What follows belongs to an exercise in optimizing a design on an open flow for small area and a short achievable clock period; a production flow would make more cautious choices. RTL that was checked went through simulation tests only; none was proved equivalent to the original. The series may have gaps, and a smaller design here may also do less where the tests do not look. For run 2, only the layout was checked, not whether the RTL still works. No activity file was given, so power comes from the tool's default toggle rates.

`design/flow/config.mk`:
```
export PLATFORM = sky130hd
export DESIGN_NAME = CPU
export DESIGN_NICKNAME = CPU
export VERILOG_FILES = /design/flow/design.v
export SDC_FILE = /design/flow/constraint.sdc
export NUM_CORES = 4
export LEC_CHECK = 0
export CAP_MARGIN = 20
export CORE_MARGIN = 2
export CORE_UTILIZATION = 30
export GPL_ROUTABILITY_DRIVEN = 1
export PLACE_DENSITY = 0.42
export SLEW_MARGIN = 20
```
`design/flow/design.v`:
```
`timescale 1ns / 1ps
module ALU(
    input [31:0] A,
    input [31:0] B,
    input [3:0] Op,
    output [31:0] C
    );
	wire [4:0] shamt;
	wire [31:0] ShiftTemp;
	assign shamt=A[4:0];
	assign ShiftTemp=$signed(B)>>>shamt;
	assign C=(Op==4'b0000)?(A+B):
				  (Op==4'b0001)?(A-B):
				  (Op==4'b0010)?(A&B):
				  (Op==4'b0011)?(A|B):
				  (Op==4'b0100)?(A^B):
				  (Op==4'b0101)?(~(A|B)):
				  (Op==4'b1000)?(B<<shamt):
				  (Op==4'b1001)?(B>>shamt):
				  (Op==4'b1010)?(ShiftTemp):
				  (Op==4'b1100)?($signed(A)<$signed(B)):
				  (Op==4'b1101)?(A<B):
				  32'hffff_ffff;
endmodule
`timescale 1ns / 1ps
module BJPC(
    input [31:0] PCin,
    output [31:0] PCout,
	 output [31:0] PCplus8,
    input Branch,
    input jump,
    input [31:0] BOffset,
    input [31:0] JAddr
    );
	assign PCplus8=PCin+8;
	assign PCout=(jump)?JAddr:
					 (Branch)?(PCin+4+(BOffset<<2)):
					 (PCin+4);
endmodule
`timescale 1ns / 1ps
module CMP( 
			Br,
			A,
			B,
			Op);
	input [31:0] A;
	input [31:0] B;
	input [2:0] Op;
	output Br;
	assign Br = (Op==3'b000)?(A[31]):
					(Op==3'b001)?(A[31]|(A==32'b0)):
					(Op==3'b010)?(~A[31]&(A!=32'b0)):
					(Op==3'b011)?(~A[31]):
					(Op==3'b100)?(A==B):
					(Op==3'b101)?(A!=B):1'b0;
endmodule
`timescale 1ns / 1ps
module CP0( 
			IntReq,
			Dout,
			EPC,
			clk,
			rst,
			Addr,
			We,
			Din,
			PC,
			HWInt,
			EXLClr);
	input clk;
	input rst;
	input [4:0] Addr;
	input We;
	input [31:0] Din;
	input [31:0] PC;
	input [15:10] HWInt;
	input EXLClr;
	output IntReq;
	output [31:0] Dout;
	output reg [31:0] EPC;
	reg [15:10] IP;
	reg [15:10] IM;
	reg EXL,IE;
	wire [31:0] SR,Cause,PRId;
	assign IntReq=(|(HWInt&IM))&~EXL&IE;
	always @(posedge clk) begin
		if (rst) begin
			IM<=6'b111111;
			EXL<=1'b0;
			IE<=1'b1;	
		end
		else if (IntReq) begin
			EXL<=1'b1;
		end
		else if (EXLClr) begin
			EXL<=1'b0;
		end
		else if(We&&(Addr==5'd12)) begin
			IM<=Din[15:10];
			EXL<=Din[1];
			IE<=Din[0];
		end 
	end
	assign SR={16'b0,IM,8'b0,EXL,IE};
	always @(posedge clk) begin
		if (rst) begin
			IP<=6'b0;			
		end
		else if (IntReq) begin
			IP<=HWInt;
		end		
	end
	assign Cause={16'b0,IP,10'b0};
	always @(posedge clk) begin
		if (rst) begin
			EPC<=32'b0;			
		end
		else if (IntReq) begin
			EPC<=PC;
		end
		else if(We&&(Addr==5'd14)) begin
			EPC<=Din;
		end
	end
	assign PRId = 32'h14061139;
	assign Dout = (Addr==5'd12)?SR:
				  (Addr==5'd13)?Cause:
				  (Addr==5'd14)?EPC:
				  (Addr==5'd15)?PRId:
				  32'b0;
endmodule
`timescale 1ns / 1ps
module DMIN( 
			WDOut,
			DMWe,
			BE,
			WDIn,
			Addr,
			MemWrite);
	input [31:0] WDIn;
	input [1:0] Addr;
	input [1:0] MemWrite;
	output [31:0] WDOut;
	output DMWe;
	output [3:0] BE;
	wire sw,sh,sb;
	assign sw=(MemWrite==2'b11);
	assign sh=(MemWrite==2'b01);
	assign sb=(MemWrite==2'b10);
	assign BE[3]=sw|(sh&Addr[1])|(sb&Addr[1]&Addr[0]);
	assign BE[2]=sw|(sh&Addr[1])|(sb&Addr[1]&~Addr[0]);
	assign BE[1]=sw|(sh&~Addr[1])|(sb&~Addr[1]&Addr[0]);
	assign BE[0]=sw|(sh&~Addr[1])|(sb&~Addr[1]&~Addr[0]);
	assign DMWe=sw|sh|sb;
	assign WDOut=(sw)?WDIn:
				 (sh)?(Addr[1]?{WDIn[15:0],16'b0}:{16'b0,WDIn[15:0]}):
				 (sb)?((Addr==2'b00)?{24'b0,WDIn[7:0]}:
				 	   (Addr==2'b01)?{16'b0,WDIn[7:0],8'b0}:
				 	   (Addr==2'b10)?{8'b0,WDIn[7:0],16'b0}:
				 	   {Addr==2'b11}?{WDIn[7:0],24'b0}:
				 	   32'b0):
				 32'b0;
endmodule
`timescale 1ns / 1ps
module EXT(
    input [15:0] imm16,
    input [1:0] EXTOp,
    output [31:0] imm32
    );
	assign imm32=(EXTOp==2'b00)?{16'b0,imm16}:
					 (EXTOp==2'b01)?{{16{imm16[15]}},imm16}:
					 ((EXTOp==2'b10)||(EXTOp==2'b11))?{imm16,16'b0}:
					 32'hffff_ffff;
endmodule
`timescale 1ns / 1ps
module HazardUnit( 
			Forward_rs_D,
			Forward_rs_E,
			Forward_rt_D,
			Forward_rt_E,
			Forward_rt_M,
			stall_D,
			stall_E,
			RegWrite_E,
			RegWrite_M,
			RegWrite_W,
			RegWriteSrcE_E,
			RegWriteSrcM_E,
			RegWriteSrcM_M,
			RFA3_E,
			RFA3_M,
			RFA3_W,
			rs_D,
			rs_E,
			rt_D,
			rt_E,
			rt_M,
			rsUseInID_D,
			rsUseInEXE_D,
			rsUseInEXE_E,
			rtUseInID_D,
			rtUseInEXE_D,
			rtUseInEXE_E,
			MnDStart_E,
			MnDBusy_E,
			MnDWe_D,
			MnDMove_D,
			MnDStart_D);
	input RegWrite_E,RegWrite_M,RegWrite_W;
	input [1:0] RegWriteSrcE_E,RegWriteSrcM_M,RegWriteSrcM_E;
	input [4:0] RFA3_E,RFA3_M,RFA3_W;
	input [4:0] rs_D,rs_E;
	input [4:0] rt_D,rt_E,rt_M;
	input rsUseInID_D,rsUseInEXE_D,rsUseInEXE_E;
	input rtUseInID_D,rtUseInEXE_D,rtUseInEXE_E;
	input MnDStart_E,MnDBusy_E;
	input MnDWe_D,MnDMove_D,MnDStart_D;
	output reg [1:0] Forward_rs_D,Forward_rs_E;
	output reg [1:0] Forward_rt_D,Forward_rt_E;
	output reg Forward_rt_M;
	output reg stall_D,stall_E;
	always@(*)
		begin
			if(RegWrite_E&&rs_D==RFA3_E&&RFA3_E!=5'b0&&RegWriteSrcE_E==2'b11)			 
				Forward_rs_D=2'b01;										
			else if(RegWrite_M&&rs_D==RFA3_M&&RFA3_M!=5'b0&&RegWriteSrcM_M==2'b11) 		 
				Forward_rs_D=2'b10;										
			else
				Forward_rs_D=2'b00; 							 
			if(RegWrite_E&&rt_D==RFA3_E&&RFA3_E!=5'b0&&RegWriteSrcE_E==2'b11)
				Forward_rt_D=2'b01;
			else if(RegWrite_M&&rt_D==RFA3_M&&RFA3_M!=5'b0&&RegWriteSrcM_M==2'b11)
				Forward_rt_D=2'b10;
			else
				Forward_rt_D=2'b00;
			if(RegWrite_M&&rs_E==RFA3_M&&RFA3_M!=5'b0&&RegWriteSrcM_M==2'b11) 			 
				Forward_rs_E=2'b01; 											 
			else if(RegWrite_W&&rs_E==RFA3_W&&RFA3_W!=5'b0)										 
				Forward_rs_E=2'b10;											 
			else
				Forward_rs_E=2'b00; 							 
			if(RegWrite_M&&rt_E==RFA3_M&&RFA3_M!=5'b0)
				Forward_rt_E=2'b01;
			else if(RegWrite_W&&rt_E==RFA3_W&&RFA3_W!=5'b0)
				Forward_rt_E=2'b10;
			else
				Forward_rt_E=2'b00;
			if(RegWrite_W&&rt_M==RFA3_W&&RFA3_W!=5'b0) 			 
				Forward_rt_M=1; 								 
			else
				Forward_rt_M=0;
			if(RegWrite_E&&rs_D==RFA3_E&&RFA3_E!=5'b0&&RegWriteSrcE_E!=2'b11&&rsUseInID_D)
				stall_D=1;
			else if(RegWrite_M&&rs_D==RFA3_M&&RFA3_M!=5'b0&&RegWriteSrcM_M!=2'b11&&rsUseInID_D)
				stall_D=1;
			else if(RegWrite_E&&rt_D==RFA3_E&&RFA3_E!=5'b0&&RegWriteSrcE_E!=2'b11&&rtUseInID_D)
				stall_D=1;
			else if(RegWrite_M&&rt_D==RFA3_M&&RFA3_M!=5'b0&&RegWriteSrcM_M!=2'b11&&rtUseInID_D)
				stall_D=1;
			else if((MnDStart_E||MnDBusy_E)&&(MnDWe_D||MnDMove_D||MnDStart_D))		 
				stall_D=1;
			else if(RegWrite_E && RegWriteSrcM_E!=2'b11 &&
			   ((rsUseInEXE_D && RFA3_E==rs_D && rs_D!=5'b0)||
			   	(rtUseInEXE_D && RFA3_E==rt_D && rt_D!=5'b0)))
				stall_D=1;
			else
				stall_D=0;
			if(RegWrite_M&&rs_E==RFA3_M&&RFA3_M!=5'b0&&RegWriteSrcM_M!=2'b11&&rsUseInEXE_E)
				stall_E=1;
			else if(RegWrite_M&&rt_E==RFA3_M&&RFA3_M!=5'b0&&RegWriteSrcM_M!=2'b11&&rtUseInEXE_E)
				stall_E=1;
			else
				stall_E=0;
		end
endmodule
`timescale 1ns / 1ps
module LOADOUT( 
			Dout,
			A,
			Din,
			Op);
	input [1:0] A;
	input [31:0] Din;
	input [2:0] Op;
	output [31:0] Dout;
	wire lh,lb,lhu,lbu;
	wire [7:0] Byte;
	wire [15:0] Half;
	assign Byte=(A==2'b00)?Din[7:0]:
				(A==2'b01)?Din[15:8]:
				(A==2'b10)?Din[23:16]:
				(A==2'b11)?Din[31:24]:
				8'b0;
	assign Half=(A[1])?Din[31:16]:Din[15:0];
	assign lb=(Op==3'b010);
	assign lh=(Op==3'b100);
	assign lbu=(Op==3'b001);
	assign lhu=(Op==3'b011);
	assign Dout = (lbu)?{24'b0,Byte}:
				  (lhu)?{16'b0,Half}:
				  (lb)?{{24{Byte[7]}},Byte}:
				  (lh)?{{16{Half[15]}},Half}:
				  Din;
endmodule
`timescale 1ns / 1ps
module MULandDIV( 
			Busy,
			HI,
			LO,
			clk,
			rst,
			D1,
			D2,
			HiLo,
			Op,
			Start,
			We);
	input clk,rst;
	input [31:0] D1,D2;
	input HiLo;
	input [1:0] Op;
	input Start;
	input We;
	output reg Busy;
	output reg [31:0] HI,LO;
	reg [31:0] SrcA,SrcB;
	reg [5:0] count;
	reg [1:0] OpReg;
	wire [63:0] SignedMulTemp,UnsignedMulTemp;
	wire [31:0] SignedDivTempQ,SignedDivTempR;
	wire [31:0] UnsignedDivTempQ,UnsignedDivTempR;
	reg [31:0] DivR,DivQ;
	wire DivSigned = OpReg[0];
	wire [31:0] DivBMag = (DivSigned&SrcB[31])?(-SrcB):SrcB;
	wire [32:0] DivRShift = {DivR,DivQ[31]};
	wire [32:0] DivDiff = DivRShift-{1'b0,DivBMag};
	wire DivNegQ = DivSigned&(SrcA[31]^SrcB[31]);
	wire DivNegR = DivSigned&SrcA[31];
	assign UnsignedMulTemp = SrcA*SrcB;
	assign SignedMulTemp = $signed(SrcA)*$signed(SrcB);
	assign UnsignedDivTempQ = DivQ;
	assign UnsignedDivTempR = DivR;
	assign SignedDivTempQ = DivNegQ?(-DivQ):DivQ;
	assign SignedDivTempR = DivNegR?(-DivR):DivR;
	always@(posedge clk)
		begin
			if(rst)
				begin 
					HI<=32'b0;
					LO<=32'b0;
					Busy<=1'b0;
					count<=4'b0;
					SrcA<=0;
					SrcB<=0;
				end
			else if(We)
				begin
					if(HiLo)
						HI<=D1;
					else
						LO<=D1;
				end
			else if(Start==1'b1 && Busy==1'b0)
				begin
					SrcA<=D1;
					SrcB<=D2;				
					Busy<=1'b1;
					OpReg<=Op;
					DivR<=32'b0;
					DivQ<=(Op[0]&D1[31])?(-D1):D1;
				end
			else if(Busy==1'b1)
				begin
					if(OpReg[1]&&count<6'd32)
						begin
							if(!DivDiff[32])
								begin
									DivR<=DivDiff[31:0];
									DivQ<={DivQ[30:0],1'b1};
								end
							else
								begin
									DivR<=DivRShift[31:0];
									DivQ<={DivQ[30:0],1'b0};
								end
						end
					if(OpReg==2'b00)
						begin
							if(count==6'd10)
								begin
									{HI,LO}<=UnsignedMulTemp;						
									count<=4'b0;
									Busy<=1'b0;
								end
							else 
								count<=count+1;
						end
					else if(OpReg==2'b01)
						begin
							if(count==6'd10)
								begin
									{HI,LO}<=SignedMulTemp;						
									count<=4'b0;
									Busy<=1'b0;
								end
							else 
								count<=count+1;
						end						
					else if(OpReg==2'b10)
						begin
							if(count==6'd40)
								begin
									if(SrcB!=32'b0)
										begin
											HI<=UnsignedDivTempR;
											LO<=UnsignedDivTempQ;
										end									
									count<=4'b0;
									Busy<=1'b0;
								end
							else 
								count<=count+1;
						end
					else if(OpReg==2'b11)
						begin
							if(count==6'd40)
								begin
									if(SrcB!=32'b0)
										begin
											HI<=SignedDivTempR;
											LO<=SignedDivTempQ;
										end								
									count<=4'b0;
									Busy<=1'b0;
								end
							else 
								count<=count+1;
						end	
				end
		end
endmodule
`timescale 1ns / 1ps
module PC(
    input clk,
    input rst,
    input en,
    input [31:0] nextPC,
    output reg [31:0] currentPC
    );
	always@(posedge clk)
		begin
			if(rst)
				currentPC<=32'h0000_3000;
			else if(en)
				currentPC<=nextPC;
		end
endmodule
`timescale 1ns / 1ps
module PR_EXE_MEM( 
			ALUResult_M,
			RD2_M,
			RFA3_M,
			rt_M,
			RFWDE_M,
			MemWrite_M,
			LoadOp_M,
			RegWrite_M,
			RegWriteSrcE_M,
			RegWriteSrcM_M,
			HI_M,
			LO_M,
			currentPC_M,
			rd_M,
			EXLClr_M,
			CP0_We_M,
			BorJ_M,
			clk,
			PR_EXE_MEM_Clr,
			ALUResult_E,
			RD2_Forward_E,
			RFA3_E,
			rt_E,
			RFWD_E,
			MemWrite_E,
			LoadOp_E,
			RegWrite_E,
			RegWriteSrcE_E,
			RegWriteSrcM_E,
			HI_E,
			LO_E,
			currentPC_E,
			rd_E,
			EXLClr_E,
			CP0_We_E,
			BorJ_E);
	input clk;
	input PR_EXE_MEM_Clr;
	input [31:0]ALUResult_E;
	input [31:0]RD2_Forward_E;
	input [4:0]RFA3_E;
	input [4:0]rt_E;
	input [31:0]RFWD_E;
	input [1:0] MemWrite_E;
	input [2:0] LoadOp_E;
	input RegWrite_E;
	input [1:0] RegWriteSrcE_E;
	input [1:0] RegWriteSrcM_E;
	input [31:0] HI_E;
	input [31:0] LO_E;
	input [31:0] currentPC_E;
	input [4:0] rd_E;
	input EXLClr_E;
	input CP0_We_E;
	input BorJ_E;
	output reg [31:0]ALUResult_M;
	output reg [31:0]RD2_M;
	output reg [4:0]RFA3_M;
	output reg [4:0]rt_M;
	output reg [31:0]RFWDE_M;
	output reg [1:0] MemWrite_M;
	output reg [2:0] LoadOp_M;
	output reg RegWrite_M;
	output reg [1:0] RegWriteSrcE_M;
	output reg [1:0] RegWriteSrcM_M;
	output reg [31:0] HI_M;
	output reg [31:0] LO_M;
	output reg [31:0] currentPC_M;
	output reg [4:0] rd_M;
	output reg EXLClr_M;
	output reg CP0_We_M;
	output reg BorJ_M;
	always@(posedge clk)
		begin
			if(PR_EXE_MEM_Clr)
				begin
					RegWrite_M<=1'b0;
					MemWrite_M<=2'b0;
					currentPC_M<=currentPC_E;
				end
			else
				begin
					ALUResult_M<=ALUResult_E;
					RD2_M<=RD2_Forward_E;
					RFA3_M<=RFA3_E;
					rt_M<=rt_E;
					RFWDE_M<=RFWD_E;
					MemWrite_M<=MemWrite_E;
					LoadOp_M<=LoadOp_E;
					RegWrite_M<=RegWrite_E;
					RegWriteSrcE_M<=RegWriteSrcE_E;
					RegWriteSrcM_M<=RegWriteSrcM_E;
					HI_M<=HI_E;
					LO_M<=LO_E;
					currentPC_M<=currentPC_E;
					EXLClr_M<=EXLClr_E;
					CP0_We_M<=CP0_We_E;
					rd_M<=rd_E;	
					BorJ_M<=BorJ_E;				
				end
		end
endmodule
`timescale 1ns / 1ps
module PR_ID_EXE( 
			ALUSrcA_E,
			ALUSrcB_E,
			shamt_E,
			ALUOp_E,
			MemWrite_E,
			LoadOp_E,
			RegWrite_E,
			RegWriteSrcD_E,
			RegWriteSrcE_E,
			RegWriteSrcM_E,
			RD1_E,
			RD2_E,
			imm32_E,
			rs_E,
			rt_E,
			RFA3_E,
			PCplus8_E,
			rsUseInEXE_E,
			rtUseInEXE_E,
			MnDOp_E,
			MnDWe_E,
			MnDStart_E,
			MnDHiLo_E,
			currentPC_E,
			EXLClr_E,
			CP0_We_E,
			rd_E,
			BorJ_E,
			clk,
			PR_ID_EXE_En,
			PR_ID_EXE_Clr,
			RD1_Forward_D,
			RD2_Forward_D,
			imm32_D,
			rs_D,
			rt_D,
			RFA3_D,
			PCplus8_D,
			ALUSrcA_D,
			ALUSrcB_D,
			shamt_D,
			ALUOp_D,
			MemWrite_D,
			LoadOp_D,
			RegWrite_D,
			RegWriteSrcD_D,
			RegWriteSrcE_D,
			RegWriteSrcM_D,
			rsUseInEXE_D,
			rtUseInEXE_D,
			MnDOp_D,
			MnDWe_D,
			MnDStart_D,
			MnDHiLo_D,
			currentPC_D,
			rd_D,
			EXLClr_D,
			CP0_We_D,
			BorJ_D);
	input clk;
	input PR_ID_EXE_En;
	input PR_ID_EXE_Clr;
	input [31:0] RD1_Forward_D,RD2_Forward_D,imm32_D;
	input [4:0] rs_D,rt_D,RFA3_D;
	input [31:0] PCplus8_D;
	input ALUSrcA_D;
	input ALUSrcB_D;
	input [4:0] shamt_D;
	input [3:0] ALUOp_D;
	input [1:0] MemWrite_D;
	input [2:0] LoadOp_D;
	input RegWrite_D;
	input RegWriteSrcD_D;
	input [1:0] RegWriteSrcE_D;
	input [1:0] RegWriteSrcM_D;
	input rsUseInEXE_D,rtUseInEXE_D;
	input [1:0] MnDOp_D;
	input MnDWe_D;
	input MnDStart_D;
	input MnDHiLo_D;
	input [31:0] currentPC_D;
	input [4:0] rd_D;
	input EXLClr_D;
	input CP0_We_D;
	input BorJ_D;
	output reg ALUSrcA_E;
	output reg ALUSrcB_E;
	output reg [4:0] shamt_E;
	output reg [3:0] ALUOp_E;
	output reg [1:0] MemWrite_E;
	output reg [2:0] LoadOp_E;
	output reg RegWrite_E;
	output reg RegWriteSrcD_E;
	output reg [1:0] RegWriteSrcE_E;
	output reg [1:0] RegWriteSrcM_E;
	output reg [31:0] RD1_E,RD2_E,imm32_E;
	output reg [4:0] rs_E,rt_E,RFA3_E;
	output reg [31:0] PCplus8_E;
	output reg rsUseInEXE_E,rtUseInEXE_E;
	output reg [1:0] MnDOp_E;
	output reg MnDWe_E;
	output reg MnDStart_E;
	output reg MnDHiLo_E;
	output reg [31:0] currentPC_E;
	output reg EXLClr_E;
	output reg CP0_We_E;
	output reg [4:0] rd_E;
	output reg BorJ_E;
	always@(posedge clk)
		begin
			if (PR_ID_EXE_Clr)
				begin
					RegWrite_E<=1'b0;
					MemWrite_E<=2'b0;
					MnDStart_E<=1'b0;
					MnDWe_E<=1'b0;
					rs_E<=5'b0;
					rt_E<=5'b0;
					RFA3_E<=5'b0;
					currentPC_E<=currentPC_D;
				end
			else if(PR_ID_EXE_En)
				begin
					RD1_E<=RD1_Forward_D;
					RD2_E<=RD2_Forward_D;
					imm32_E<=imm32_D;
					rs_E<=rs_D;
					rt_E<=rt_D;
					RFA3_E<=RFA3_D;
					PCplus8_E<=PCplus8_D;
					ALUSrcA_E<=ALUSrcA_D;
					ALUSrcB_E<=ALUSrcB_D;
					shamt_E<=shamt_D;
					ALUOp_E<=ALUOp_D;
					MemWrite_E<=MemWrite_D;
					LoadOp_E<=LoadOp_D;
					RegWrite_E<=RegWrite_D;
					RegWriteSrcD_E<=RegWriteSrcD_D;
					RegWriteSrcE_E<=RegWriteSrcE_D;
					RegWriteSrcM_E<=RegWriteSrcM_D;
					rsUseInEXE_E<=rsUseInEXE_D;
					rtUseInEXE_E<=rtUseInEXE_D;
					MnDOp_E<=MnDOp_D;
					MnDWe_E<=MnDWe_D;
					MnDStart_E<=MnDStart_D;
					MnDHiLo_E<=MnDHiLo_D;
					currentPC_E<=currentPC_D;
					EXLClr_E<=EXLClr_D;
					CP0_We_E<=CP0_We_D;
					rd_E<=rd_D;
					BorJ_E<=BorJ_D;
				end
		end
endmodule
`timescale 1ns / 1ps
module PR_IF_ID( 
			Instr_D,
			currentPC_D,
			clk,
			rst,
			PR_IF_ID_Clr,
			PR_IF_ID_En,
			Instr_F,
			currentPC_F);
	input clk,rst;
	input PR_IF_ID_Clr;
	input PR_IF_ID_En;
	input [31:0]Instr_F;
	input [31:0]currentPC_F;
	output reg [31:0]Instr_D;
	output reg [31:0]currentPC_D;
	always@(posedge clk)
		begin
			if(PR_IF_ID_Clr||rst)
				begin
					Instr_D<=32'h0000_0000;
					currentPC_D<=32'h0000_3000;
				end
			else if(PR_IF_ID_En)
				begin
					Instr_D<=Instr_F;
					currentPC_D<=currentPC_F;
				end
		end
endmodule
`timescale 1ns / 1ps
module PR_MEM_WB( 
			LoadOut_W,
			ByteAddr_W,
			RFA3_W,
			RFWDM_W,
			RegWrite_W,
			RegWriteSrcM_W,
			LoadOp_W,
			CP0_Out_W,
			currentPC_W,
			BorJ_W,
			EXLClr_W,
			clk,
			PR_MEM_WB_Clr,
			LoadOut_M,
			ByteAddr_M,
			RFA3_M,
			RFWD_M,
			RegWrite_M,
			RegWriteSrcM_M,
			LoadOp_M,
			CP0_Out_M,
			currentPC_M,
			BorJ_M,
			EXLClr_M);
	input clk;
	input PR_MEM_WB_Clr;
	input [31:0] LoadOut_M;
	input [1:0] ByteAddr_M;
	input [4:0] RFA3_M;
	input [31:0] RFWD_M;
	input RegWrite_M;
	input [1:0] RegWriteSrcM_M;
	input [2:0] LoadOp_M;
	input [31:0] CP0_Out_M;
	input [31:0] currentPC_M;
	input BorJ_M;
	input EXLClr_M;
	output reg [31:0] LoadOut_W;
	output reg [1:0] ByteAddr_W;
	output reg [4:0] RFA3_W;
	output reg [31:0] RFWDM_W;
	output reg RegWrite_W;
	output reg [1:0] RegWriteSrcM_W;
	output reg [2:0] LoadOp_W;
	output reg [31:0] CP0_Out_W;
	output reg [31:0] currentPC_W;
	output reg BorJ_W;
	output reg EXLClr_W;
	always@(posedge clk)
		begin
			if(PR_MEM_WB_Clr)
				begin
					RegWrite_W<=0;
				end
			else
				begin
					LoadOut_W<=LoadOut_M;
					ByteAddr_W<=ByteAddr_M;
					RFA3_W<=RFA3_M;
					RFWDM_W<=RFWD_M;
					RegWrite_W<=RegWrite_M;
					RegWriteSrcM_W<=RegWriteSrcM_M;
					LoadOp_W<=LoadOp_M;
					CP0_Out_W<=CP0_Out_M;	
					currentPC_W<=currentPC_M;
					BorJ_W<=BorJ_M;
					EXLClr_W<=EXLClr_M;
				end
		end
endmodule
`timescale 1ns / 1ps
module RegFile(
    input Clk,
    input Rst,
    input [4:0] A1,
    input [4:0] A2,
    input [4:0] A3,
    input [31:0] WD,
    input We,
    output [31:0] RD1,
    output [31:0] RD2
    );
	reg [31:0] GPR[1:31];
	integer i;
	always@(posedge Clk)
		begin
			if(Rst)
				for(i=1;i<32;i=i+1)
					GPR[i]<=32'b0;
			else if(We&&A3!=5'b0)
				begin
					GPR[A3]<=WD;
				end
		end
	assign RD1=(A1==5'b0)?32'b0:
			   (We==1&&A1==A3)?WD:GPR[A1];
	assign RD2=(A2==5'b0)?32'b0:
			   (We==1&&A2==A3)?WD:GPR[A2];
endmodule
`timescale 1ns / 1ps
module Controller( 
			RegWrite,
			jump,
			JumpSrc,
			RegWriteSrcD,
			RegWriteSrcE,
			RegWriteSrcM,
			Branch,
			CMPOp,
			MemWrite,
			LoadOp,
			ALUOp,
			ALUSrcB,
			ALUSrcA,
			RegDst,
			EXTOp,
			rsUseInID,
			rsUseInEXE,
			rtUseInID,
			rtUseInEXE,
			MnDOp,
			MnDWe,
			MnDStart,
			MnDHiLo,
			MnDMove,
			EXLClr,
			CP0_We,
			op,
			funct,
			rs,
			rt);
	input [5:0] op,funct;
	input [4:0] rs,rt;
	output RegWrite,jump,JumpSrc;
	output RegWriteSrcD;
	output [1:0] RegWriteSrcE;
	output [1:0] RegWriteSrcM;
	output Branch;
	output [2:0] CMPOp;
	output [1:0] MemWrite;
	output [2:0] LoadOp;
	output [3:0] ALUOp;
	output ALUSrcB,ALUSrcA;
	output [1:0] RegDst,EXTOp;
	output rsUseInID,rsUseInEXE;
	output rtUseInID,rtUseInEXE;
	output [1:0] MnDOp;
	output MnDWe,MnDStart,MnDHiLo,MnDMove;
	output EXLClr,CP0_We;
	wire R,add,addu,sub,subu,And,Or,Xor,Nor,sll,srl,sra,sllv,srlv,srav,slt,sltu,jr,jalr;
	wire R_Shift,R_Arithmetic;
	wire addi,addiu,andi,ori,xori,lui,slti,sltiu,I_Arithmetic;
	wire lw,lh,lb,lhu,lbu,Load;
	wire sw,sh,sb,Store;
	wire beq,bne,bltz,blez,bgtz,bgez,branch,REGIMM;
	wire j,jal;
	wire mult,multu,div,divu,mfhi,mflo,mthi,mtlo;
	wire COP0,eret,mfc0,mtc0;
	assign R    =(op==6'b000000);
	assign add  =R&(funct==6'b100000);
	assign addu =R&(funct==6'b100001);
	assign sub  =R&(funct==6'b100010);
	assign subu =R&(funct==6'b100011); 
	assign And  =R&(funct==6'b100100);
	assign Or   =R&(funct==6'b100101);
	assign Xor  =R&(funct==6'b100110);
	assign Nor  =R&(funct==6'b100111);
	assign sll  =R&(funct==6'b000000);
	assign srl  =R&(funct==6'b000010);
	assign sra  =R&(funct==6'b000011);
	assign sllv =R&(funct==6'b000100);
	assign srlv =R&(funct==6'b000110);
	assign srav =R&(funct==6'b000111);
	assign slt  =R&(funct==6'b101010);	
	assign sltu =R&(funct==6'b101011);
	assign mult =R&(funct==6'b011000);
	assign multu=R&(funct==6'b011001);
	assign div  =R&(funct==6'b011010);
	assign divu =R&(funct==6'b011011);
	assign mfhi =R&(funct==6'b010000);
	assign mflo =R&(funct==6'b010010);
	assign mthi =R&(funct==6'b010001);
	assign mtlo =R&(funct==6'b010011);
	assign R_Shift=sll|srl|sra|sllv|srlv|srav;
	assign R_Arithmetic=add|addu|sub|subu|And|Or|Xor|Nor|sllv|srlv|srav|slt|sltu;
	assign jr   =R&(funct==6'b001000);
	assign jalr =R&(funct==6'b001001);
	assign addi =(op==6'b001000);
	assign addiu=(op==6'b001001);
	assign andi =(op==6'b001100);
	assign ori  =(op==6'b001101);
	assign xori =(op==6'b001110);
	assign lui  =(op==6'b001111);
	assign slti =(op==6'b001010);
	assign sltiu=(op==6'b001011);
	assign I_Arithmetic=addi|addiu|andi|ori|xori|lui|slti|sltiu;
	assign lw   =(op==6'b100011);
	assign lh   =(op==6'b100001);
	assign lb   =(op==6'b100000);
	assign lhu  =(op==6'b100101);
	assign lbu  =(op==6'b100100);
	assign sw   =(op==6'b101011);
	assign sh   =(op==6'b101001);
	assign sb   =(op==6'b101000);
	assign Load=lw|lh|lb|lhu|lbu;
	assign Store=sw|sh|sb;
	assign REGIMM=(op==6'b000001);
	assign beq  =(op==6'b000100);
	assign bne  =(op==6'b000101);
	assign bltz =REGIMM&(rt==5'b00000);
	assign blez =(op==6'b000110);
	assign bgtz =(op==6'b000111);
	assign bgez =REGIMM&(rt==5'b00001);
	assign branch=beq|bne|bltz|blez|bgtz|bgez;
	assign j    =(op==6'b000010);
	assign jal  =(op==6'b000011);
	assign COP0 =(op==6'b010000);
	assign eret =COP0&(funct==6'b011000);
	assign mfc0 =COP0&(rs==5'b00000);
	assign mtc0 =COP0&(rs==5'b00100);
	assign RegDst[1]=jal;
	assign RegDst[0]=I_Arithmetic|Load|mfc0;
	assign RegWrite=R_Arithmetic|R_Shift|I_Arithmetic|Load|jal|jalr|mfhi|mflo|mfc0;
	assign ALUSrcB=I_Arithmetic|Load|Store;
	assign ALUSrcA=sll|srl|sra;
	assign ALUOp[3]=R_Shift|slt|sltu|slti|sltiu;
	assign ALUOp[2]=Xor|Nor|xori|slt|sltu|slti|sltiu;
	assign ALUOp[1]=And|andi|Or|ori|sra|srav;
	assign ALUOp[0]=sub|subu|Or|ori|Nor|beq|srl|srlv|sltu|sltiu;
	assign EXTOp[1]=lui;
	assign EXTOp[0]=addi|addiu|slti|sltiu|Load|Store|branch;
	assign CMPOp[2]=beq|bne;
	assign CMPOp[1]=bgtz|bgez;
	assign CMPOp[0]=bne|blez|bgez;
	assign RegWriteSrcD=jal|jalr;
	assign RegWriteSrcE[1]=jal|jalr|lui|mfhi;
	assign RegWriteSrcE[0]=jal|jalr|lui|mflo;
	assign RegWriteSrcM[1]=~Load;
	assign RegWriteSrcM[0]=~Load&~mfc0;
	assign MemWrite[1]=sw|sb;
	assign MemWrite[0]=sw|sh;
	assign LoadOp[2]=lh;
	assign LoadOp[1]=lb|lhu;
	assign LoadOp[0]=lhu|lbu;
	assign Branch=branch;
	assign jump=j|jr|jal|jalr;
	assign JumpSrc=jr|jalr;
	assign rsUseInID=branch|jr|jalr;
	assign rtUseInID=beq|bne;
	assign rsUseInEXE=R_Arithmetic|I_Arithmetic|Load|Store|mult|multu|div|divu|mthi|mtlo;
	assign rtUseInEXE=R_Arithmetic|sll|srl|sra|mult|multu|div|divu|mtc0;
	assign MnDOp[1] = div|divu;
	assign MnDOp[0] = mult|div;
	assign MnDWe = mthi|mtlo;
	assign MnDStart = mult|multu|div|divu;
	assign MnDHiLo = mthi;
	assign MnDMove = mfhi|mflo;
	assign EXLClr = eret;
	assign CP0_We = mtc0;
endmodule
`timescale 1ns / 1ps
module CPU(
    input clk,
    input rst,
    input [31:0] PrRD,
    input [15:10] HWInt,
    output [31:0] PrAddr,
    output [31:0] PrWD,
    output PrWe,
    output [12:2] IAddr,
    input [31:0] IRD,
    output [11:2] DAddr,
    output [3:0] DBE,
    output [31:0] DWD,
    output DWe,
    input [31:0] DRD
    );
	wire [31:0]currentPC_F,nextPC_F,NormalnextPC_F,eretPC_F;
	wire [31:0]Instr_F;
	wire NormalPCSrc_F;
	wire [1:0] PCSrc_F;
	wire [31:0]IMaddr_F;
	wire [31:0]Instr_D;
	wire [5:0] op_D,funct_D;
	wire [4:0] rs_D,rt_D,rd_D;
	wire [4:0] shamt_D;
	wire [15:0]imm16_D;
	wire [25:0]imm26_D;
	wire [31:0]currentPC_D,PCplus8_D;
	wire [31:0]JAddr_D,JImm_D;
	wire [31:0]BorJPC_D;
	wire BorJ_D;
	wire CMPResult_D;
	wire [31:0] RD1_D,RD2_D;
	wire [4:0] RFA3_D;
	wire [31:0] RD1_Forward_D,RD2_Forward_D;
	wire [31:0]imm32_D;
	wire [31:0]currentPC_E;
	wire [31:0] RD1_E,RD2_E,imm32_E;
	wire [31:0] RD1_Forward_E,RD2_Forward_E;
	wire [4:0] rs_E,rt_E,rd_E,RFA3_E;
	wire [31:0] ALUinA_E,ALUinB_E;
	wire [4:0] shamt_E;
	wire [31:0] ALUResult_E;
	wire [31:0] PCplus8_E;
	wire [31:0] RFWD_E;
	wire MnDBusy_E;
	wire [31:0] HI_E,LO_E;
	wire BorJ_E;
	wire [31:0]currentPC_M;
	wire [31:0]ALUResult_M;
	wire [31:0]RD2_M,RD2_Forward_M;
	wire [4:0]RFA3_M;
	wire [4:0]rt_M,rd_M;
	wire [31:0] DMRD_M;
	wire [31:0] RFWD_M,RFWDE_M;
	wire DMWe_M;
	wire [31:0] DMWD_M;
	wire [3:0] BE_M;
	wire [31:0] DMlowAddr_M;
	wire [31:0] HI_M,LO_M;
	wire [31:0] LoadOut_M;
	wire [1:0] ByteAddr_M;
	wire BorJ_M;
	wire [31:0]LoadOut_W;
	wire [31:0]LoadResult_W;
	wire [31:0]DMRD_W;
	wire [1:0] ByteAddr_W;
	wire [4:0]RFA3_W;
	wire [31:0]RFWD_W,RFWDM_W;
	wire [31:0] currentPC_W;
	wire BorJ_W;
	wire [1:0]EXTOp_D;
	wire Branch_D; 
	wire jump_D;
	wire JumpSrc_D;
	wire [1:0]RegDst_D;
	wire ALUSrcA_D;
	wire ALUSrcB_D;
	wire [3:0]ALUOp_D;
	wire [1:0]MemWrite_D;
	wire [2:0]LoadOp_D;
	wire RegWrite_D;
	wire RegWriteSrcD_D;
	wire [1:0]RegWriteSrcE_D;
	wire [1:0]RegWriteSrcM_D;
	wire rsUseInID_D,rsUseInEXE_D;
	wire rtUseInID_D,rtUseInEXE_D;
	wire [2:0] CMPOp_D;
	wire [1:0] MnDOp_D;
	wire MnDWe_D,MnDStart_D,MnDHiLo_D,MnDMove_D;
	wire EXLClr_D;
	wire CP0_We_D;
	wire ALUSrcA_E;
	wire ALUSrcB_E;
	wire [3:0]ALUOp_E;
	wire [1:0]MemWrite_E;
	wire [2:0]LoadOp_E;
	wire RegWrite_E;
	wire RegWriteSrcD_E;
	wire [1:0]RegWriteSrcE_E;
	wire [1:0]RegWriteSrcM_E;
	wire rsUseInEXE_E;
	wire rtUseInEXE_E;
	wire [1:0] MnDOp_E;
	wire MnDWe_E,MnDStart_E,MnDHiLo_E;
	wire EXLClr_E;
	wire CP0_We_E;
	wire [1:0]MemWrite_M;
	wire [2:0]LoadOp_M;
	wire RegWrite_M;
	wire [1:0]RegWriteSrcE_M;
	wire [1:0]RegWriteSrcM_M;
	wire EXLClr_M;
	wire CP0_We_M;
	wire RegWrite_W;
	wire [1:0]RegWriteSrcM_W;
	wire [2:0]LoadOp_W;
	wire EXLClr_W;
	wire [1:0] Forward_rs_D,Forward_rs_E;
	wire [1:0] Forward_rt_D,Forward_rt_E;
	wire Forward_rt_M;
	wire stall_D,stall_E;
	wire PC_En;
	wire PR_IF_ID_En,PR_ID_EXE_En;
	wire PR_IF_ID_Clr,PR_ID_EXE_Clr,PR_EXE_MEM_Clr,PR_MEM_WB_Clr;
	wire IntReq;
	wire [31:0] CP0_Out_M,CP0_Out_W; 
	wire [31:0] CP0_PCin;
	wire [31:0] EPC;
	assign NormalPCSrc_F=(Branch_D&CMPResult_D)|jump_D;
	assign NormalnextPC_F=(NormalPCSrc_F)?BorJPC_D:(currentPC_F+4);
	assign eretPC_F=(CP0_We_E&&(rd_E==5'd14))?RD2_Forward_E:
					(CP0_We_M&&(rd_M==5'd14))?RD2_Forward_M:
					EPC;
	assign PCSrc_F[1]=IntReq|EXLClr_D;
	assign PCSrc_F[0]=EXLClr_D;	
	assign nextPC_F=(PCSrc_F[1]==1'b1)?
						((PCSrc_F[0]==1'b1)?eretPC_F:32'h0000_4180):
						NormalnextPC_F;
	assign IMaddr_F=currentPC_F-32'h0000_3000;
	PC PC(.clk(clk),.rst(rst),.en(PC_En),.nextPC(nextPC_F),.currentPC(currentPC_F));
	assign IAddr=IMaddr_F[12:2];
	assign Instr_F=IRD;
PR_IF_ID IF_ID( 
			.Instr_D(Instr_D[31:0]),
			.currentPC_D(currentPC_D[31:0]),
			.clk(clk),
			.rst(rst),
			.PR_IF_ID_Clr(PR_IF_ID_Clr),
			.PR_IF_ID_En(PR_IF_ID_En),
			.Instr_F(Instr_F[31:0]),
			.currentPC_F(currentPC_F[31:0]));
	assign op_D=Instr_D[31:26];
	assign funct_D=Instr_D[5:0];
	assign rs_D=Instr_D[25:21];
	assign rt_D=Instr_D[20:16];
	assign rd_D=Instr_D[15:11];
	assign shamt_D=Instr_D[10:6];
	assign imm16_D=Instr_D[15:0];
	assign imm26_D=Instr_D[25:0];
	RegFile RF(.Clk(clk),.Rst(rst),.A1(rs_D),.A2(rt_D),.A3(RFA3_W),
				  .WD(RFWD_W),.We(RegWrite_W),.RD1(RD1_D),.RD2(RD2_D));
	assign RD1_Forward_D=(Forward_rs_D==2'b01)?RFWD_E:
						 (Forward_rs_D==2'b10)?RFWD_M:
						 RD1_D;
	assign RD2_Forward_D=(Forward_rt_D==2'b01)?RFWD_E:
						 (Forward_rt_D==2'b10)?RFWD_M:
						 RD2_D;
	EXT EXT(.imm16(imm16_D),.EXTOp(EXTOp_D),.imm32(imm32_D));
	assign JImm_D={currentPC_D[31:28],imm26_D,2'b00};
	assign JAddr_D=(JumpSrc_D)?RD1_Forward_D:JImm_D;
	CMP CMP(.A(RD1_Forward_D),.B(RD2_Forward_D),.Op(CMPOp_D),.Br(CMPResult_D));
	BJPC BJPC(.PCin(currentPC_D),.PCout(BorJPC_D),.PCplus8(PCplus8_D),
				 .Branch(Branch_D),.jump(jump_D),.BOffset(imm32_D),.JAddr(JAddr_D));
	assign BorJ_D = Branch_D|jump_D;
	assign RFA3_D=(RegDst_D[1])?5'b11111:
				  (RegDst_D[0])?rt_D:rd_D;
PR_ID_EXE ID_EXE( 
			.ALUSrcA_E(ALUSrcA_E),
			.ALUSrcB_E(ALUSrcB_E),
			.shamt_E(shamt_E[4:0]),
			.ALUOp_E(ALUOp_E[3:0]),
			.MemWrite_E(MemWrite_E[1:0]),
			.LoadOp_E(LoadOp_E[2:0]),
			.RegWrite_E(RegWrite_E),
			.RegWriteSrcD_E(RegWriteSrcD_E),
			.RegWriteSrcE_E(RegWriteSrcE_E[1:0]),
			.RegWriteSrcM_E(RegWriteSrcM_E[1:0]),
			.RD1_E(RD1_E[31:0]),
			.RD2_E(RD2_E[31:0]),
			.imm32_E(imm32_E[31:0]),
			.rs_E(rs_E[4:0]),
			.rt_E(rt_E[4:0]),
			.RFA3_E(RFA3_E[4:0]),
			.PCplus8_E(PCplus8_E[31:0]),
			.rsUseInEXE_E(rsUseInEXE_E),
			.rtUseInEXE_E(rtUseInEXE_E),
			.MnDOp_E(MnDOp_E[1:0]),
			.MnDWe_E(MnDWe_E),
			.MnDStart_E(MnDStart_E),
			.MnDHiLo_E(MnDHiLo_E),
			.currentPC_E(currentPC_E[31:0]),
			.EXLClr_E(EXLClr_E),
			.CP0_We_E(CP0_We_E),
			.rd_E(rd_E[4:0]),
			.BorJ_E(BorJ_E),
			.clk(clk),
			.PR_ID_EXE_En(PR_ID_EXE_En),
			.PR_ID_EXE_Clr(PR_ID_EXE_Clr),
			.RD1_Forward_D(RD1_Forward_D[31:0]),
			.RD2_Forward_D(RD2_Forward_D[31:0]),
			.imm32_D(imm32_D[31:0]),
			.rs_D(rs_D[4:0]),
			.rt_D(rt_D[4:0]),
			.RFA3_D(RFA3_D[4:0]),
			.PCplus8_D(PCplus8_D[31:0]),
			.ALUSrcA_D(ALUSrcA_D),
			.ALUSrcB_D(ALUSrcB_D),
			.shamt_D(shamt_D[4:0]),
			.ALUOp_D(ALUOp_D[3:0]),
			.MemWrite_D(MemWrite_D[1:0]),
			.LoadOp_D(LoadOp_D[2:0]),
			.RegWrite_D(RegWrite_D),
			.RegWriteSrcD_D(RegWriteSrcD_D),
			.RegWriteSrcE_D(RegWriteSrcE_D[1:0]),
			.RegWriteSrcM_D(RegWriteSrcM_D[1:0]),
			.rsUseInEXE_D(rsUseInEXE_D),
			.rtUseInEXE_D(rtUseInEXE_D),
			.MnDOp_D(MnDOp_D[1:0]),
			.MnDWe_D(MnDWe_D),
			.MnDStart_D(MnDStart_D),
			.MnDHiLo_D(MnDHiLo_D),
			.currentPC_D(currentPC_D[31:0]),
			.rd_D(rd_D[4:0]),
			.EXLClr_D(EXLClr_D),
			.CP0_We_D(CP0_We_D),
			.BorJ_D(BorJ_D));
	assign RD1_Forward_E=(Forward_rs_E==2'b01)?RFWD_M:
						 (Forward_rs_E==2'b10)?RFWD_W:
						 RD1_E;
	assign RD2_Forward_E=(Forward_rt_E==2'b01)?RFWD_M:
						 (Forward_rt_E==2'b10)?RFWD_W:
						 RD2_E;
	assign ALUinA_E=(ALUSrcA_E)?({26'b0,shamt_E}):RD1_Forward_E;
	assign ALUinB_E=(ALUSrcB_E)?imm32_E:RD2_Forward_E;
	assign RFWD_E=(RegWriteSrcD_E)?PCplus8_E:imm32_E;
	ALU ALU(.A(ALUinA_E),.B(ALUinB_E),.Op(ALUOp_E),.C(ALUResult_E));
	MULandDIV MULandDIV( 
			.Busy(MnDBusy_E),
			.HI(HI_E),
			.LO(LO_E),
			.clk(clk),
			.rst(rst),
			.D1(RD1_Forward_E),
			.D2(RD2_Forward_E),
			.HiLo(MnDHiLo_E),
			.Op(MnDOp_E),
			.Start(MnDStart_E&(~IntReq)),
			.We(MnDWe_E&(~IntReq)));
PR_EXE_MEM EXE_MEM( 
			.ALUResult_M(ALUResult_M[31:0]),
			.RD2_M(RD2_M[31:0]),
			.RFA3_M(RFA3_M[4:0]),
			.rt_M(rt_M[4:0]),
			.RFWDE_M(RFWDE_M[31:0]),
			.MemWrite_M(MemWrite_M[1:0]),
			.LoadOp_M(LoadOp_M[2:0]),
			.RegWrite_M(RegWrite_M),
			.RegWriteSrcE_M(RegWriteSrcE_M[1:0]),
			.RegWriteSrcM_M(RegWriteSrcM_M[1:0]),
			.HI_M(HI_M[31:0]),
			.LO_M(LO_M[31:0]),
			.currentPC_M(currentPC_M[31:0]),
			.rd_M(rd_M[4:0]),
			.EXLClr_M(EXLClr_M),
			.CP0_We_M(CP0_We_M),
			.BorJ_M(BorJ_M),
			.clk(clk),
			.PR_EXE_MEM_Clr(PR_EXE_MEM_Clr),
			.ALUResult_E(ALUResult_E[31:0]),
			.RD2_Forward_E(RD2_Forward_E[31:0]),
			.RFA3_E(RFA3_E[4:0]),
			.rt_E(rt_E[4:0]),
			.RFWD_E(RFWD_E[31:0]),
			.MemWrite_E(MemWrite_E[1:0]),
			.LoadOp_E(LoadOp_E[2:0]),
			.RegWrite_E(RegWrite_E),
			.RegWriteSrcE_E(RegWriteSrcE_E[1:0]),
			.RegWriteSrcM_E(RegWriteSrcM_E[1:0]),
			.HI_E(HI_E[31:0]),
			.LO_E(LO_E[31:0]),
			.currentPC_E(currentPC_E[31:0]),
			.rd_E(rd_E[4:0]),
			.EXLClr_E(EXLClr_E),
			.CP0_We_E(CP0_We_E),
			.BorJ_E(BorJ_E));
	assign RD2_Forward_M=(Forward_rt_M)?RFWD_W:RD2_M;
	assign RFWD_M=(RegWriteSrcE_M==2'b00)?ALUResult_M:
				  (RegWriteSrcE_M==2'b01)?LO_M:
				  (RegWriteSrcE_M==2'b10)?HI_M:
				  RFWDE_M;
	assign DMlowAddr_M=ALUResult_M;
	assign ByteAddr_M=DMlowAddr_M[1:0];
	assign PrWD = RD2_Forward_M;
	assign PrAddr = DMlowAddr_M;
	assign PrWe = (MemWrite_M[1]&MemWrite_M[0])&(~IntReq);
	DMIN DMIN(.WDOut(DMWD_M),
			  .DMWe(DMWe_M),
			  .BE(BE_M),
			  .WDIn(RD2_Forward_M),
			  .Addr(DMlowAddr_M[1:0]),
			  .MemWrite(MemWrite_M));
	assign DAddr=DMlowAddr_M[11:2];
	assign DBE=BE_M;
	assign DWD=DMWD_M;
	assign DWe=DMWe_M&(~IntReq)&(DMlowAddr_M[31:8]!=24'h0000_7f);
	assign DMRD_M=DRD;
	assign LoadOut_M = (DMlowAddr_M[31:8]==24'h0000_7f)?PrRD:DMRD_M;
PR_MEM_WB MEM_WB( 
			.LoadOut_W(LoadOut_W[31:0]),
			.ByteAddr_W(ByteAddr_W[1:0]),
			.RFA3_W(RFA3_W[4:0]),
			.RFWDM_W(RFWDM_W[31:0]),
			.RegWrite_W(RegWrite_W),
			.RegWriteSrcM_W(RegWriteSrcM_W[1:0]),
			.LoadOp_W(LoadOp_W[2:0]),
			.CP0_Out_W(CP0_Out_W[31:0]),
			.currentPC_W(currentPC_W[31:0]),
			.BorJ_W(BorJ_W),
			.EXLClr_W(EXLClr_W),
			.clk(clk),
			.PR_MEM_WB_Clr(PR_MEM_WB_Clr),
			.LoadOut_M(LoadOut_M[31:0]),
			.ByteAddr_M(ByteAddr_M[1:0]),
			.RFA3_M(RFA3_M[4:0]),
			.RFWD_M(RFWD_M[31:0]),
			.RegWrite_M(RegWrite_M),
			.RegWriteSrcM_M(RegWriteSrcM_M[1:0]),
			.LoadOp_M(LoadOp_M[2:0]),
			.CP0_Out_M(CP0_Out_M[31:0]),
			.currentPC_M(currentPC_M[31:0]),
			.BorJ_M(BorJ_M),
			.EXLClr_M(EXLClr_M));
	LOADOUT LOADOUT( 
			.Dout(LoadResult_W),
			.A(ByteAddr_W),
			.Din(LoadOut_W),
			.Op(LoadOp_W));
	assign RFWD_W=(RegWriteSrcM_W[1])?
					((RegWriteSrcM_W[0])?RFWDM_W:CP0_Out_W):
					LoadResult_W;
Controller Controller( 
			.RegWrite(RegWrite_D),
			.jump(jump_D),
			.JumpSrc(JumpSrc_D),
			.RegWriteSrcD(RegWriteSrcD_D),
			.RegWriteSrcE(RegWriteSrcE_D),
			.RegWriteSrcM(RegWriteSrcM_D),
			.Branch(Branch_D),
			.CMPOp(CMPOp_D),
			.MemWrite(MemWrite_D),
			.LoadOp(LoadOp_D),
			.ALUOp(ALUOp_D),
			.ALUSrcB(ALUSrcB_D),
			.ALUSrcA(ALUSrcA_D),
			.RegDst(RegDst_D),
			.EXTOp(EXTOp_D),
			.rsUseInID(rsUseInID_D),
			.rsUseInEXE(rsUseInEXE_D),
			.rtUseInID(rtUseInID_D),
			.rtUseInEXE(rtUseInEXE_D),
			.MnDOp(MnDOp_D),
			.MnDWe(MnDWe_D),
			.MnDStart(MnDStart_D),
			.MnDHiLo(MnDHiLo_D),
			.MnDMove(MnDMove_D),
			.EXLClr(EXLClr_D),
			.CP0_We(CP0_We_D),
			.op(op_D),
			.funct(funct_D),
			.rs(rs_D),
			.rt(rt_D));
HazardUnit HazardUnit( 
			.Forward_rs_D(Forward_rs_D[1:0]),
			.Forward_rs_E(Forward_rs_E[1:0]),
			.Forward_rt_D(Forward_rt_D[1:0]),
			.Forward_rt_E(Forward_rt_E[1:0]),
			.Forward_rt_M(Forward_rt_M),
			.stall_D(stall_D),
			.stall_E(stall_E),
			.RegWrite_E(RegWrite_E),
			.RegWrite_M(RegWrite_M),
			.RegWrite_W(RegWrite_W),
			.RegWriteSrcE_E(RegWriteSrcE_E[1:0]),
			.RegWriteSrcM_M(RegWriteSrcM_M[1:0]),
			.RegWriteSrcM_E(RegWriteSrcM_E[1:0]),
			.RFA3_E(RFA3_E[4:0]),
			.RFA3_M(RFA3_M[4:0]),
			.RFA3_W(RFA3_W[4:0]),
			.rs_D(rs_D[4:0]),
			.rs_E(rs_E[4:0]),
			.rt_D(rt_D[4:0]),
			.rt_E(rt_E[4:0]),
			.rt_M(rt_M[4:0]),
			.rsUseInID_D(rsUseInID_D),
			.rsUseInEXE_D(rsUseInEXE_D),
			.rsUseInEXE_E(rsUseInEXE_E),
			.rtUseInID_D(rtUseInID_D),
			.rtUseInEXE_D(rtUseInEXE_D),
			.rtUseInEXE_E(rtUseInEXE_E),
			.MnDStart_E(MnDStart_E),
			.MnDBusy_E(MnDBusy_E),
			.MnDWe_D(MnDWe_D),
			.MnDMove_D(MnDMove_D),
			.MnDStart_D(MnDStart_D));
	assign PC_En=(~(stall_D|stall_E))|IntReq;
	assign PR_IF_ID_En=~(stall_D|stall_E);
	assign PR_ID_EXE_En=~stall_E;
	assign PR_IF_ID_Clr=rst|IntReq|EXLClr_D;
	assign PR_ID_EXE_Clr=stall_D&~stall_E|IntReq;
	assign PR_EXE_MEM_Clr=stall_E|IntReq;
	assign PR_MEM_WB_Clr=(IntReq&~EXLClr_E);
	assign CP0_PCin = (BorJ_W)?currentPC_W:
					  (EXLClr_E)?currentPC_F:
					  (EXLClr_M)?currentPC_D:
					  (EXLClr_W)?currentPC_E:
					  currentPC_M;
	CP0 CP0( 
			.IntReq(IntReq),
			.Dout(CP0_Out_M),
			.EPC(EPC[31:0]),
			.clk(clk),
			.rst(rst),
			.Addr(rd_M),
			.We(CP0_We_M&(~IntReq)),
			.Din(RD2_Forward_M),
			.PC(CP0_PCin),
			.HWInt(HWInt),
			.EXLClr(EXLClr_D));
endmodule
```
`design/flow/constraint.sdc`:
```
create_clock -name core_clock -period 12.0 [get_ports {clk}]
set_input_delay 2.4000 -clock core_clock [delete_from_list [all_inputs] [get_ports {clk}]]
set_output_delay 2.4000 -clock core_clock [all_outputs]
set_load 0.01 [all_outputs]
```
`design/flow/run.sh`:
```
#!/bin/bash
# synth_recipe.tcl (not shown) runs the flow's synth.tcl, then flattens the netlist and writes it again
# the make line also repeats each setting of config.mk as NAME=value (left out here)
make -C /OpenROAD-flow-scripts/flow DESIGN_CONFIG=/design/flow/config.mk WORK_HOME=/design/flow/orfs CLKGATE_MAP_FILE= SYNTH_SCRIPT=/design/flow/synth_recipe.tcl finish
```
==> flow_summary.yaml, run 1 <==
setup_path:
  reg2reg_from: "MULandDIV.SrcA[7]"
  path_common_cell: "fa_1"
  cp.depth: 29
  critical-path-top-delay-family: "compound AO/OA/AOI/OAI gates"
  cp.arrival_ns: 11.04
  startpoint: "MULandDIV.SrcA[7]"
  crit_type: "reg -> reg"
  cp-start-kind: "flop"
  cp-endpoint: "MULandDIV.HI[30]"
  required_ns: 12.78
  cp_slowest_cell: "a2111oi_1"
  crit_buf_inv: 5
  critPathMaxStageDelay_ns: 0.96
  reg2reg_slack_ns: 1.74
  cp_max_fo: 16
  worstSetupEndpointType: "flop"
drt:
  first_iter_violations: 17700
  dr_wl_met3_um: 83100
  firstDrtPassIters: 7
  route.met2.wl_um: 339000
  final_antenna_net_count: 0
  drc: 0
sta:
  finClkSkew_ns: 0.133
  timing.final.ws_setup_ns: 1.74
  setup_viol: 0
  timing.final.crit_share: 0.855
  tns_ns: 0
  fmax_ghz: 0.0974
  rsz0062_at_grt: "false"
  tightest_slew_ns: 1.39
  hold_violations: 0
grt:
  grt_pass1_vias: 130000
  use_met3: 0.0707
  use_met2: 0.414
  grt_pass1_wl_um: 1110000
  met1_usage: 0.399
  antenna_found_initial: 132
  busiest_layer: "met2"
final_layout:
  regMostFlops: "RF.GPR"
  layout_common_cells: "nor2_1, inv_1, edfxtp_1"
  areaGrowthSynthToFinish_pct: 11.9
  largest_reg_flops: 1024
  layout.cells.non_filler: 23600
  layout_commonest_cell: "nor2_1"
logic_synthesis:
  syn_avg_cell_area_um2: 10.2
  synth-adder-area-share: 0.221
  synth_simple_gate_area_frac: 0.135
  synthDistinctLibCells: 117
  ys.flop_type: "edfxtp_1"
  ys_seq_area_frac: 0.335
  synth.mux.area_fraction: 0.102
  synth_edf_count: 1609
  yosysWarnings: 9
  synth-seq-cells: 1952
  synth_compound_gate_area_share: 0.109
worst_hold_path:
  min_to: "EXE_MEM.currentPC_M[28]"
  hp-start: "ID_EXE.currentPC_E[28]"
  holdCritPathClass: "reg -> reg"
die:
  die_w_um: 745
  floorplan.initialDensity: 0.301
power:
  p_leak_nw: 74.9
  p_total_mw: 20.4
  p_per_area_mw_per_mm2: 111
  peakVddDrop_uv: 144
place:
  dpl_worst_slack_ns: 1.96
  dp.cells: 23100
  port_buffers: 226
clock_tree:
  cts-resized-gates: 0
  post_cts_buffers: 0
  cts_tree: "built"
  clk_latency_ns: 1.03
  clkSlewWorstSetupHoldPaths_ns: 0.06
job:
  drv_cap: 0
outcome:
  status: "complete, no violations"
==> run 1: synth_stat cells, types with 123 or more instances <==
library cell,instances,share of area
a211oi_1,233,0.011
a21o_1,123,0.0056
a21oi_1,736,0.022
a22oi_1,157,0.0071
and2_1,587,0.022
buf_2,128,0.0039
clkbuf_1,849,0.019
dfxtp_1,343,0.042
edfxtp_1,1609,0.29
fa_1,1476,0.18
ha_1,556,0.042
inv_1,1850,0.042
mux2_2,139,0.0095
mux2i_1,478,0.029
mux4_2,467,0.064
nand2_1,1369,0.031
nand3_1,179,0.0054
nor2_1,1892,0.043
nor3_1,203,0.0062
o21ai_0,456,0.014
xnor2_1,270,0.014
xor2_1,191,0.010
==> run 1: final cells by class <==
type                       count  area (um^2)
tap                         7261         9080
timing repair buffer         782         6610
multi-input combinational  11200        98600
fill                       56200       363000
clock buffer                 310         6520
clock inverter               135         1170
sequential                  1952        55300
antenna                       70          175
inverter                    1869         7020
==> run 1: power breakdown <==
group | switching [mW] | total, mW | internal, mW
Sequential | 0.406 | 8.13 | 7.73
Clock | 3.29 | 7.46 | 4.18
Combinational | 3.50 | 4.83 | 1.33
Total | 7.20 | 20.4 | 13.2
Run 1, signal routing as the flow saved it:
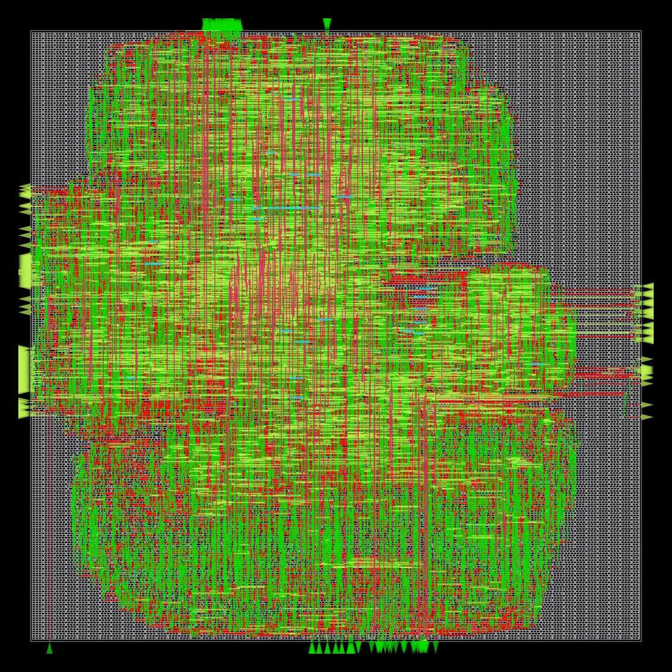
WL met1: 346000 um
Routed WL per cell: 34.3 um
highest metal used: met5
gr usage total: 0.284

Run 1, cells coloured by class:
(1 px per um) Fill, decap, tap and diode cells in grey.
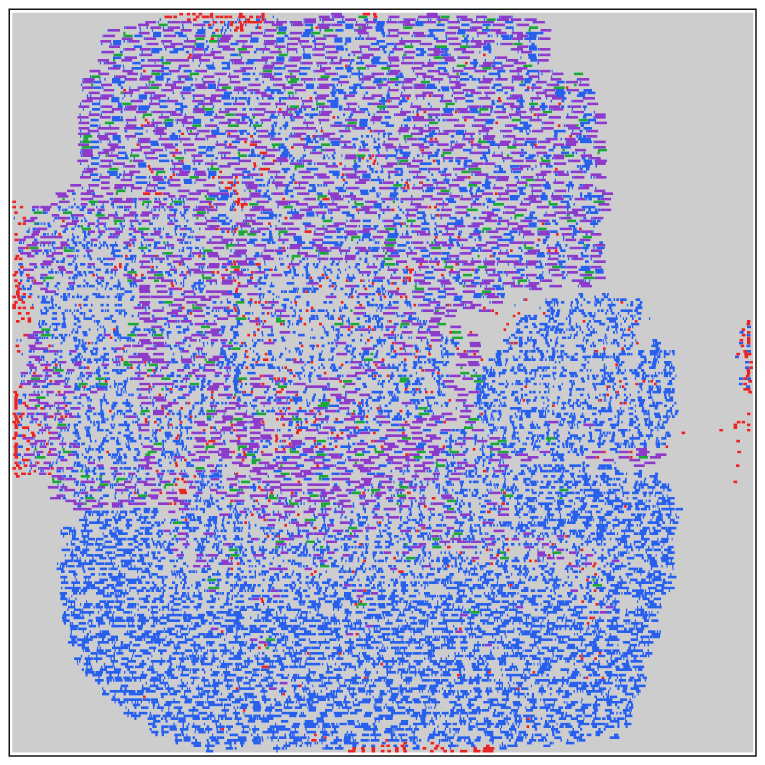
other buffers and delay cells: shown in red, cells 782, share of their area 3.8%. combinational and other logic: shown in blue, cells 13073, share of their area 60%. clock drivers and dummy loads: shown in green, cells 445, share of their area 4.4%. flops: shown in purple, cells 1952, share of their area 32%.
# rows: 272
fin area: 0.184 mm^2
area of the core: 0.548 mm^2
Finished Core Util: 0.337

Run 1, signal wires by layer:
(1 px per um)
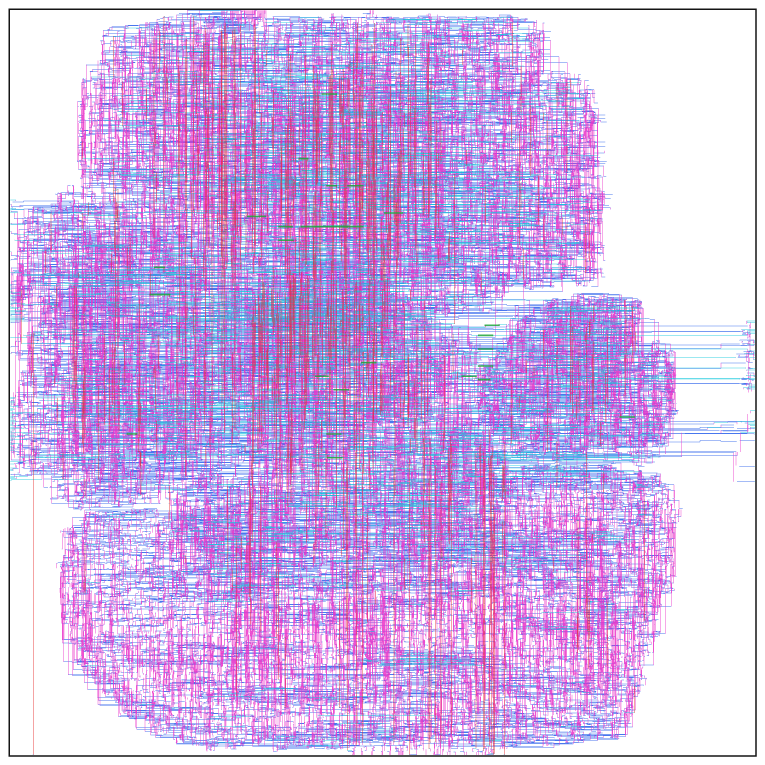
metal 4: shown in red, wire length 39.7 mm. metal 5: shown in green, wire length 368 um. metal 3: shown in cyan, wire length 83.1 mm. metal 2: shown in magenta, wire length 339 mm. metal 1: shown in blue, wire length 346 mm.
vias: 133000
drt total wl: 808000 um

## Run 2: large edit since run 1, in outline
design/flow/design.v: 1451 -> 1364 lines; modules unchanged: 9
  ALU: edited, 23 -> 37 lines
  BJPC: edited, 14 -> 11 lines
  MULandDIV: edited, 136 -> 149 lines
  PR_EXE_MEM: edited, 103 -> 54 lines
  PR_ID_EXE: edited, 155 -> 147 lines
  PR_MEM_WB: edited, 71 -> 32 lines
  RegFile: edited, 28 -> 27 lines
  CPU: edited, 440 -> 427 lines
==> module ALU as of run 2 <==
module ALU(
    input [31:0] A,
    input [31:0] B,
    input [3:0] Op,
    output [31:0] C
    );
	wire sub = Op[0] | Op[2];
	wire [31:0] Bx = B ^ {32{sub}};
	wire [32:0] sum = {1'b0,A} + {1'b0,Bx} + {32'b0,sub};
	wire ltu = ~sum[32];
	wire lts = (A[31]^B[31]) ? A[31] : sum[31];
	wire lt = Op[0] ? ltu : lts;
	wire left = ~Op[1] & ~Op[0];
	wire [4:0] shamt = A[4:0];
	reg [31:0] Brev, Rrev;
	integer i;
	always @(*)
		for (i=0;i<32;i=i+1)
			Brev[i] = B[31-i];
	wire [31:0] Sin = left ? Brev : B;
	wire [31:0] Sr = $signed({Op[1]&B[31],Sin}) >>> shamt;
	always @(*)
		for (i=0;i<32;i=i+1)
			Rrev[i] = Sr[31-i];
	wire [31:0] Sh = left ? Rrev : Sr;
	reg [31:0] Lg;
	always @(*)
		case (Op[1:0])
			2'b00: Lg = A^B;
			2'b01: Lg = ~(A|B);
			2'b10: Lg = A&B;
			default: Lg = A|B;
		endcase
	assign C = Op[3] ? (Op[2] ? {31'b0,lt} : Sh) :
			   (Op[2] | Op[1]) ? Lg :
			   sum[31:0];
endmodule
==> module RegFile as of run 2 <==
module RegFile(
    input Clk,
    input Rst,
    input [4:0] A1,
    input [4:0] A2,
    input [4:0] A3,
    input [31:0] WD,
    input We,
    output [31:0] RD1,
    output [31:0] RD2
    );
	wire [31:0] wd = WD & {32{~Rst}};
	wire [32*32-1:0] flat;
	assign flat[31:0] = 32'b0;
	genvar i;
	generate for (i=1;i<32;i=i+1) begin : g
		reg [31:0] r;
		always @(posedge Clk)
			if (Rst | (We && A3==i))
				r <= wd;
		assign flat[i*32+31:i*32] = r;
	end endgenerate
	wire [31:0] g1 = flat[A1*32 +: 32];
	wire [31:0] g2 = flat[A2*32 +: 32];
	assign RD1=(A1==5'b0)?32'b0:(We==1&&A1==A3)?WD:g1;
	assign RD2=(A2==5'b0)?32'b0:(We==1&&A2==A3)?WD:g2;
endmodule
==> module PR_EXE_MEM as of run 2 <==
module PR_EXE_MEM(
	input clk,
	input PR_EXE_MEM_Clr,
	input [31:0] ALUResult_E,
	input [31:0] RD2_Forward_E,
	input [4:0] RFA3_E,
	input [4:0] rt_E,
	input [1:0] MemWrite_E,
	input [2:0] LoadOp_E,
	input RegWrite_E,
	input [1:0] RegWriteSrcM_E,
	input [31:0] currentPC_E,
	input [4:0] rd_E,
	input EXLClr_E,
	input CP0_We_E,
	input BorJ_E,
	output reg [31:0] ALUResult_M,
	output reg [31:0] RD2_M,
	output reg [4:0] RFA3_M,
	output reg [4:0] rt_M,
	output reg [1:0] MemWrite_M,
	output reg [2:0] LoadOp_M,
	output reg RegWrite_M,
	output reg [1:0] RegWriteSrcM_M,
	output reg [31:0] currentPC_M,
	output reg [4:0] rd_M,
	output reg EXLClr_M,
	output reg CP0_We_M,
	output reg BorJ_M);
	always@(posedge clk)
		begin
			ALUResult_M<=ALUResult_E;
			currentPC_M<=currentPC_E;
			if(PR_EXE_MEM_Clr)
				begin
					RegWrite_M<=1'b0;
					MemWrite_M<=2'b0;
				end
			else
				begin
					RD2_M<=RD2_Forward_E;
					RFA3_M<=RFA3_E;
					rt_M<=rt_E;
					MemWrite_M<=MemWrite_E;
					LoadOp_M<=LoadOp_E;
					RegWrite_M<=RegWrite_E;
					RegWriteSrcM_M<=RegWriteSrcM_E;
					EXLClr_M<=EXLClr_E;
					CP0_We_M<=CP0_We_E;
					rd_M<=rd_E;
					BorJ_M<=BorJ_E;
				end
		end
endmodule
==> module BJPC as of run 2 <==
module BJPC(
    input [31:0] PCin,
    output [31:0] PCout,
    input Branch,
    input jump,
    input [31:0] BOffset,
    input [31:0] JAddr
    );
	wire [29:0] BTarget = PCin[31:2] + BOffset[29:0] + 30'd1;
	assign PCout=(jump)?JAddr:{BTarget,PCin[1:0]};
endmodule
==> module PR_ID_EXE as of run 2 <==
module PR_ID_EXE( 
			ALUSrcA_E,
			ALUSrcB_E,
			ALUOp_E,
			MemWrite_E,
			LoadOp_E,
			RegWrite_E,
			RegWriteSrcD_E,
			RegWriteSrcE_E,
			RegWriteSrcM_E,
			RD1_E,
			RD2_E,
			imm16_E,
			EXTOp_E,
			rs_E,
			rt_E,
			RFA3_E,
			rsUseInEXE_E,
			rtUseInEXE_E,
			MnDOp_E,
			MnDWe_E,
			MnDStart_E,
			MnDHiLo_E,
			currentPC_E,
			EXLClr_E,
			CP0_We_E,
			BorJ_E,
			clk,
			PR_ID_EXE_En,
			PR_ID_EXE_Clr,
			RD1_Forward_D,
			RD2_Forward_D,
			imm16_D,
			EXTOp_D,
			rs_D,
			rt_D,
			RFA3_D,
			ALUSrcA_D,
			ALUSrcB_D,
			ALUOp_D,
			MemWrite_D,
			LoadOp_D,
			RegWrite_D,
			RegWriteSrcD_D,
			RegWriteSrcE_D,
			RegWriteSrcM_D,
			rsUseInEXE_D,
			rtUseInEXE_D,
			MnDOp_D,
			MnDWe_D,
			MnDStart_D,
			MnDHiLo_D,
			currentPC_D,
			EXLClr_D,
			CP0_We_D,
			BorJ_D);
	input clk;
	input PR_ID_EXE_En;
	input PR_ID_EXE_Clr;
	input [31:0] RD1_Forward_D,RD2_Forward_D;
	input [15:0] imm16_D;
	input [1:0] EXTOp_D;
	input [4:0] rs_D,rt_D,RFA3_D;
	input ALUSrcA_D;
	input ALUSrcB_D;
	input [3:0] ALUOp_D;
	input [1:0] MemWrite_D;
	input [2:0] LoadOp_D;
	input RegWrite_D;
	input RegWriteSrcD_D;
	input [1:0] RegWriteSrcE_D;
	input [1:0] RegWriteSrcM_D;
	input rsUseInEXE_D,rtUseInEXE_D;
	input [1:0] MnDOp_D;
	input MnDWe_D;
	input MnDStart_D;
	input MnDHiLo_D;
	input [31:0] currentPC_D;
	input EXLClr_D;
	input CP0_We_D;
	input BorJ_D;
	output reg ALUSrcA_E;
	output reg ALUSrcB_E;
	output reg [3:0] ALUOp_E;
	output reg [1:0] MemWrite_E;
	output reg [2:0] LoadOp_E;
	output reg RegWrite_E;
	output reg RegWriteSrcD_E;
	output reg [1:0] RegWriteSrcE_E;
	output reg [1:0] RegWriteSrcM_E;
	output reg [31:0] RD1_E,RD2_E;
	output reg [15:0] imm16_E;
	output reg [1:0] EXTOp_E;
	output reg [4:0] rs_E,rt_E,RFA3_E;
	output reg rsUseInEXE_E,rtUseInEXE_E;
	output reg [1:0] MnDOp_E;
	output reg MnDWe_E;
	output reg MnDStart_E;
	output reg MnDHiLo_E;
	output reg [31:0] currentPC_E;
	output reg EXLClr_E;
	output reg CP0_We_E;
	output reg BorJ_E;
	always@(posedge clk)
		begin
			if (PR_ID_EXE_Clr)
				begin
					RegWrite_E<=1'b0;
					MemWrite_E<=2'b0;
					MnDStart_E<=1'b0;
					MnDWe_E<=1'b0;
					rs_E<=5'b0;
					rt_E<=5'b0;
					RFA3_E<=5'b0;
					currentPC_E<=currentPC_D;
				end
			else if(PR_ID_EXE_En)
				begin
					RD1_E<=RD1_Forward_D;
					RD2_E<=RD2_Forward_D;
					imm16_E<=imm16_D;
					EXTOp_E<=EXTOp_D;
					rs_E<=rs_D;
					rt_E<=rt_D;
					RFA3_E<=RFA3_D;
					ALUSrcA_E<=ALUSrcA_D;
					ALUSrcB_E<=ALUSrcB_D;
					ALUOp_E<=ALUOp_D;
					MemWrite_E<=MemWrite_D;
					LoadOp_E<=LoadOp_D;
					RegWrite_E<=RegWrite_D;
					RegWriteSrcD_E<=RegWriteSrcD_D;
					RegWriteSrcE_E<=RegWriteSrcE_D;
					RegWriteSrcM_E<=RegWriteSrcM_D;
					rsUseInEXE_E<=rsUseInEXE_D;
					rtUseInEXE_E<=rtUseInEXE_D;
					MnDOp_E<=MnDOp_D;
					MnDWe_E<=MnDWe_D;
					MnDStart_E<=MnDStart_D;
					MnDHiLo_E<=MnDHiLo_D;
					currentPC_E<=currentPC_D;
					EXLClr_E<=EXLClr_D;
					CP0_We_E<=CP0_We_D;
					BorJ_E<=BorJ_D;
				end
		end
endmodule
==> module MULandDIV as of run 2 <==
module MULandDIV( 
			Busy,
			HI,
			LO,
			clk,
			rst,
			D1,
			D2,
			HiLo,
			Op,
			Start,
			We);
	input clk,rst;
	input [31:0] D1,D2;
	input HiLo;
	input [1:0] Op;
	input Start;
	input We;
	output reg Busy;
	output reg [31:0] HI,LO;
	reg [31:0] M;
	reg [5:0] count;
	reg [1:0] OpReg;
	reg DivZ,NegQ,NegR;
	wire sgn = OpReg[0];
	wire isdiv = OpReg[1];
	wire c0 = (count==6'd0);
	wire dstep = ~c0 & ~count[5] | (count==6'd32);	 
	wire fixR = (count==6'd33);
	wire fixQ = (count==6'd34);
	wire mlast = (count==6'd10);
	wire [35:0] Aext = {{4{sgn&M[31]}},M};
	wire [35:0] Hext = {{4{sgn&HI[31]}},HI};
	wire mneg = mlast&sgn&LO[1];
	wire [35:0] pp0 = LO[0] ? Aext : 36'b0;
	wire [35:0] pp1 = LO[1] ? {Aext[34:0],1'b0} : 36'b0;
	wire [35:0] pp2 = (LO[2]&~mlast) ? {Aext[33:0],2'b0} : 36'b0;
	wire madd = sgn&M[31];			 
	wire [31:0] NegSrc = fixR ? HI : LO;
	wire [35:0] X = ~isdiv ? Hext : dstep ? {3'b0,HI,LO[31]} : 36'b0;
	wire [35:0] Y = ~isdiv ? pp0 :
					dstep ? (madd ? Aext : ~{4'b0,M}) :
					{4'hf,~NegSrc};
	wire [35:0] Z = ~isdiv ? (mneg ? ~pp1 : pp1) : 36'b0;
	wire [35:0] W = ~isdiv ? pp2 : 36'b0;
	wire cin = ~isdiv ? mneg : ~(dstep & madd);
	wire [35:0] sum = X + Y + Z + W + {35'b0,cin};
	always@(posedge clk)
		begin
			if(rst)
				begin
					HI<=32'b0;
					LO<=32'b0;
					Busy<=1'b0;
					count<=6'b0;
				end
			else if(We)
				begin
					if(HiLo)
						HI<=D1;
					else
						LO<=D1;
				end
			else if(Start==1'b1 && Busy==1'b0)
				begin
					Busy<=1'b1;
					OpReg<=Op;
					DivZ<=(D2==32'b0);
					if(Op[1])
						begin
							M<=D2;
							if(D2!=32'b0)
								LO<=D1;
						end
					else
						begin
							M<=D1;
							LO<=D2;
							HI<=32'b0;
						end
				end
			else if(Busy==1'b1)
				begin
					if(!isdiv)
						begin
							if(mlast)
								begin
									HI<=sum[33:2];
									LO<={sum[1:0],LO[31:2]};
									count<=6'b0;
									Busy<=1'b0;
								end
							else
								begin
									HI<=sum[34:3];
									LO<={sum[2:0],LO[31:3]};
									count<=count+1;
								end
						end
					else
						begin
							if(count==6'd40)
								begin
									count<=6'b0;
									Busy<=1'b0;
								end
							else
								count<=count+1;
							if(c0)
								begin
									NegQ<=sgn&(LO[31]^M[31]);
									NegR<=sgn&LO[31];
								end
							if(!DivZ)
								begin
									if(c0)
										begin
											HI<=32'b0;
											if(sgn&LO[31])
												LO<=sum[31:0];
										end
									else if(dstep)
										begin
											if(!sum[35])
												begin
													HI<=sum[31:0];
													LO<={LO[30:0],1'b1};
												end
											else
												begin
													HI<={HI[30:0],LO[31]};
													LO<={LO[30:0],1'b0};
												end
										end
									else if(fixR)
										begin
											if(NegR)
												HI<=sum[31:0];
										end
									else if(fixQ)
										begin
											if(NegQ)
												LO<=sum[31:0];
										end
								end
						end
				end
		end
endmodule
==> module PR_MEM_WB as of run 2 <==
module PR_MEM_WB(
	input clk,
	input PR_MEM_WB_Clr,
	input [4:0] RFA3_M,
	input [31:0] RFWD_M,
	input RegWrite_M,
	input [31:0] currentPC_M,
	input BorJ_M,
	input EXLClr_M,
	output reg [4:0] RFA3_W,
	output reg [31:0] RFWDM_W,
	output reg RegWrite_W,
	output reg [31:0] currentPC_W,
	output reg BorJ_W,
	output reg EXLClr_W);
	always@(posedge clk)
		begin
			RFA3_W<=RFA3_M;
			RFWDM_W<=RFWD_M;
			if(PR_MEM_WB_Clr)
				begin
					RegWrite_W<=0;
				end
			else
				begin
					RegWrite_W<=RegWrite_M;
					currentPC_W<=currentPC_M;
					BorJ_W<=BorJ_M;
					EXLClr_W<=EXLClr_M;
				end
		end
endmodule
Run 2, cells coloured by class:
(1 px per um) Fill, decap, tap and diode cells in grey.
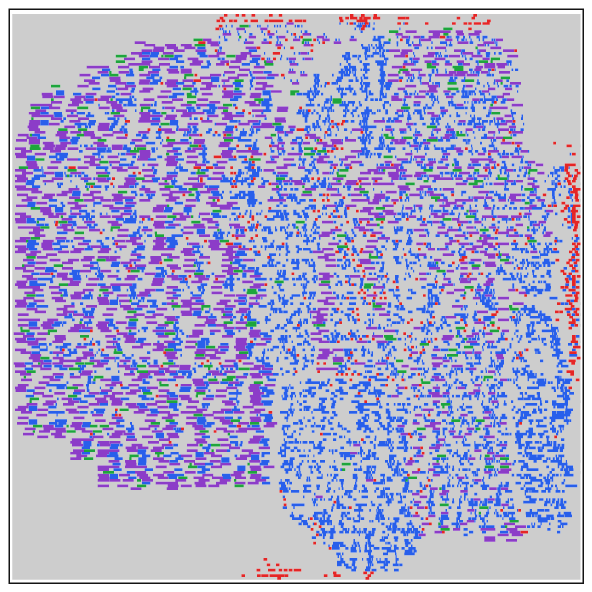
other buffers and delay cells: shown in red, cells 609, share of their area 5.0%. combinational and other logic: shown in blue, cells 6382, share of their area 47%. clock drivers and dummy loads: shown in green, cells 348, share of their area 6.1%. flops: shown in purple, cells 1592, share of their area 42%.
sequential share of cell area: 0.399
# rows: 208
Finished Core Util: 0.347
area of the core: 0.321 mm^2

Run 2, signal wires by layer:
(1 px per um)
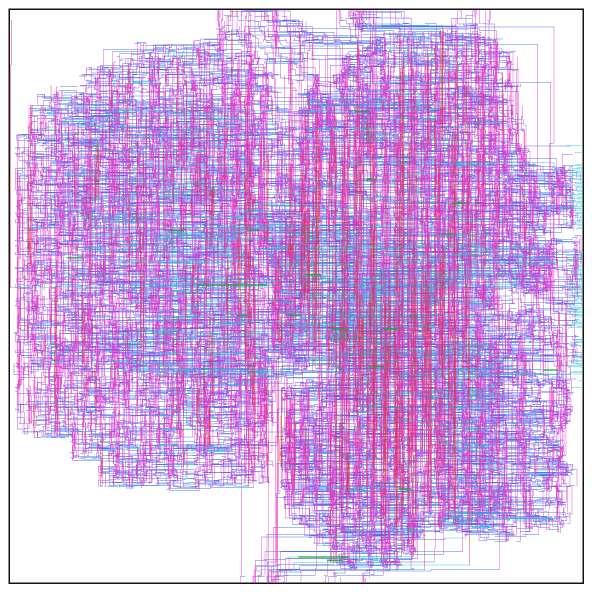
metal 1: shown in blue, wire length 200 mm. metal 4: shown in red, wire length 30.8 mm. metal 2: shown in magenta, wire length 225 mm. metal 3: shown in cyan, wire length 43.8 mm. metal 5: shown in green, wire length 328 um.
Routed WL per cell: 37.7 um
drt total wl: 499000 um

Run 2, signal routing as the flow saved it:
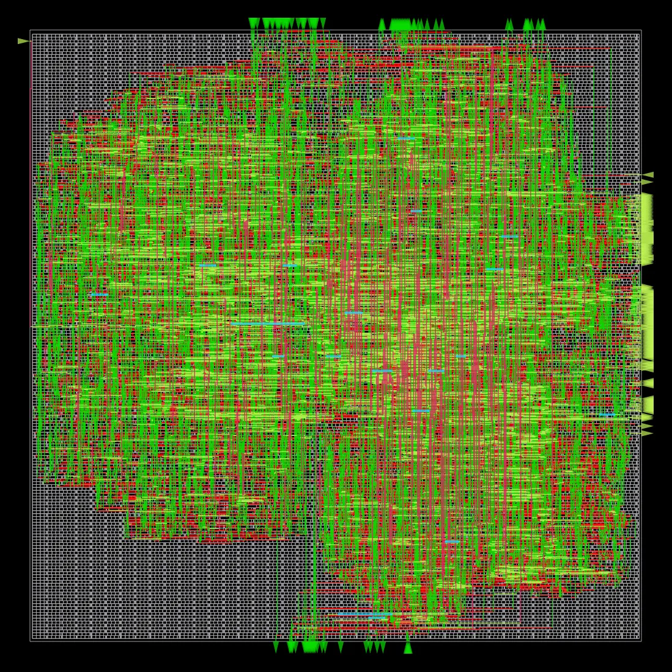
gr usage total: 0.297
met3 wire length: 43800 um

==> flow_summary.yaml, run 2 <==
outcome:
  status: "complete, no violations"
power:
  p_leak_nw: 39.0
  p_per_area_mw_per_mm2: 151
  p_total_mw: 16.9
  peakVddDrop_uv: 114
clock_tree:
  clkSlewWorstSetupHoldPaths_ns: 0.06
  cts-resized-gates: 0
  cts_tree: "built"
  clk_latency_ns: 0.92
  post_cts_buffers: 0
final_layout:
  areaGrowthSynthToFinish_pct: 15.0
  multiInputCombCellCount: 6158
  regArea_mm2: 0.0445
  clock_buffers: 249
  layout_commonest_cell: "edfxtp_1"
  nonClkBufAreaFrac: 0.0472
  nFlopsAndLatches: 1592
  multi_input_area_share: 0.440
  layout_common_cells: "edfxtp_1, nand2_1, nor2_1"
  finalInstanceArea_mm2: 0.111
  regMostFlops: "RF.g.r"
  dominant-cell-class: "multi-input gates"
  inv_count: 224
  largest_reg_flops: 992
  clk_share: 0.0577
drt:
  highest_layer: "met5"
  vias: 81000
  firstDrtPassIters: 8
  first_iter_violations: 10900
  final_antenna_net_count: 0
  met1Wirelength_um: 200000
  route.met2.wl_um: 225000
  drc: 0
  via_per_inst: 6.11
setup_path:
  cp-endpoint: "MULandDIV.HI[13]"
  reg2reg_slack_ns: 3.67
  reg2reg_from: "MULandDIV.count[0]"
  cp-start-kind: "flop"
  cp_max_fo: 52
  critical-path-top-delay-family: "simple AND/OR/NAND/NOR gates"
  critPathMaxStageDelay_ns: 0.63
  cp.depth: 27
  worstSetupEndpointType: "flop"
  crit_type: "reg -> reg"
  startpoint: "MULandDIV.count[0]"
  required_ns: 12.78
  crit_buf_inv: 5
  path_common_cell: "buf_4"
  cp.arrival_ns: 9.11
logic_synthesis:
  ys_seq_area_frac: 0.458
  synth.mux.area_fraction: 0.172
  yosysTopAreaCell: "edfxtp_1"
  synth-seq-cells: 1592
  yosysWarnings: 10
  netlist_top_cells_area: "edfxtp_1, mux4_2, dfxtp_1"
  syn_avg_cell_area_um2: 11.1
  synth-adder-area-share: 0.0361
  synthDominantCellAreaShare: 0.388
  synth.most_common_cell: "edfxtp_1"
  synth_simple_gate_area_frac: 0.116
  synth_edf_count: 1254
  synth_common_cells: "edfxtp_1, nand2_1, nor2_1"
  synth_compound_gate_area_share: 0.150
  ys.flop_type: "edfxtp_1"
worst_hold_path:
  hp-start: "EXE_MEM.BorJ_M"
  holdCritPathClass: "reg -> reg"
  min_to: "MEM_WB.BorJ_W"
sta:
  tightest_slew_ns: 1.32
  timing.final.crit_share: 0.694
  hold_violations: 0
  setup_viol: 0
  tns_ns: 0
  timing.final.ws_setup_ns: 3.67
  finClkSkew_ns: 0.0688
  fmax_ghz: 0.120
die:
  nWellTaps: 4305
  die_w_um: 572
job:
  drv_cap: 0
place:
  dp.cells: 12900
  port_buffers: 226
grt:
  grt_pass1_wl_um: 675000
## run 2: cell count changes after synthesis, moves of 89 or more
| cell | before | now |
|---|---|---|
| edfxtp_1 | 1609 | 1254 |
| clkbuf_1 | 849 | 426 |
| ha_1 | 556 | 167 |
| a21oi_1 | 736 | 582 |
| a211oi_1 | 233 | 122 |
| and2_1 | 587 | 70 |
| xnor2_1 | 270 | 135 |
| nor2_1 | 1892 | 629 |
| fa_1 | 1476 | 70 |
| nor3_1 | 203 | 114 |
| nand2_1 | 1369 | 844 |
| inv_1 | 1850 | 215 |
## run 2: cell families after synthesis
logic type,Yosys count
flip-flops,1592
multiplexers,1046
adder cells (fa/ha/maj),238
AND/OR/NAND/NOR,2411
XOR/XNOR,268
buffers and inverters,945
AO/OA/AOI/OAI,2195
## run 2: layer usage
layer,vias to the layer above,global-route usage
met5,-,0
li1,33700,-
met1,41900,0.385
met2,4391,0.464
met4,38,0.159
met3,1042,0.0616
## run 2: power breakdown
group	leakage (nW)	total, mW	internal, mW	switching (mW)
clock	3.13	6.16	3.59	2.57
combinational	20.3	3.82	1.26	2.57
sequential	15.6	6.88	6.49	0.396
## Run 3: what changed since run 2
--- a/design/flow/design.v
+++ b/design/flow/design.v
@@ -165,10 +165,6 @@
 	assign DMWe=sw|sh|sb;
-	assign WDOut=(sw)?WDIn:
-				 (sh)?(Addr[1]?{WDIn[15:0],16'b0}:{16'b0,WDIn[15:0]}):
-				 (sb)?((Addr==2'b00)?{24'b0,WDIn[7:0]}:
-				 	   (Addr==2'b01)?{16'b0,WDIn[7:0],8'b0}:
-				 	   (Addr==2'b10)?{8'b0,WDIn[7:0],16'b0}:
-				 	   {Addr==2'b11}?{WDIn[7:0],24'b0}:
-				 	   32'b0):
-				 32'b0;
+	assign WDOut[7:0]=WDIn[7:0];
+	assign WDOut[15:8]=MemWrite[0]?WDIn[15:8]:WDIn[7:0];
+	assign WDOut[23:16]=sw?WDIn[23:16]:WDIn[7:0];
+	assign WDOut[31:24]=sw?WDIn[31:24]:MemWrite[0]?WDIn[15:8]:WDIn[7:0];
 endmodule
@@ -339,10 +335,21 @@
 	reg [1:0] OpReg;
-	reg DivZ,NegQ,NegR;
+	reg DivZ,NegQ,NegR,Rs;
+	reg c0,mlast,dstep,fixC,fixR,fixQ,cend;
 	wire sgn = OpReg[0];
 	wire isdiv = OpReg[1];
-	wire c0 = (count==6'd0);
-	wire dstep = ~c0 & ~count[5] | (count==6'd32);	 
-	wire fixR = (count==6'd33);
-	wire fixQ = (count==6'd34);
-	wire mlast = (count==6'd10);
+	wire start = Start & ~Busy;
+	wire done = Busy & (isdiv ? cend : mlast);
+	wire [5:0] count_n = (rst | done) ? 6'd0 :
+						 (~We & ~start & Busy) ? count+6'd1 : count;
+	always@(posedge clk)
+		begin
+			count<=count_n;
+			c0<=(count_n==6'd0);
+			mlast<=(count_n==6'd10);
+			dstep<=(count_n>=6'd1)&&(count_n<=6'd32);
+			fixC<=(count_n==6'd33);
+			fixR<=(count_n==6'd34);
+			fixQ<=(count_n==6'd35);
+			cend<=(count_n==6'd40);
+		end
 	wire [35:0] Aext = {{4{sgn&M[31]}},M};
@@ -353,7 +360,10 @@
 	wire [35:0] pp2 = (LO[2]&~mlast) ? {Aext[33:0],2'b0} : 36'b0;
-	wire madd = sgn&M[31];			 
+	wire addM = Rs ^ (sgn&M[31]);		 
+	wire divadd = dstep | fixC;
 	wire [31:0] NegSrc = fixR ? HI : LO;
-	wire [35:0] X = ~isdiv ? Hext : dstep ? {3'b0,HI,LO[31]} : 36'b0;
+	wire [35:0] X = ~isdiv ? Hext :
+					dstep ? {{3{Rs}},HI,LO[31]} :
+					fixC ? {{4{Rs}},HI} : 36'b0;
 	wire [35:0] Y = ~isdiv ? pp0 :
-					dstep ? (madd ? Aext : ~{4'b0,M}) :
+					divadd ? (addM ? Aext : ~Aext) :
 					{4'hf,~NegSrc};
@@ -361,3 +371,3 @@
 	wire [35:0] W = ~isdiv ? pp2 : 36'b0;
-	wire cin = ~isdiv ? mneg : ~(dstep & madd);
+	wire cin = ~isdiv ? mneg : ~(divadd & addM);
 	wire [35:0] sum = X + Y + Z + W + {35'b0,cin};
@@ -370,3 +380,2 @@
 					Busy<=1'b0;
-					count<=6'b0;
 				end
@@ -379,3 +388,3 @@
 				end
-			else if(Start==1'b1 && Busy==1'b0)
+			else if(start)
 				begin
@@ -399,2 +408,4 @@
 				begin
+					if(done)
+						Busy<=1'b0;
 					if(!isdiv)
@@ -405,4 +416,2 @@
 									LO<={sum[1:0],LO[31:2]};
-									count<=6'b0;
-									Busy<=1'b0;
 								end
@@ -412,3 +421,2 @@
 									LO<={sum[2:0],LO[31:3]};
-									count<=count+1;
 								end
@@ -417,9 +425,2 @@
 						begin
-							if(count==6'd40)
-								begin
-									count<=6'b0;
-									Busy<=1'b0;
-								end
-							else
-								count<=count+1;
 							if(c0)
@@ -428,2 +429,3 @@
 									NegR<=sgn&LO[31];
+									Rs<=1'b0;
 								end
@@ -439,12 +441,10 @@
 										begin
-											if(!sum[35])
-												begin
-													HI<=sum[31:0];
-													LO<={LO[30:0],1'b1};
-												end
-											else
-												begin
-													HI<={HI[30:0],LO[31]};
-													LO<={LO[30:0],1'b0};
-												end
+											HI<=sum[31:0];
+											Rs<=sum[35];
+											LO<={LO[30:0],~sum[35]};
+										end
+									else if(fixC)
+										begin
+											if(Rs)
+												HI<=sum[31:0];
 										end
@@ -688,2 +688,4 @@
 			currentPC_D,
+			S1_D,
+			S2_D,
 			clk,
@@ -701,2 +703,5 @@
 	output reg [31:0]currentPC_D;
+	output reg [31:0]S1_D,S2_D;
+	wire [31:0] S1_F = 32'b1 << Instr_F[25:21];
+	wire [31:0] S2_F = 32'b1 << Instr_F[20:16];
 	always@(posedge clk)
@@ -707,2 +712,4 @@
 					currentPC_D<=32'h0000_3000;
+					S1_D<=32'b1;
+					S2_D<=32'b1;
 				end
@@ -712,2 +719,4 @@
 					currentPC_D<=currentPC_F;
+					S1_D<=S1_F;
+					S2_D<=S2_F;
 				end
@@ -748,2 +757,3 @@
 endmodule
+`timescale 1ns / 1ps
 module RegFile(
@@ -751,4 +761,6 @@
     input Rst,
-    input [4:0] A1,
-    input [4:0] A2,
+    input B1,
+    input B2,
+    input [31:0] S1,
+    input [31:0] S2,
     input [4:0] A3,
@@ -759,17 +771,23 @@
     );
-	wire [31:0] wd = WD & {32{~Rst}};
-	wire [32*32-1:0] flat;
-	assign flat[31:0] = 32'b0;
+	wire [31:0] wdata = WD & {32{~Rst}};
+	reg [31:0] o1, o2;
+	wire [31:0] r [1:31];
 	genvar i;
 	generate for (i=1;i<32;i=i+1) begin : g
-		reg [31:0] r;
+		reg [31:0] q;
 		always @(posedge Clk)
 			if (Rst | (We && A3==i))
-				r <= wd;
-		assign flat[i*32+31:i*32] = r;
+				q <= wdata;
+		assign r[i] = q;
 	end endgenerate
-	wire [31:0] g1 = flat[A1*32 +: 32];
-	wire [31:0] g2 = flat[A2*32 +: 32];
-	assign RD1=(A1==5'b0)?32'b0:(We==1&&A1==A3)?WD:g1;
-	assign RD2=(A2==5'b0)?32'b0:(We==1&&A2==A3)?WD:g2;
+	integer k;
+	always @(*) begin
+		o1 = 32'b0; o2 = 32'b0;
+		for (k=1;k<32;k=k+1) begin
+			o1 = o1 | (r[k] & {32{S1[k]}});
+			o2 = o2 | (r[k] & {32{S2[k]}});
+		end
+	end
+	assign RD1 = B1 ? WD : o1;
+	assign RD2 = B2 ? WD : o2;
 endmodule
@@ -959,2 +977,3 @@
 	wire [31:0]Instr_D;
+	wire [31:0]S1_D,S2_D;
 	wire [5:0] op_D,funct_D;
@@ -1083,2 +1102,4 @@
 			.currentPC_D(currentPC_D[31:0]),
+			.S1_D(S1_D),
+			.S2_D(S2_D),
 			.clk(clk),
@@ -1097,9 +1118,9 @@
 	assign imm26_D=Instr_D[25:0];
-	RegFile RF(.Clk(clk),.Rst(rst),.A1(rs_D),.A2(rt_D),.A3(RFA3_W),
+	RegFile RF(.Clk(clk),.Rst(rst),.B1(Byp_rs_D),.B2(Byp_rt_D),.S1(S1_D),.S2(S2_D),.A3(RFA3_W),
 				  .WD(RFWD_W),.We(RegWrite_W),.RD1(RD1_D),.RD2(RD2_D));
-	assign RD1_Forward_D=(Forward_rs_D==2'b01)?RFWD_E:
-						 (Forward_rs_D==2'b10)?RFWD_M:
+	assign RD1_Forward_D=(Fwd_rs_D==2'b01)?RFWD_E:
+						 (Fwd_rs_D==2'b10)?RFWD_M:
 						 RD1_D;
-	assign RD2_Forward_D=(Forward_rt_D==2'b01)?RFWD_E:
-						 (Forward_rt_D==2'b10)?RFWD_M:
+	assign RD2_Forward_D=(Fwd_rt_D==2'b01)?RFWD_E:
+						 (Fwd_rt_D==2'b10)?RFWD_M:
 						 RD2_D;
@@ -1170,7 +1191,7 @@
 			.BorJ_D(BorJ_D));
-	assign RD1_Forward_E=(Forward_rs_E==2'b01)?RFWD_M:
-						 (Forward_rs_E==2'b10)?RFWD_W:
+	assign RD1_Forward_E=(Fwd_rs_E==2'b01)?RFWD_M:
+						 (Fwd_rs_E==2'b10)?RFWD_W:
 						 RD1_E;
-	assign RD2_Forward_E=(Forward_rt_E==2'b01)?RFWD_M:
-						 (Forward_rt_E==2'b10)?RFWD_W:
+	assign RD2_Forward_E=(Fwd_rt_E==2'b01)?RFWD_M:
+						 (Fwd_rt_E==2'b10)?RFWD_W:
 						 RD2_E;
@@ -1231,3 +1252,7 @@
 			.BorJ_E(BorJ_E));
-	assign RD2_Forward_M=(Forward_rt_M)?RFWD_W:RD2_M;
+	reg Forward_rt_M_r;
+	always@(posedge clk)
+		Forward_rt_M_r<=~PR_MEM_WB_Clr&RegWrite_M&(RFA3_M!=5'b0)&
+						((PR_EXE_MEM_Clr?rt_M:rt_E)==RFA3_M);
+	assign RD2_Forward_M=(Forward_rt_M_r)?RFWD_W:RD2_M;
 	assign RFWD_M=ALUResult_M;
@@ -1341,2 +1366,32 @@
 	assign PR_IF_ID_En=~(stall_D|stall_E);
+	wire [4:0] rs_D_n=PR_IF_ID_Clr?5'b0:PR_IF_ID_En?Instr_F[25:21]:rs_D;
+	wire [4:0] rt_D_n=PR_IF_ID_Clr?5'b0:PR_IF_ID_En?Instr_F[20:16]:rt_D;
+	wire RegWrite_E_n=PR_ID_EXE_Clr?1'b0:PR_ID_EXE_En?RegWrite_D:RegWrite_E;
+	wire [4:0] RFA3_E_n=PR_ID_EXE_Clr?5'b0:PR_ID_EXE_En?RFA3_D:RFA3_E;
+	wire [1:0] RWSE_E_n=(~PR_ID_EXE_Clr&PR_ID_EXE_En)?RegWriteSrcE_D:RegWriteSrcE_E;
+	wire [4:0] rs_E_n=PR_ID_EXE_Clr?5'b0:PR_ID_EXE_En?rs_D:rs_E;
+	wire [4:0] rt_E_n=PR_ID_EXE_Clr?5'b0:PR_ID_EXE_En?rt_D:rt_E;
+	wire RegWrite_M_n=PR_EXE_MEM_Clr?1'b0:RegWrite_E;
+	wire [4:0] RFA3_M_n=PR_EXE_MEM_Clr?RFA3_M:RFA3_E;
+	wire [1:0] RWSM_M_n=PR_EXE_MEM_Clr?RegWriteSrcM_M:RegWriteSrcM_E;
+	wire RegWrite_W_n=PR_MEM_WB_Clr?1'b0:RegWrite_M;
+	wire [4:0] RFA3_W_n=RFA3_M;
+	wire E_ok_n=RegWrite_E_n&&RFA3_E_n!=5'b0&&RWSE_E_n==2'b11;
+	wire M_ok_n=RegWrite_M_n&&RFA3_M_n!=5'b0;
+	wire W_ok_n=RegWrite_W_n&&RFA3_W_n!=5'b0;
+	reg [1:0] Fwd_rs_D,Fwd_rt_D,Fwd_rs_E,Fwd_rt_E;
+	reg Byp_rs_D,Byp_rt_D;
+	always@(posedge clk)
+		begin
+			Fwd_rs_D<=(E_ok_n&&rs_D_n==RFA3_E_n)?2'b01:
+					  (M_ok_n&&RWSM_M_n==2'b11&&rs_D_n==RFA3_M_n)?2'b10:2'b00;
+			Fwd_rt_D<=(E_ok_n&&rt_D_n==RFA3_E_n)?2'b01:
+					  (M_ok_n&&RWSM_M_n==2'b11&&rt_D_n==RFA3_M_n)?2'b10:2'b00;
+			Fwd_rs_E<=(M_ok_n&&RWSM_M_n==2'b11&&rs_E_n==RFA3_M_n)?2'b01:
+					  (W_ok_n&&rs_E_n==RFA3_W_n)?2'b10:2'b00;
+			Fwd_rt_E<=(M_ok_n&&rt_E_n==RFA3_M_n)?2'b01:
+					  (W_ok_n&&rt_E_n==RFA3_W_n)?2'b10:2'b00;
+			Byp_rs_D<=W_ok_n&&rs_D_n==RFA3_W_n;
+			Byp_rt_D<=W_ok_n&&rt_D_n==RFA3_W_n;
+		end
 	assign PR_ID_EXE_En=~stall_E;
--- a/design/flow/config.mk
+++ b/design/flow/config.mk
@@ -12,2 +12,3 @@
 export PLACE_DENSITY = 0.42
+export SETUP_SLACK_MARGIN = 5
 export SLEW_MARGIN = 20
Run 3, signal wires by layer:
(1 px per um)
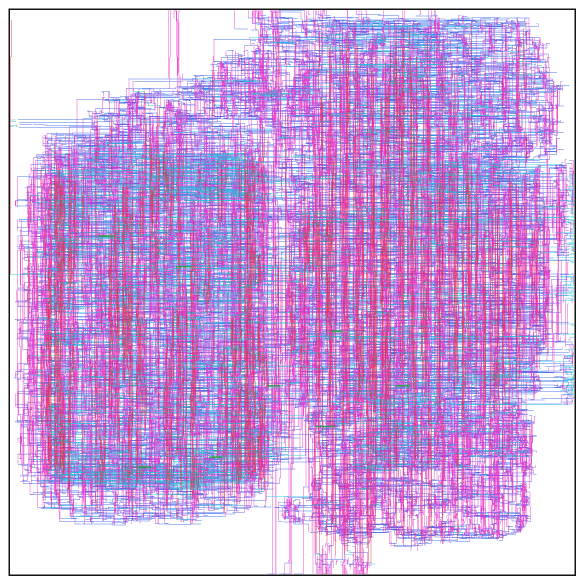
metal 4: shown in red, wire length 48.4 mm. metal 5: shown in green, wire length 101 um. metal 2: shown in magenta, wire length 248 mm. metal 1: shown in blue, wire length 218 mm. metal 3: shown in cyan, wire length 62.3 mm.
vias: 89100
drt total wl: 576000 um
Routed WL per cell: 42.3 um
gr usage total: 0.348

Run 3, cells coloured by class:
(1 px per um) Fill, decap, tap and diode cells in grey.
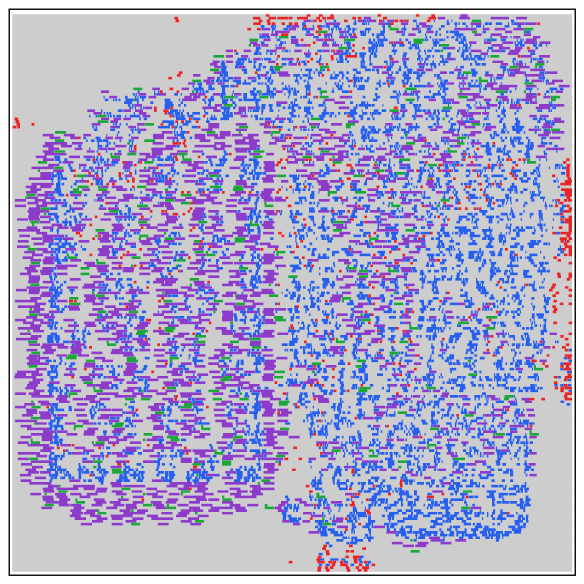
combinational and other logic: shown in blue, cells 6735, share of their area 44%. other buffers and delay cells: shown in red, cells 670, share of their area 5.4%. clock drivers and dummy loads: shown in green, cells 370, share of their area 6.6%. flops: shown in purple, cells 1673, share of their area 44%.
# rows: 205
area of the core: 0.312 mm^2
Finished Core Util: 0.353
fin area: 0.110 mm^2
sequential share of cell area: 0.418

Run 3, signal routing as the flow saved it:
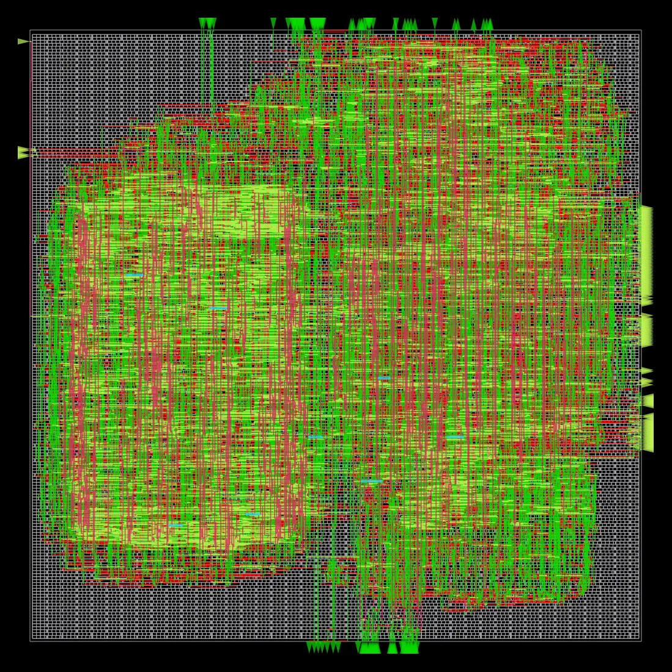
WL met1: 218000 um
met3 wire length: 62300 um

==> flow_summary.yaml, run 3 <==
final_layout:
  dominant-cell-class: "sequential cells"
  multiInputCombCellCount: 6538
  layout_commonest_cell: "edfxtp_1"
  largest_reg_flops: 992
  clk_share: 0.0632
  nonClkBufAreaFrac: 0.0516
  layout.cells.non_filler: 13600
  layout_common_cells: "edfxtp_1, nor2_1, a21oi_1"
  nonClockBufferCount: 670
  n_fill_cell: 31000
  multi_input_area_mm2: 0.0454
  regArea_mm2: 0.0460
  areaGrowthSynthToFinish_pct: 16.8
  regMostFlops: "RF.g.q"
  final_nets: 9618
  nFlopsAndLatches: 1673
  antennaDiodeCount: 34
  multi_input_area_share: 0.412
  inv_count: 197
  clock_buffers: 247
outcome:
  status: "complete, no violations"
power:
  power_leader: "sequential cells"
  p_seq_mw: 7.49
  pwr-share-seq: 0.419
  p_total_mw: 17.9
  p_comb_mw: 3.71
  power_frac_clock: 0.374
  swShare: 0.332
  p_per_area_mw_per_mm2: 163
  p_leak_nw: 39.6
  switching_power_mw: 5.94
  peakVddDrop_uv: 103
  p_clk_mw: 6.69
  comb_power_share: 0.207
  p_int_mw: 11.9
sta:
  timing.final.ws_setup_ns: 5.04
  tightest_slew_ns: 1.24
  rsz0062_at_grt: "true"
  slew_viol_final: 0
  fin_worst_hold_slack_ns: 0.416
  tns_ns: 0
  setup_viol: 0
  slew-limit-headroom: 0.171
  hold_violations: 0
  timing.final.crit_share: 0.580
  finClkSkew_ns: 0.0978
  fmax_ghz: 0.144
drt:
  via_per_inst: 6.54
  drc: 0
  final_antenna_net_count: 0
  firstDrtPassIters: 10
  first_iter_violations: 15000
grt:
  grt_pass1_vias: 83000
  antenna_found_initial: 54
  grt_pass1_wl_um: 759000
logic_synthesis:
  synthDominantCellAreaShare: 0.396
  synth-seq-cells: 1673
  synth_compound_gate_area_share: 0.218
  ys.flop_type: "edfxtp_1"
  syn_avg_cell_area_um2: 10.3
  netlist_top_cells_area: "edfxtp_1, dfxtp_1, mux2i_1"
  yosysTopAreaCell: "edfxtp_1"
  synth_top_family_by_area: "compound AO/OA/AOI/OAI gates"
  synth_common_cells: "edfxtp_1, nor2_1, a21oi_1"
  synth.most_common_cell: "edfxtp_1"
  synth-adder-area-share: 0.0366
  yosysWarnings: 11
  synthCells: 9157
  synth_simple_gate_area_frac: 0.119
  synth.mux.area_fraction: 0.0704
  ys_seq_area_frac: 0.487
  synthDistinctLibCells: 91
  synth_edf_count: 1243
clock_tree:
  clk_latency_ns: 0.94
  clkSlewWorstSetupHoldPaths_ns: 0.06
  cts_htree_levels: 4
  cts_tree: "built"
setup_path:
  worstSetupEndpointType: "flop"
  cp_slowest_cell: "nor4_1"
  cp-start-kind: "flop"
  critical-path-top-delay-family: "simple AND/OR/NAND/NOR gates"
  crit_buf_inv: 2
  cp.arrival_ns: 7.75
  critPathMaxStageDelay_ns: 0.87
  cp_max_fo: 22
  required_ns: 12.79
  crit_type: "reg -> reg"
  ff2ff_path_depth: 17
  cp.depth: 17
worst_hold_path:
  hold_depth: 0
  holdCritPathClass: "reg -> reg"
die:
  nWellTaps: 4140
  floorplan.initialDensity: 0.302
  die_w_um: 564
place:
  dpl_cell_area_mm2: 0.103
  port_buffers: 226
  dp.cells: 13200
  dpl_worst_slack_ns: 4.33
job:
  drv_cap: 0
[run 3: cell families (layout without fill, tap and decap cells)]
kind of cell / after synthesis / count (layout)
flops: 1673 / 1673
simple gates: 2399 / 2399
mux: 628 / 628
fa+ha+maj: 234 / 234
buf+inv: 946 / 1237
other cells: 0 / 34
compound gates: 2965 / 2965
xor+xnor: 312 / 312
[run 3: what timing repair did]
item                       in CTS  in global routing
setup endpoints to repair      25                 35
pin swaps                       0                  4
buffers inserted                0                 10
gates cloned                    0                  3
hold buffers                    0                  0
gates resized for setup         9                 33
[run 3: routing by layer]
layer | GRT usage | wire (um) | share of wire
met3 | 0.0858 | 62300 | 0.11
met5 | 0 | 101 | 0.00018
met1 | 0.438 | 218000 | 0.38
met4 | 0.238 | 48400 | 0.084
met2 | 0.527 | 248000 | 0.43
[run 3: path summary, 6_finish.rpt]
path / slack (ns) / from / endpoint
setup reg to reg: 5.04 / IF_ID.S1_D[31] / PC.currentPC[12]
setup / recovery: 5.04 / IF_ID.S1_D[31] / PC.currentPC[12]
hold / removal: 0.42 / ID_EXE.currentPC_E[1] / EXE_MEM.currentPC_M[1]
hold reg to reg: 0.42 / ID_EXE.currentPC_E[1] / EXE_MEM.currentPC_M[1]
## Run 4: what changed since run 3
--- a/design/flow/design.v
+++ b/design/flow/design.v
@@ -9,3 +9,4 @@
 	wire [31:0] Bx = B ^ {32{sub}};
-	wire [32:0] sum = {1'b0,A} + {1'b0,Bx} + {32'b0,sub};
+	wire [33:0] sumc = {1'b0,A,1'b1} + {1'b0,Bx,sub};
+	wire [32:0] sum = sumc[33:1];
 	wire ltu = ~sum[32];
@@ -47,3 +48,4 @@
     );
-	wire [29:0] BTarget = PCin[31:2] + BOffset[29:0] + 30'd1;
+	wire [30:0] BTargetC = {PCin[31:2],1'b1} + {BOffset[29:0],1'b1};
+	wire [29:0] BTarget = BTargetC[30:1];
 	assign PCout=(jump)?JAddr:{BTarget,PCin[1:0]};
@@ -335,6 +337,23 @@
 	reg [1:0] OpReg;
-	reg DivZ,NegQ,NegR,Rs;
+	reg DivZ,NegQ,NegR,Rs,L0;
 	reg c0,mlast,dstep,fixC,fixR,fixQ,cend;
+	reg sXm,sXd,sXc,sY0,sYp,sYn,sYneg,sNegHI,sZ,sWp,sWn;
 	wire sgn = OpReg[0];
 	wire isdiv = OpReg[1];
+	wire [35:0] Aext = {{4{sgn&M[31]}},M};
+	wire [35:0] A8 = {Aext[32:0],3'b0};
+	wire [35:0] Hext = {{4{sgn&HI[31]}},HI};
+	wire [31:0] NegSrc = sNegHI ? HI : LO;
+	wire [35:0] X = ({36{sXm}} & Hext) |
+					({36{sXd}} & {HI,LO[31],3'b0}) |
+					({36{sXc}} & {Rs,HI,3'b0});
+	wire [35:0] Y = ({36{sY0}} & Aext) |
+					({36{sYp}} & A8) |
+					({36{sYn}} & ~A8) |
+					({36{sYneg}} & {1'b1,~NegSrc,3'b111});
+	wire [35:0] Z = {36{sZ}} & {Aext[34:0],1'b0};
+	wire [35:0] W = ({36{sWp}} & {Aext[33:0],2'b0}) |
+					({36{sWn}} & ~{Aext[33:0],2'b0});
+	wire cin = sWn | sYn | sYneg;
+	wire [35:0] sum = X + Y + Z + W + {35'b0,cin};
 	wire start = Start & ~Busy;
@@ -343,39 +362,14 @@
 						 (~We & ~start & Busy) ? count+6'd1 : count;
-	always@(posedge clk)
-		begin
-			count<=count_n;
-			c0<=(count_n==6'd0);
-			mlast<=(count_n==6'd10);
-			dstep<=(count_n>=6'd1)&&(count_n<=6'd32);
-			fixC<=(count_n==6'd33);
-			fixR<=(count_n==6'd34);
-			fixQ<=(count_n==6'd35);
-			cend<=(count_n==6'd40);
-		end
-	wire [35:0] Aext = {{4{sgn&M[31]}},M};
-	wire [35:0] Hext = {{4{sgn&HI[31]}},HI};
-	wire mneg = mlast&sgn&LO[1];
-	wire [35:0] pp0 = LO[0] ? Aext : 36'b0;
-	wire [35:0] pp1 = LO[1] ? {Aext[34:0],1'b0} : 36'b0;
-	wire [35:0] pp2 = (LO[2]&~mlast) ? {Aext[33:0],2'b0} : 36'b0;
-	wire addM = Rs ^ (sgn&M[31]);		 
-	wire divadd = dstep | fixC;
-	wire [31:0] NegSrc = fixR ? HI : LO;
-	wire [35:0] X = ~isdiv ? Hext :
-					dstep ? {{3{Rs}},HI,LO[31]} :
-					fixC ? {{4{Rs}},HI} : 36'b0;
-	wire [35:0] Y = ~isdiv ? pp0 :
-					divadd ? (addM ? Aext : ~Aext) :
-					{4'hf,~NegSrc};
-	wire [35:0] Z = ~isdiv ? (mneg ? ~pp1 : pp1) : 36'b0;
-	wire [35:0] W = ~isdiv ? pp2 : 36'b0;
-	wire cin = ~isdiv ? mneg : ~(divadd & addM);
-	wire [35:0] sum = X + Y + Z + W + {35'b0,cin};
-	always@(posedge clk)
+	reg [31:0] HI_n,LO_n,M_n;
+	reg [1:0] OpReg_n;
+	reg Busy_n,DivZ_n,NegQ_n,NegR_n,Rs_n,L0_n;
+	always@(*)
 		begin
+			HI_n=HI; LO_n=LO; M_n=M; OpReg_n=OpReg; Busy_n=Busy;
+			DivZ_n=DivZ; NegQ_n=NegQ; NegR_n=NegR; Rs_n=Rs; L0_n=L0;
 			if(rst)
 				begin
-					HI<=32'b0;
-					LO<=32'b0;
-					Busy<=1'b0;
+					HI_n=32'b0;
+					LO_n=32'b0;
+					Busy_n=1'b0;
 				end
@@ -384,5 +378,5 @@
 					if(HiLo)
-						HI<=D1;
+						HI_n=D1;
 					else
-						LO<=D1;
+						LO_n=D1;
 				end
@@ -390,10 +384,11 @@
 				begin
-					Busy<=1'b1;
-					OpReg<=Op;
-					DivZ<=(D2==32'b0);
+					Busy_n=1'b1;
+					OpReg_n=Op;
+					DivZ_n=(D2==32'b0);
+					L0_n=1'b0;
 					if(Op[1])
 						begin
-							M<=D2;
+							M_n=D2;
 							if(D2!=32'b0)
-								LO<=D1;
+								LO_n=D1;
 						end
@@ -401,23 +396,16 @@
 						begin
-							M<=D1;
-							LO<=D2;
-							HI<=32'b0;
+							M_n=D1;
+							LO_n=D2;
+							HI_n=32'b0;
 						end
 				end
-			else if(Busy==1'b1)
+			else if(Busy)
 				begin
 					if(done)
-						Busy<=1'b0;
+						Busy_n=1'b0;
 					if(!isdiv)
 						begin
-							if(mlast)
-								begin
-									HI<=sum[33:2];
-									LO<={sum[1:0],LO[31:2]};
-								end
-							else
-								begin
-									HI<=sum[34:3];
-									LO<={sum[2:0],LO[31:3]};
-								end
+							HI_n=sum[34:3];
+							LO_n={sum[2:0],LO[31:3]};
+							L0_n=LO[2];
 						end
@@ -427,5 +415,5 @@
 								begin
-									NegQ<=sgn&(LO[31]^M[31]);
-									NegR<=sgn&LO[31];
-									Rs<=1'b0;
+									NegQ_n=sgn&(LO[31]^M[31]);
+									NegR_n=sgn&LO[31];
+									Rs_n=1'b0;
 								end
@@ -435,5 +423,5 @@
 										begin
-											HI<=32'b0;
+											HI_n=32'b0;
 											if(sgn&LO[31])
-												LO<=sum[31:0];
+												LO_n=sum[34:3];
 										end
@@ -441,5 +429,5 @@
 										begin
-											HI<=sum[31:0];
-											Rs<=sum[35];
-											LO<={LO[30:0],~sum[35]};
+											HI_n=sum[34:3];
+											Rs_n=sum[35];
+											LO_n={LO[30:0],~sum[35]};
 										end
@@ -448,3 +436,3 @@
 											if(Rs)
-												HI<=sum[31:0];
+												HI_n=sum[34:3];
 										end
@@ -453,3 +441,3 @@
 											if(NegR)
-												HI<=sum[31:0];
+												HI_n=sum[34:3];
 										end
@@ -458,3 +446,3 @@
 											if(NegQ)
-												LO<=sum[31:0];
+												LO_n=sum[34:3];
 										end
@@ -464,2 +452,30 @@
 		end
+	wire isdiv_n = OpReg_n[1];
+	wire dstep_n = (count_n>=6'd1)&&(count_n<=6'd32);
+	wire fixC_n = (count_n==6'd33);
+	wire addM_n = Rs_n^(OpReg_n[0]&M_n[31]);
+	always@(posedge clk)
+		begin
+			HI<=HI_n; LO<=LO_n; M<=M_n; OpReg<=OpReg_n; Busy<=Busy_n;
+			DivZ<=DivZ_n; NegQ<=NegQ_n; NegR<=NegR_n; Rs<=Rs_n; L0<=L0_n;
+			count<=count_n;
+			c0<=(count_n==6'd0);
+			mlast<=(count_n==6'd10);
+			dstep<=dstep_n;
+			fixC<=fixC_n;
+			fixR<=(count_n==6'd34);
+			fixQ<=(count_n==6'd35);
+			cend<=(count_n==6'd40);
+			sXm<=~isdiv_n;
+			sXd<=isdiv_n&dstep_n;
+			sXc<=isdiv_n&fixC_n;
+			sY0<=~isdiv_n&L0_n;
+			sYp<=isdiv_n&(dstep_n|fixC_n)&addM_n;
+			sYn<=isdiv_n&(dstep_n|fixC_n)&~addM_n;
+			sYneg<=isdiv_n&((count_n==6'd0)|(count_n==6'd34)|(count_n==6'd35));
+			sNegHI<=(count_n==6'd34);
+			sZ<=~isdiv_n&LO_n[0];
+			sWp<=~isdiv_n&LO_n[1]&~((count_n==6'd10)&OpReg_n[0]);
+			sWn<=~isdiv_n&LO_n[1]&(count_n==6'd10)&OpReg_n[0];
+		end
 endmodule
@@ -1202,3 +1218,3 @@
 	EXT EXT_E(.imm16(imm16_E),.EXTOp(EXTOp_E),.imm32(imm32_E));
-	assign ALUinA_E=(ALUSrcA_E)?({26'b0,shamt_E}):RD1_Forward_E;
+	assign ALUinA_E={RD1_Forward_E[31:5],(ALUSrcA_E)?shamt_E:RD1_Forward_E[4:0]};
 	assign ALUinB_E=(ALUSrcB_E)?imm32_E:RD2_Forward_E;
Run 4, sequential cells grouped by signal name:
(1.5 px per um) Other sequential cells in the stronger grey, the rest of the logic in the fainter grey.
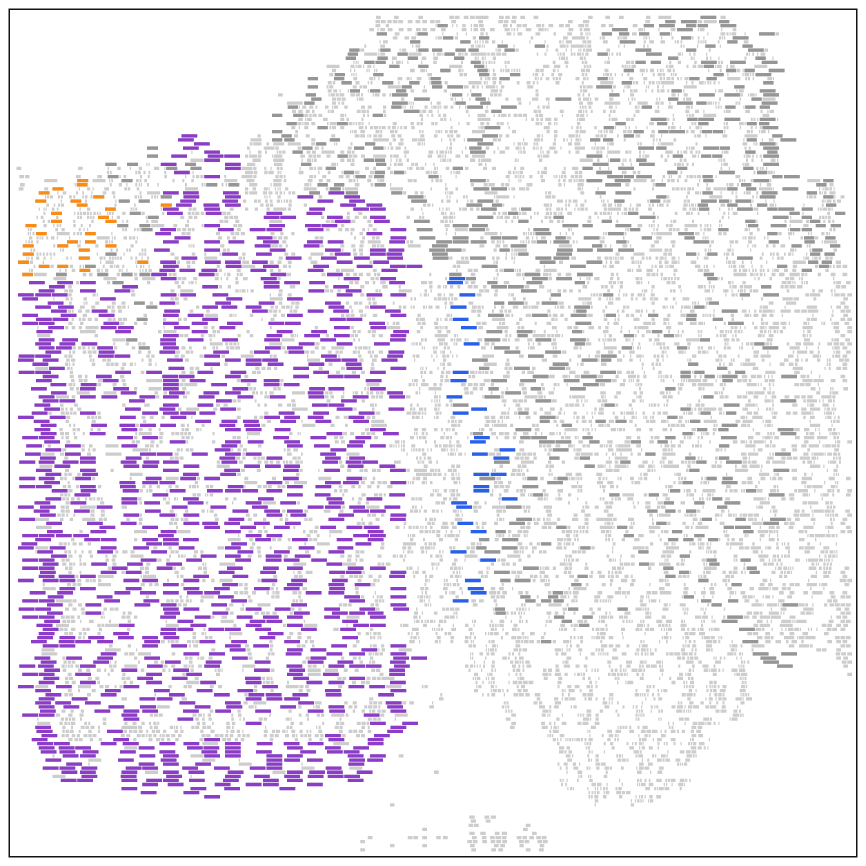
ID_EXE.RD2_E: shown in blue, sequential cells 32, where centre. IF_ID.S2_D: shown in orange, sequential cells 31, where north-west. RF.g.q: shown in purple, sequential cells 992.
Another 629 sequential cells are not coloured.
sequential share of cell area: 0.422
sequential cell power: 7.53 mW
Finished Core Util: 0.351
FF/Latch Area: 0.0462 mm^2

Run 4, signal wires by layer:
(1 px per um)
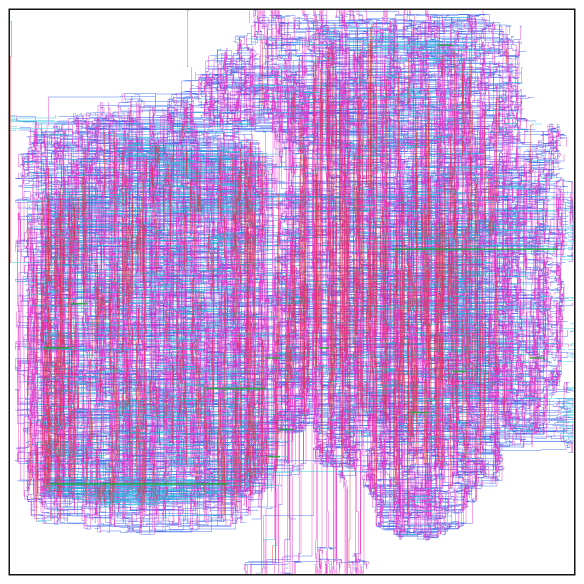
gr usage total: 0.343
vias: 88100
Routed WL per cell: 41.9 um
drt total wl: 566000 um

Run 4, signal routing as the flow saved it:
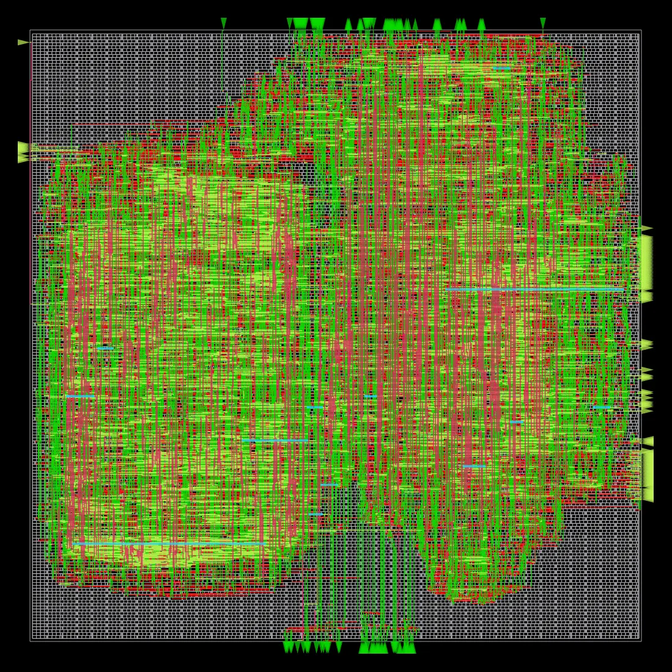
WL met1: 208000 um
met3 wire length: 60500 um

==> flow_summary.yaml, run 4 <==
outcome:
  status: "complete, no violations"
logic_synthesis:
  ys.flop_type: "edfxtp_1"
  synthCells: 9032
  synthDominantCellAreaShare: 0.396
  yosysWarnings: 11
  ys_seq_area_frac: 0.490
  netlist_top_cells_area: "edfxtp_1, dfxtp_1, mux2i_1"
  syn_avg_cell_area_um2: 10.4
  yosysTopAreaCell: "edfxtp_1"
  synth_edf_count: 1239
  synth_common_cells: "edfxtp_1, nor2_1, a21oi_1"
final_layout:
  regMostFlops: "RF.g.q"
  final_nets: 9528
  layout.cells.non_filler: 13500
  clk_share: 0.0602
  inv_count: 335
  layout_common_cells: "edfxtp_1, nor2_1, a21oi_1"
  n_fill_cell: 31200
  multiInputCombCellCount: 6289
  largest_reg_flops: 992
  multi_input_area_mm2: 0.0444
  layout_commonest_cell: "edfxtp_1"
  finalInstanceArea_mm2: 0.109
  nonClkBufAreaFrac: 0.0522
power:
  pwr-share-seq: 0.427
  power_leader: "sequential cells"
  comb_power_share: 0.211
  p_int_mw: 11.8
  p_comb_mw: 3.72
  power_frac_clock: 0.362
  p_total_mw: 17.6
  swShare: 0.332
  peakVddDrop_uv: 125
  p_per_area_mw_per_mm2: 161
grt:
  grt_pass1_vias: 82400
  grt_pass1_wl_um: 746000
sta:
  finClkSkew_ns: 0.104
  tightest_slew_ns: 1.33
  slew-limit-headroom: 0.101
  hold_violations: 0
  rsz0062_at_grt: "false"
  tns_ns: 0
setup_path:
  cp_max_fo: 27
  reg2reg_slack_ns: 5.08
  cp_slowest_cell: "clkdlybuf4s50_1"
  cp-start-kind: "input port"
  cp-endpoint: "PrWe"
  cp.depth: 8
  crit_buf_inv: 4
  ff2ff_path_depth: 17
  required_ns: 9.60
  crit_type: "in -> out"
  worstSetupEndpointType: "output port"
drt:
  final_antenna_net_count: 0
  via_per_inst: 6.52
  firstDrtPassIters: 10
  first_iter_violations: 15000
place:
  dp.cells: 13100
  port_buffers: 226
job:
  drv_cap: 0
clock_tree:
  cts-resized-gates: 5
  clk_latency_ns: 0.94
  clkSlewWorstSetupHoldPaths_ns: 0.06
die:
  die_w_um: 564
  rows: 205
run 4: how the worst min path moves through the flow:
stage	startpoint	end	slack, ns
after floorplan	EXE_MEM.RFA3_M[1]	MEM_WB.RFA3_W[1]	0.33
after global placement	EXE_MEM.currentPC_M[2]	MEM_WB.currentPC_W[2]	0.41
after detailed placement	ID_EXE.LoadOp_E[0]	EXE_MEM.LoadOp_M[0]	0.41
after CTS	EXE_MEM.currentPC_M[19]	MEM_WB.currentPC_W[19]	0.41
after global routing	EXE_MEM.currentPC_M[19]	MEM_WB.currentPC_W[19]	0.42
final	EXE_MEM.currentPC_M[19]	MEM_WB.currentPC_W[19]	0.41
run 4: cells by family after synthesis:
kind of cell	synth area share
AO/OA/AOI/OAI	0.216
XOR/XNOR	0.0261
adder cells (fa/ha/maj)	0.0371
buffers and inverters	0.0442
flip-flops	0.490
multiplexers	0.0722
AND/OR/NAND/NOR	0.114
run 4: per-layer routing:
metal	part of all wire	vias to the layer above	track usage
li1	-	35200	-
met1	0.37	44000	0.416
met2	0.43	6897	0.526
met3	0.11	1992	0.0885
met4	0.090	26	0.251
met5	0.00095	-	0.00818

==> screenshots <==
Sequential cells grouped by signal name.
(a)
(1.5 px per um) Other sequential cells in the stronger grey, the rest of the logic in the fainter grey.
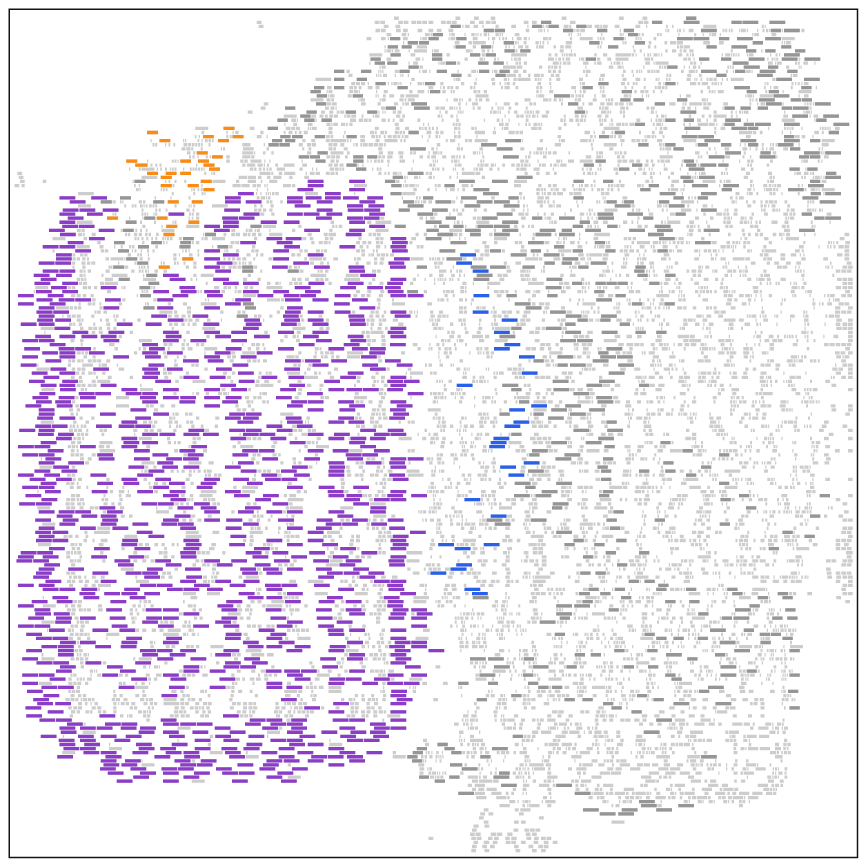
(b)
(1.5 px per um) Other sequential cells in the stronger grey, the rest of the logic in the fainter grey.
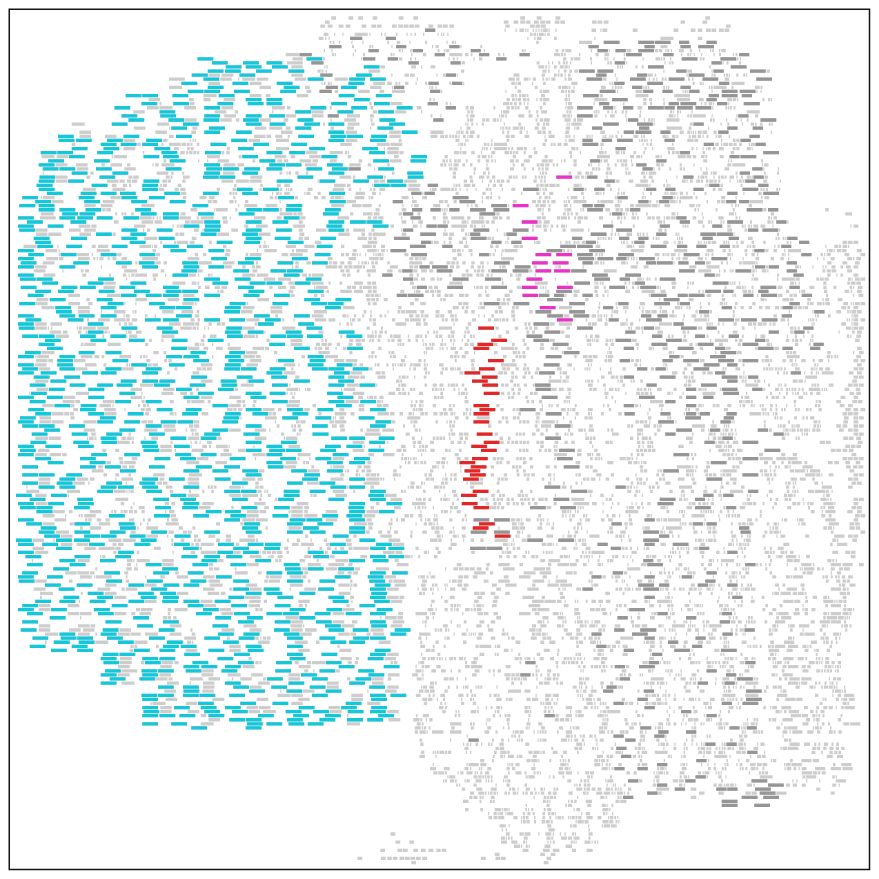
(c)
(1 px per um) Other sequential cells in the stronger grey, the rest of the logic in the fainter grey.
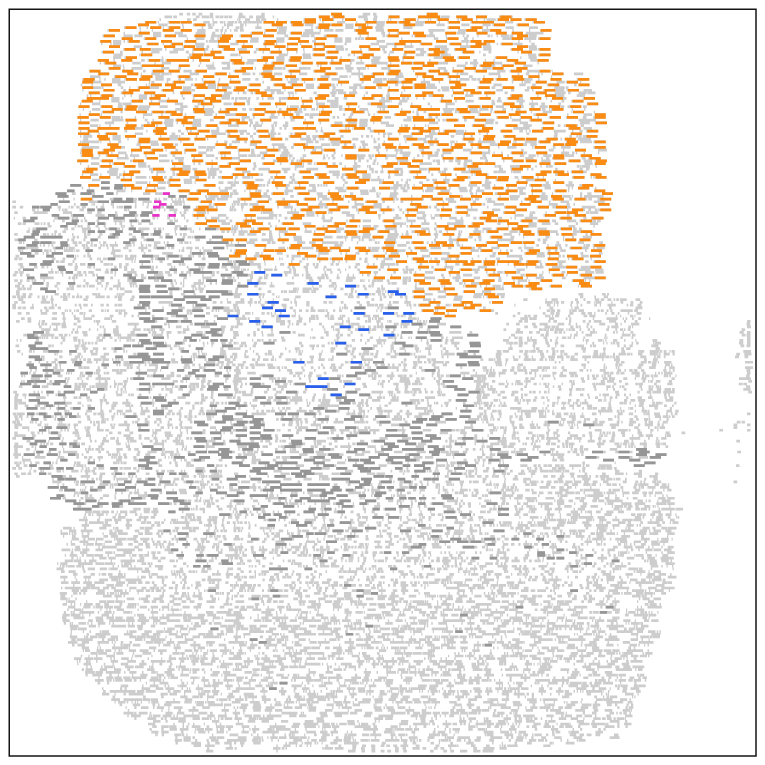
(b) is run 2.
(c) is run 1.
(a) is run 3.
Of these, most sequential cells: (c)
Of these, largest die: (c)

## what the ideal ports hide
The flow's constraints put no driver on any port. The routed layouts listed below were extracted and timed again, unchanged, in two steps.
Step 1: set_driving_cell puts a clkbuf_16 on clk and a buf_2 on each other input, an assumption about the parent block.
Step 2, shift: input delay + t, output delay - t, t = (earliest + latest rising clock arrival at the registers) / 2. This alone moves slack from input paths to output paths.
a / b / c = ideal / step 1 / step 2; a / b = the first two.
run	t (ns)	slack for setup (ns)	hold slack, ns
run 1	1.103	1.738 / 1.738 / 1.738	0.355 / 0.355 / 0.355
run 2	0.981	3.672 / 3.672 / 3.672	0.418 / 0.418 / 0.418
run 3	0.994	5.040 / 5.040 / 4.864	0.416 / 0.416 / 0.416
run 4	0.984	5.058 / 5.032 / 5.032	0.410 / 0.410 / 0.410
After both steps setup and hold are still met in every run listed. The setup slack of run 3, which loses most, moves by 0.000 ns with the drivers and by -0.176 ns with both steps.
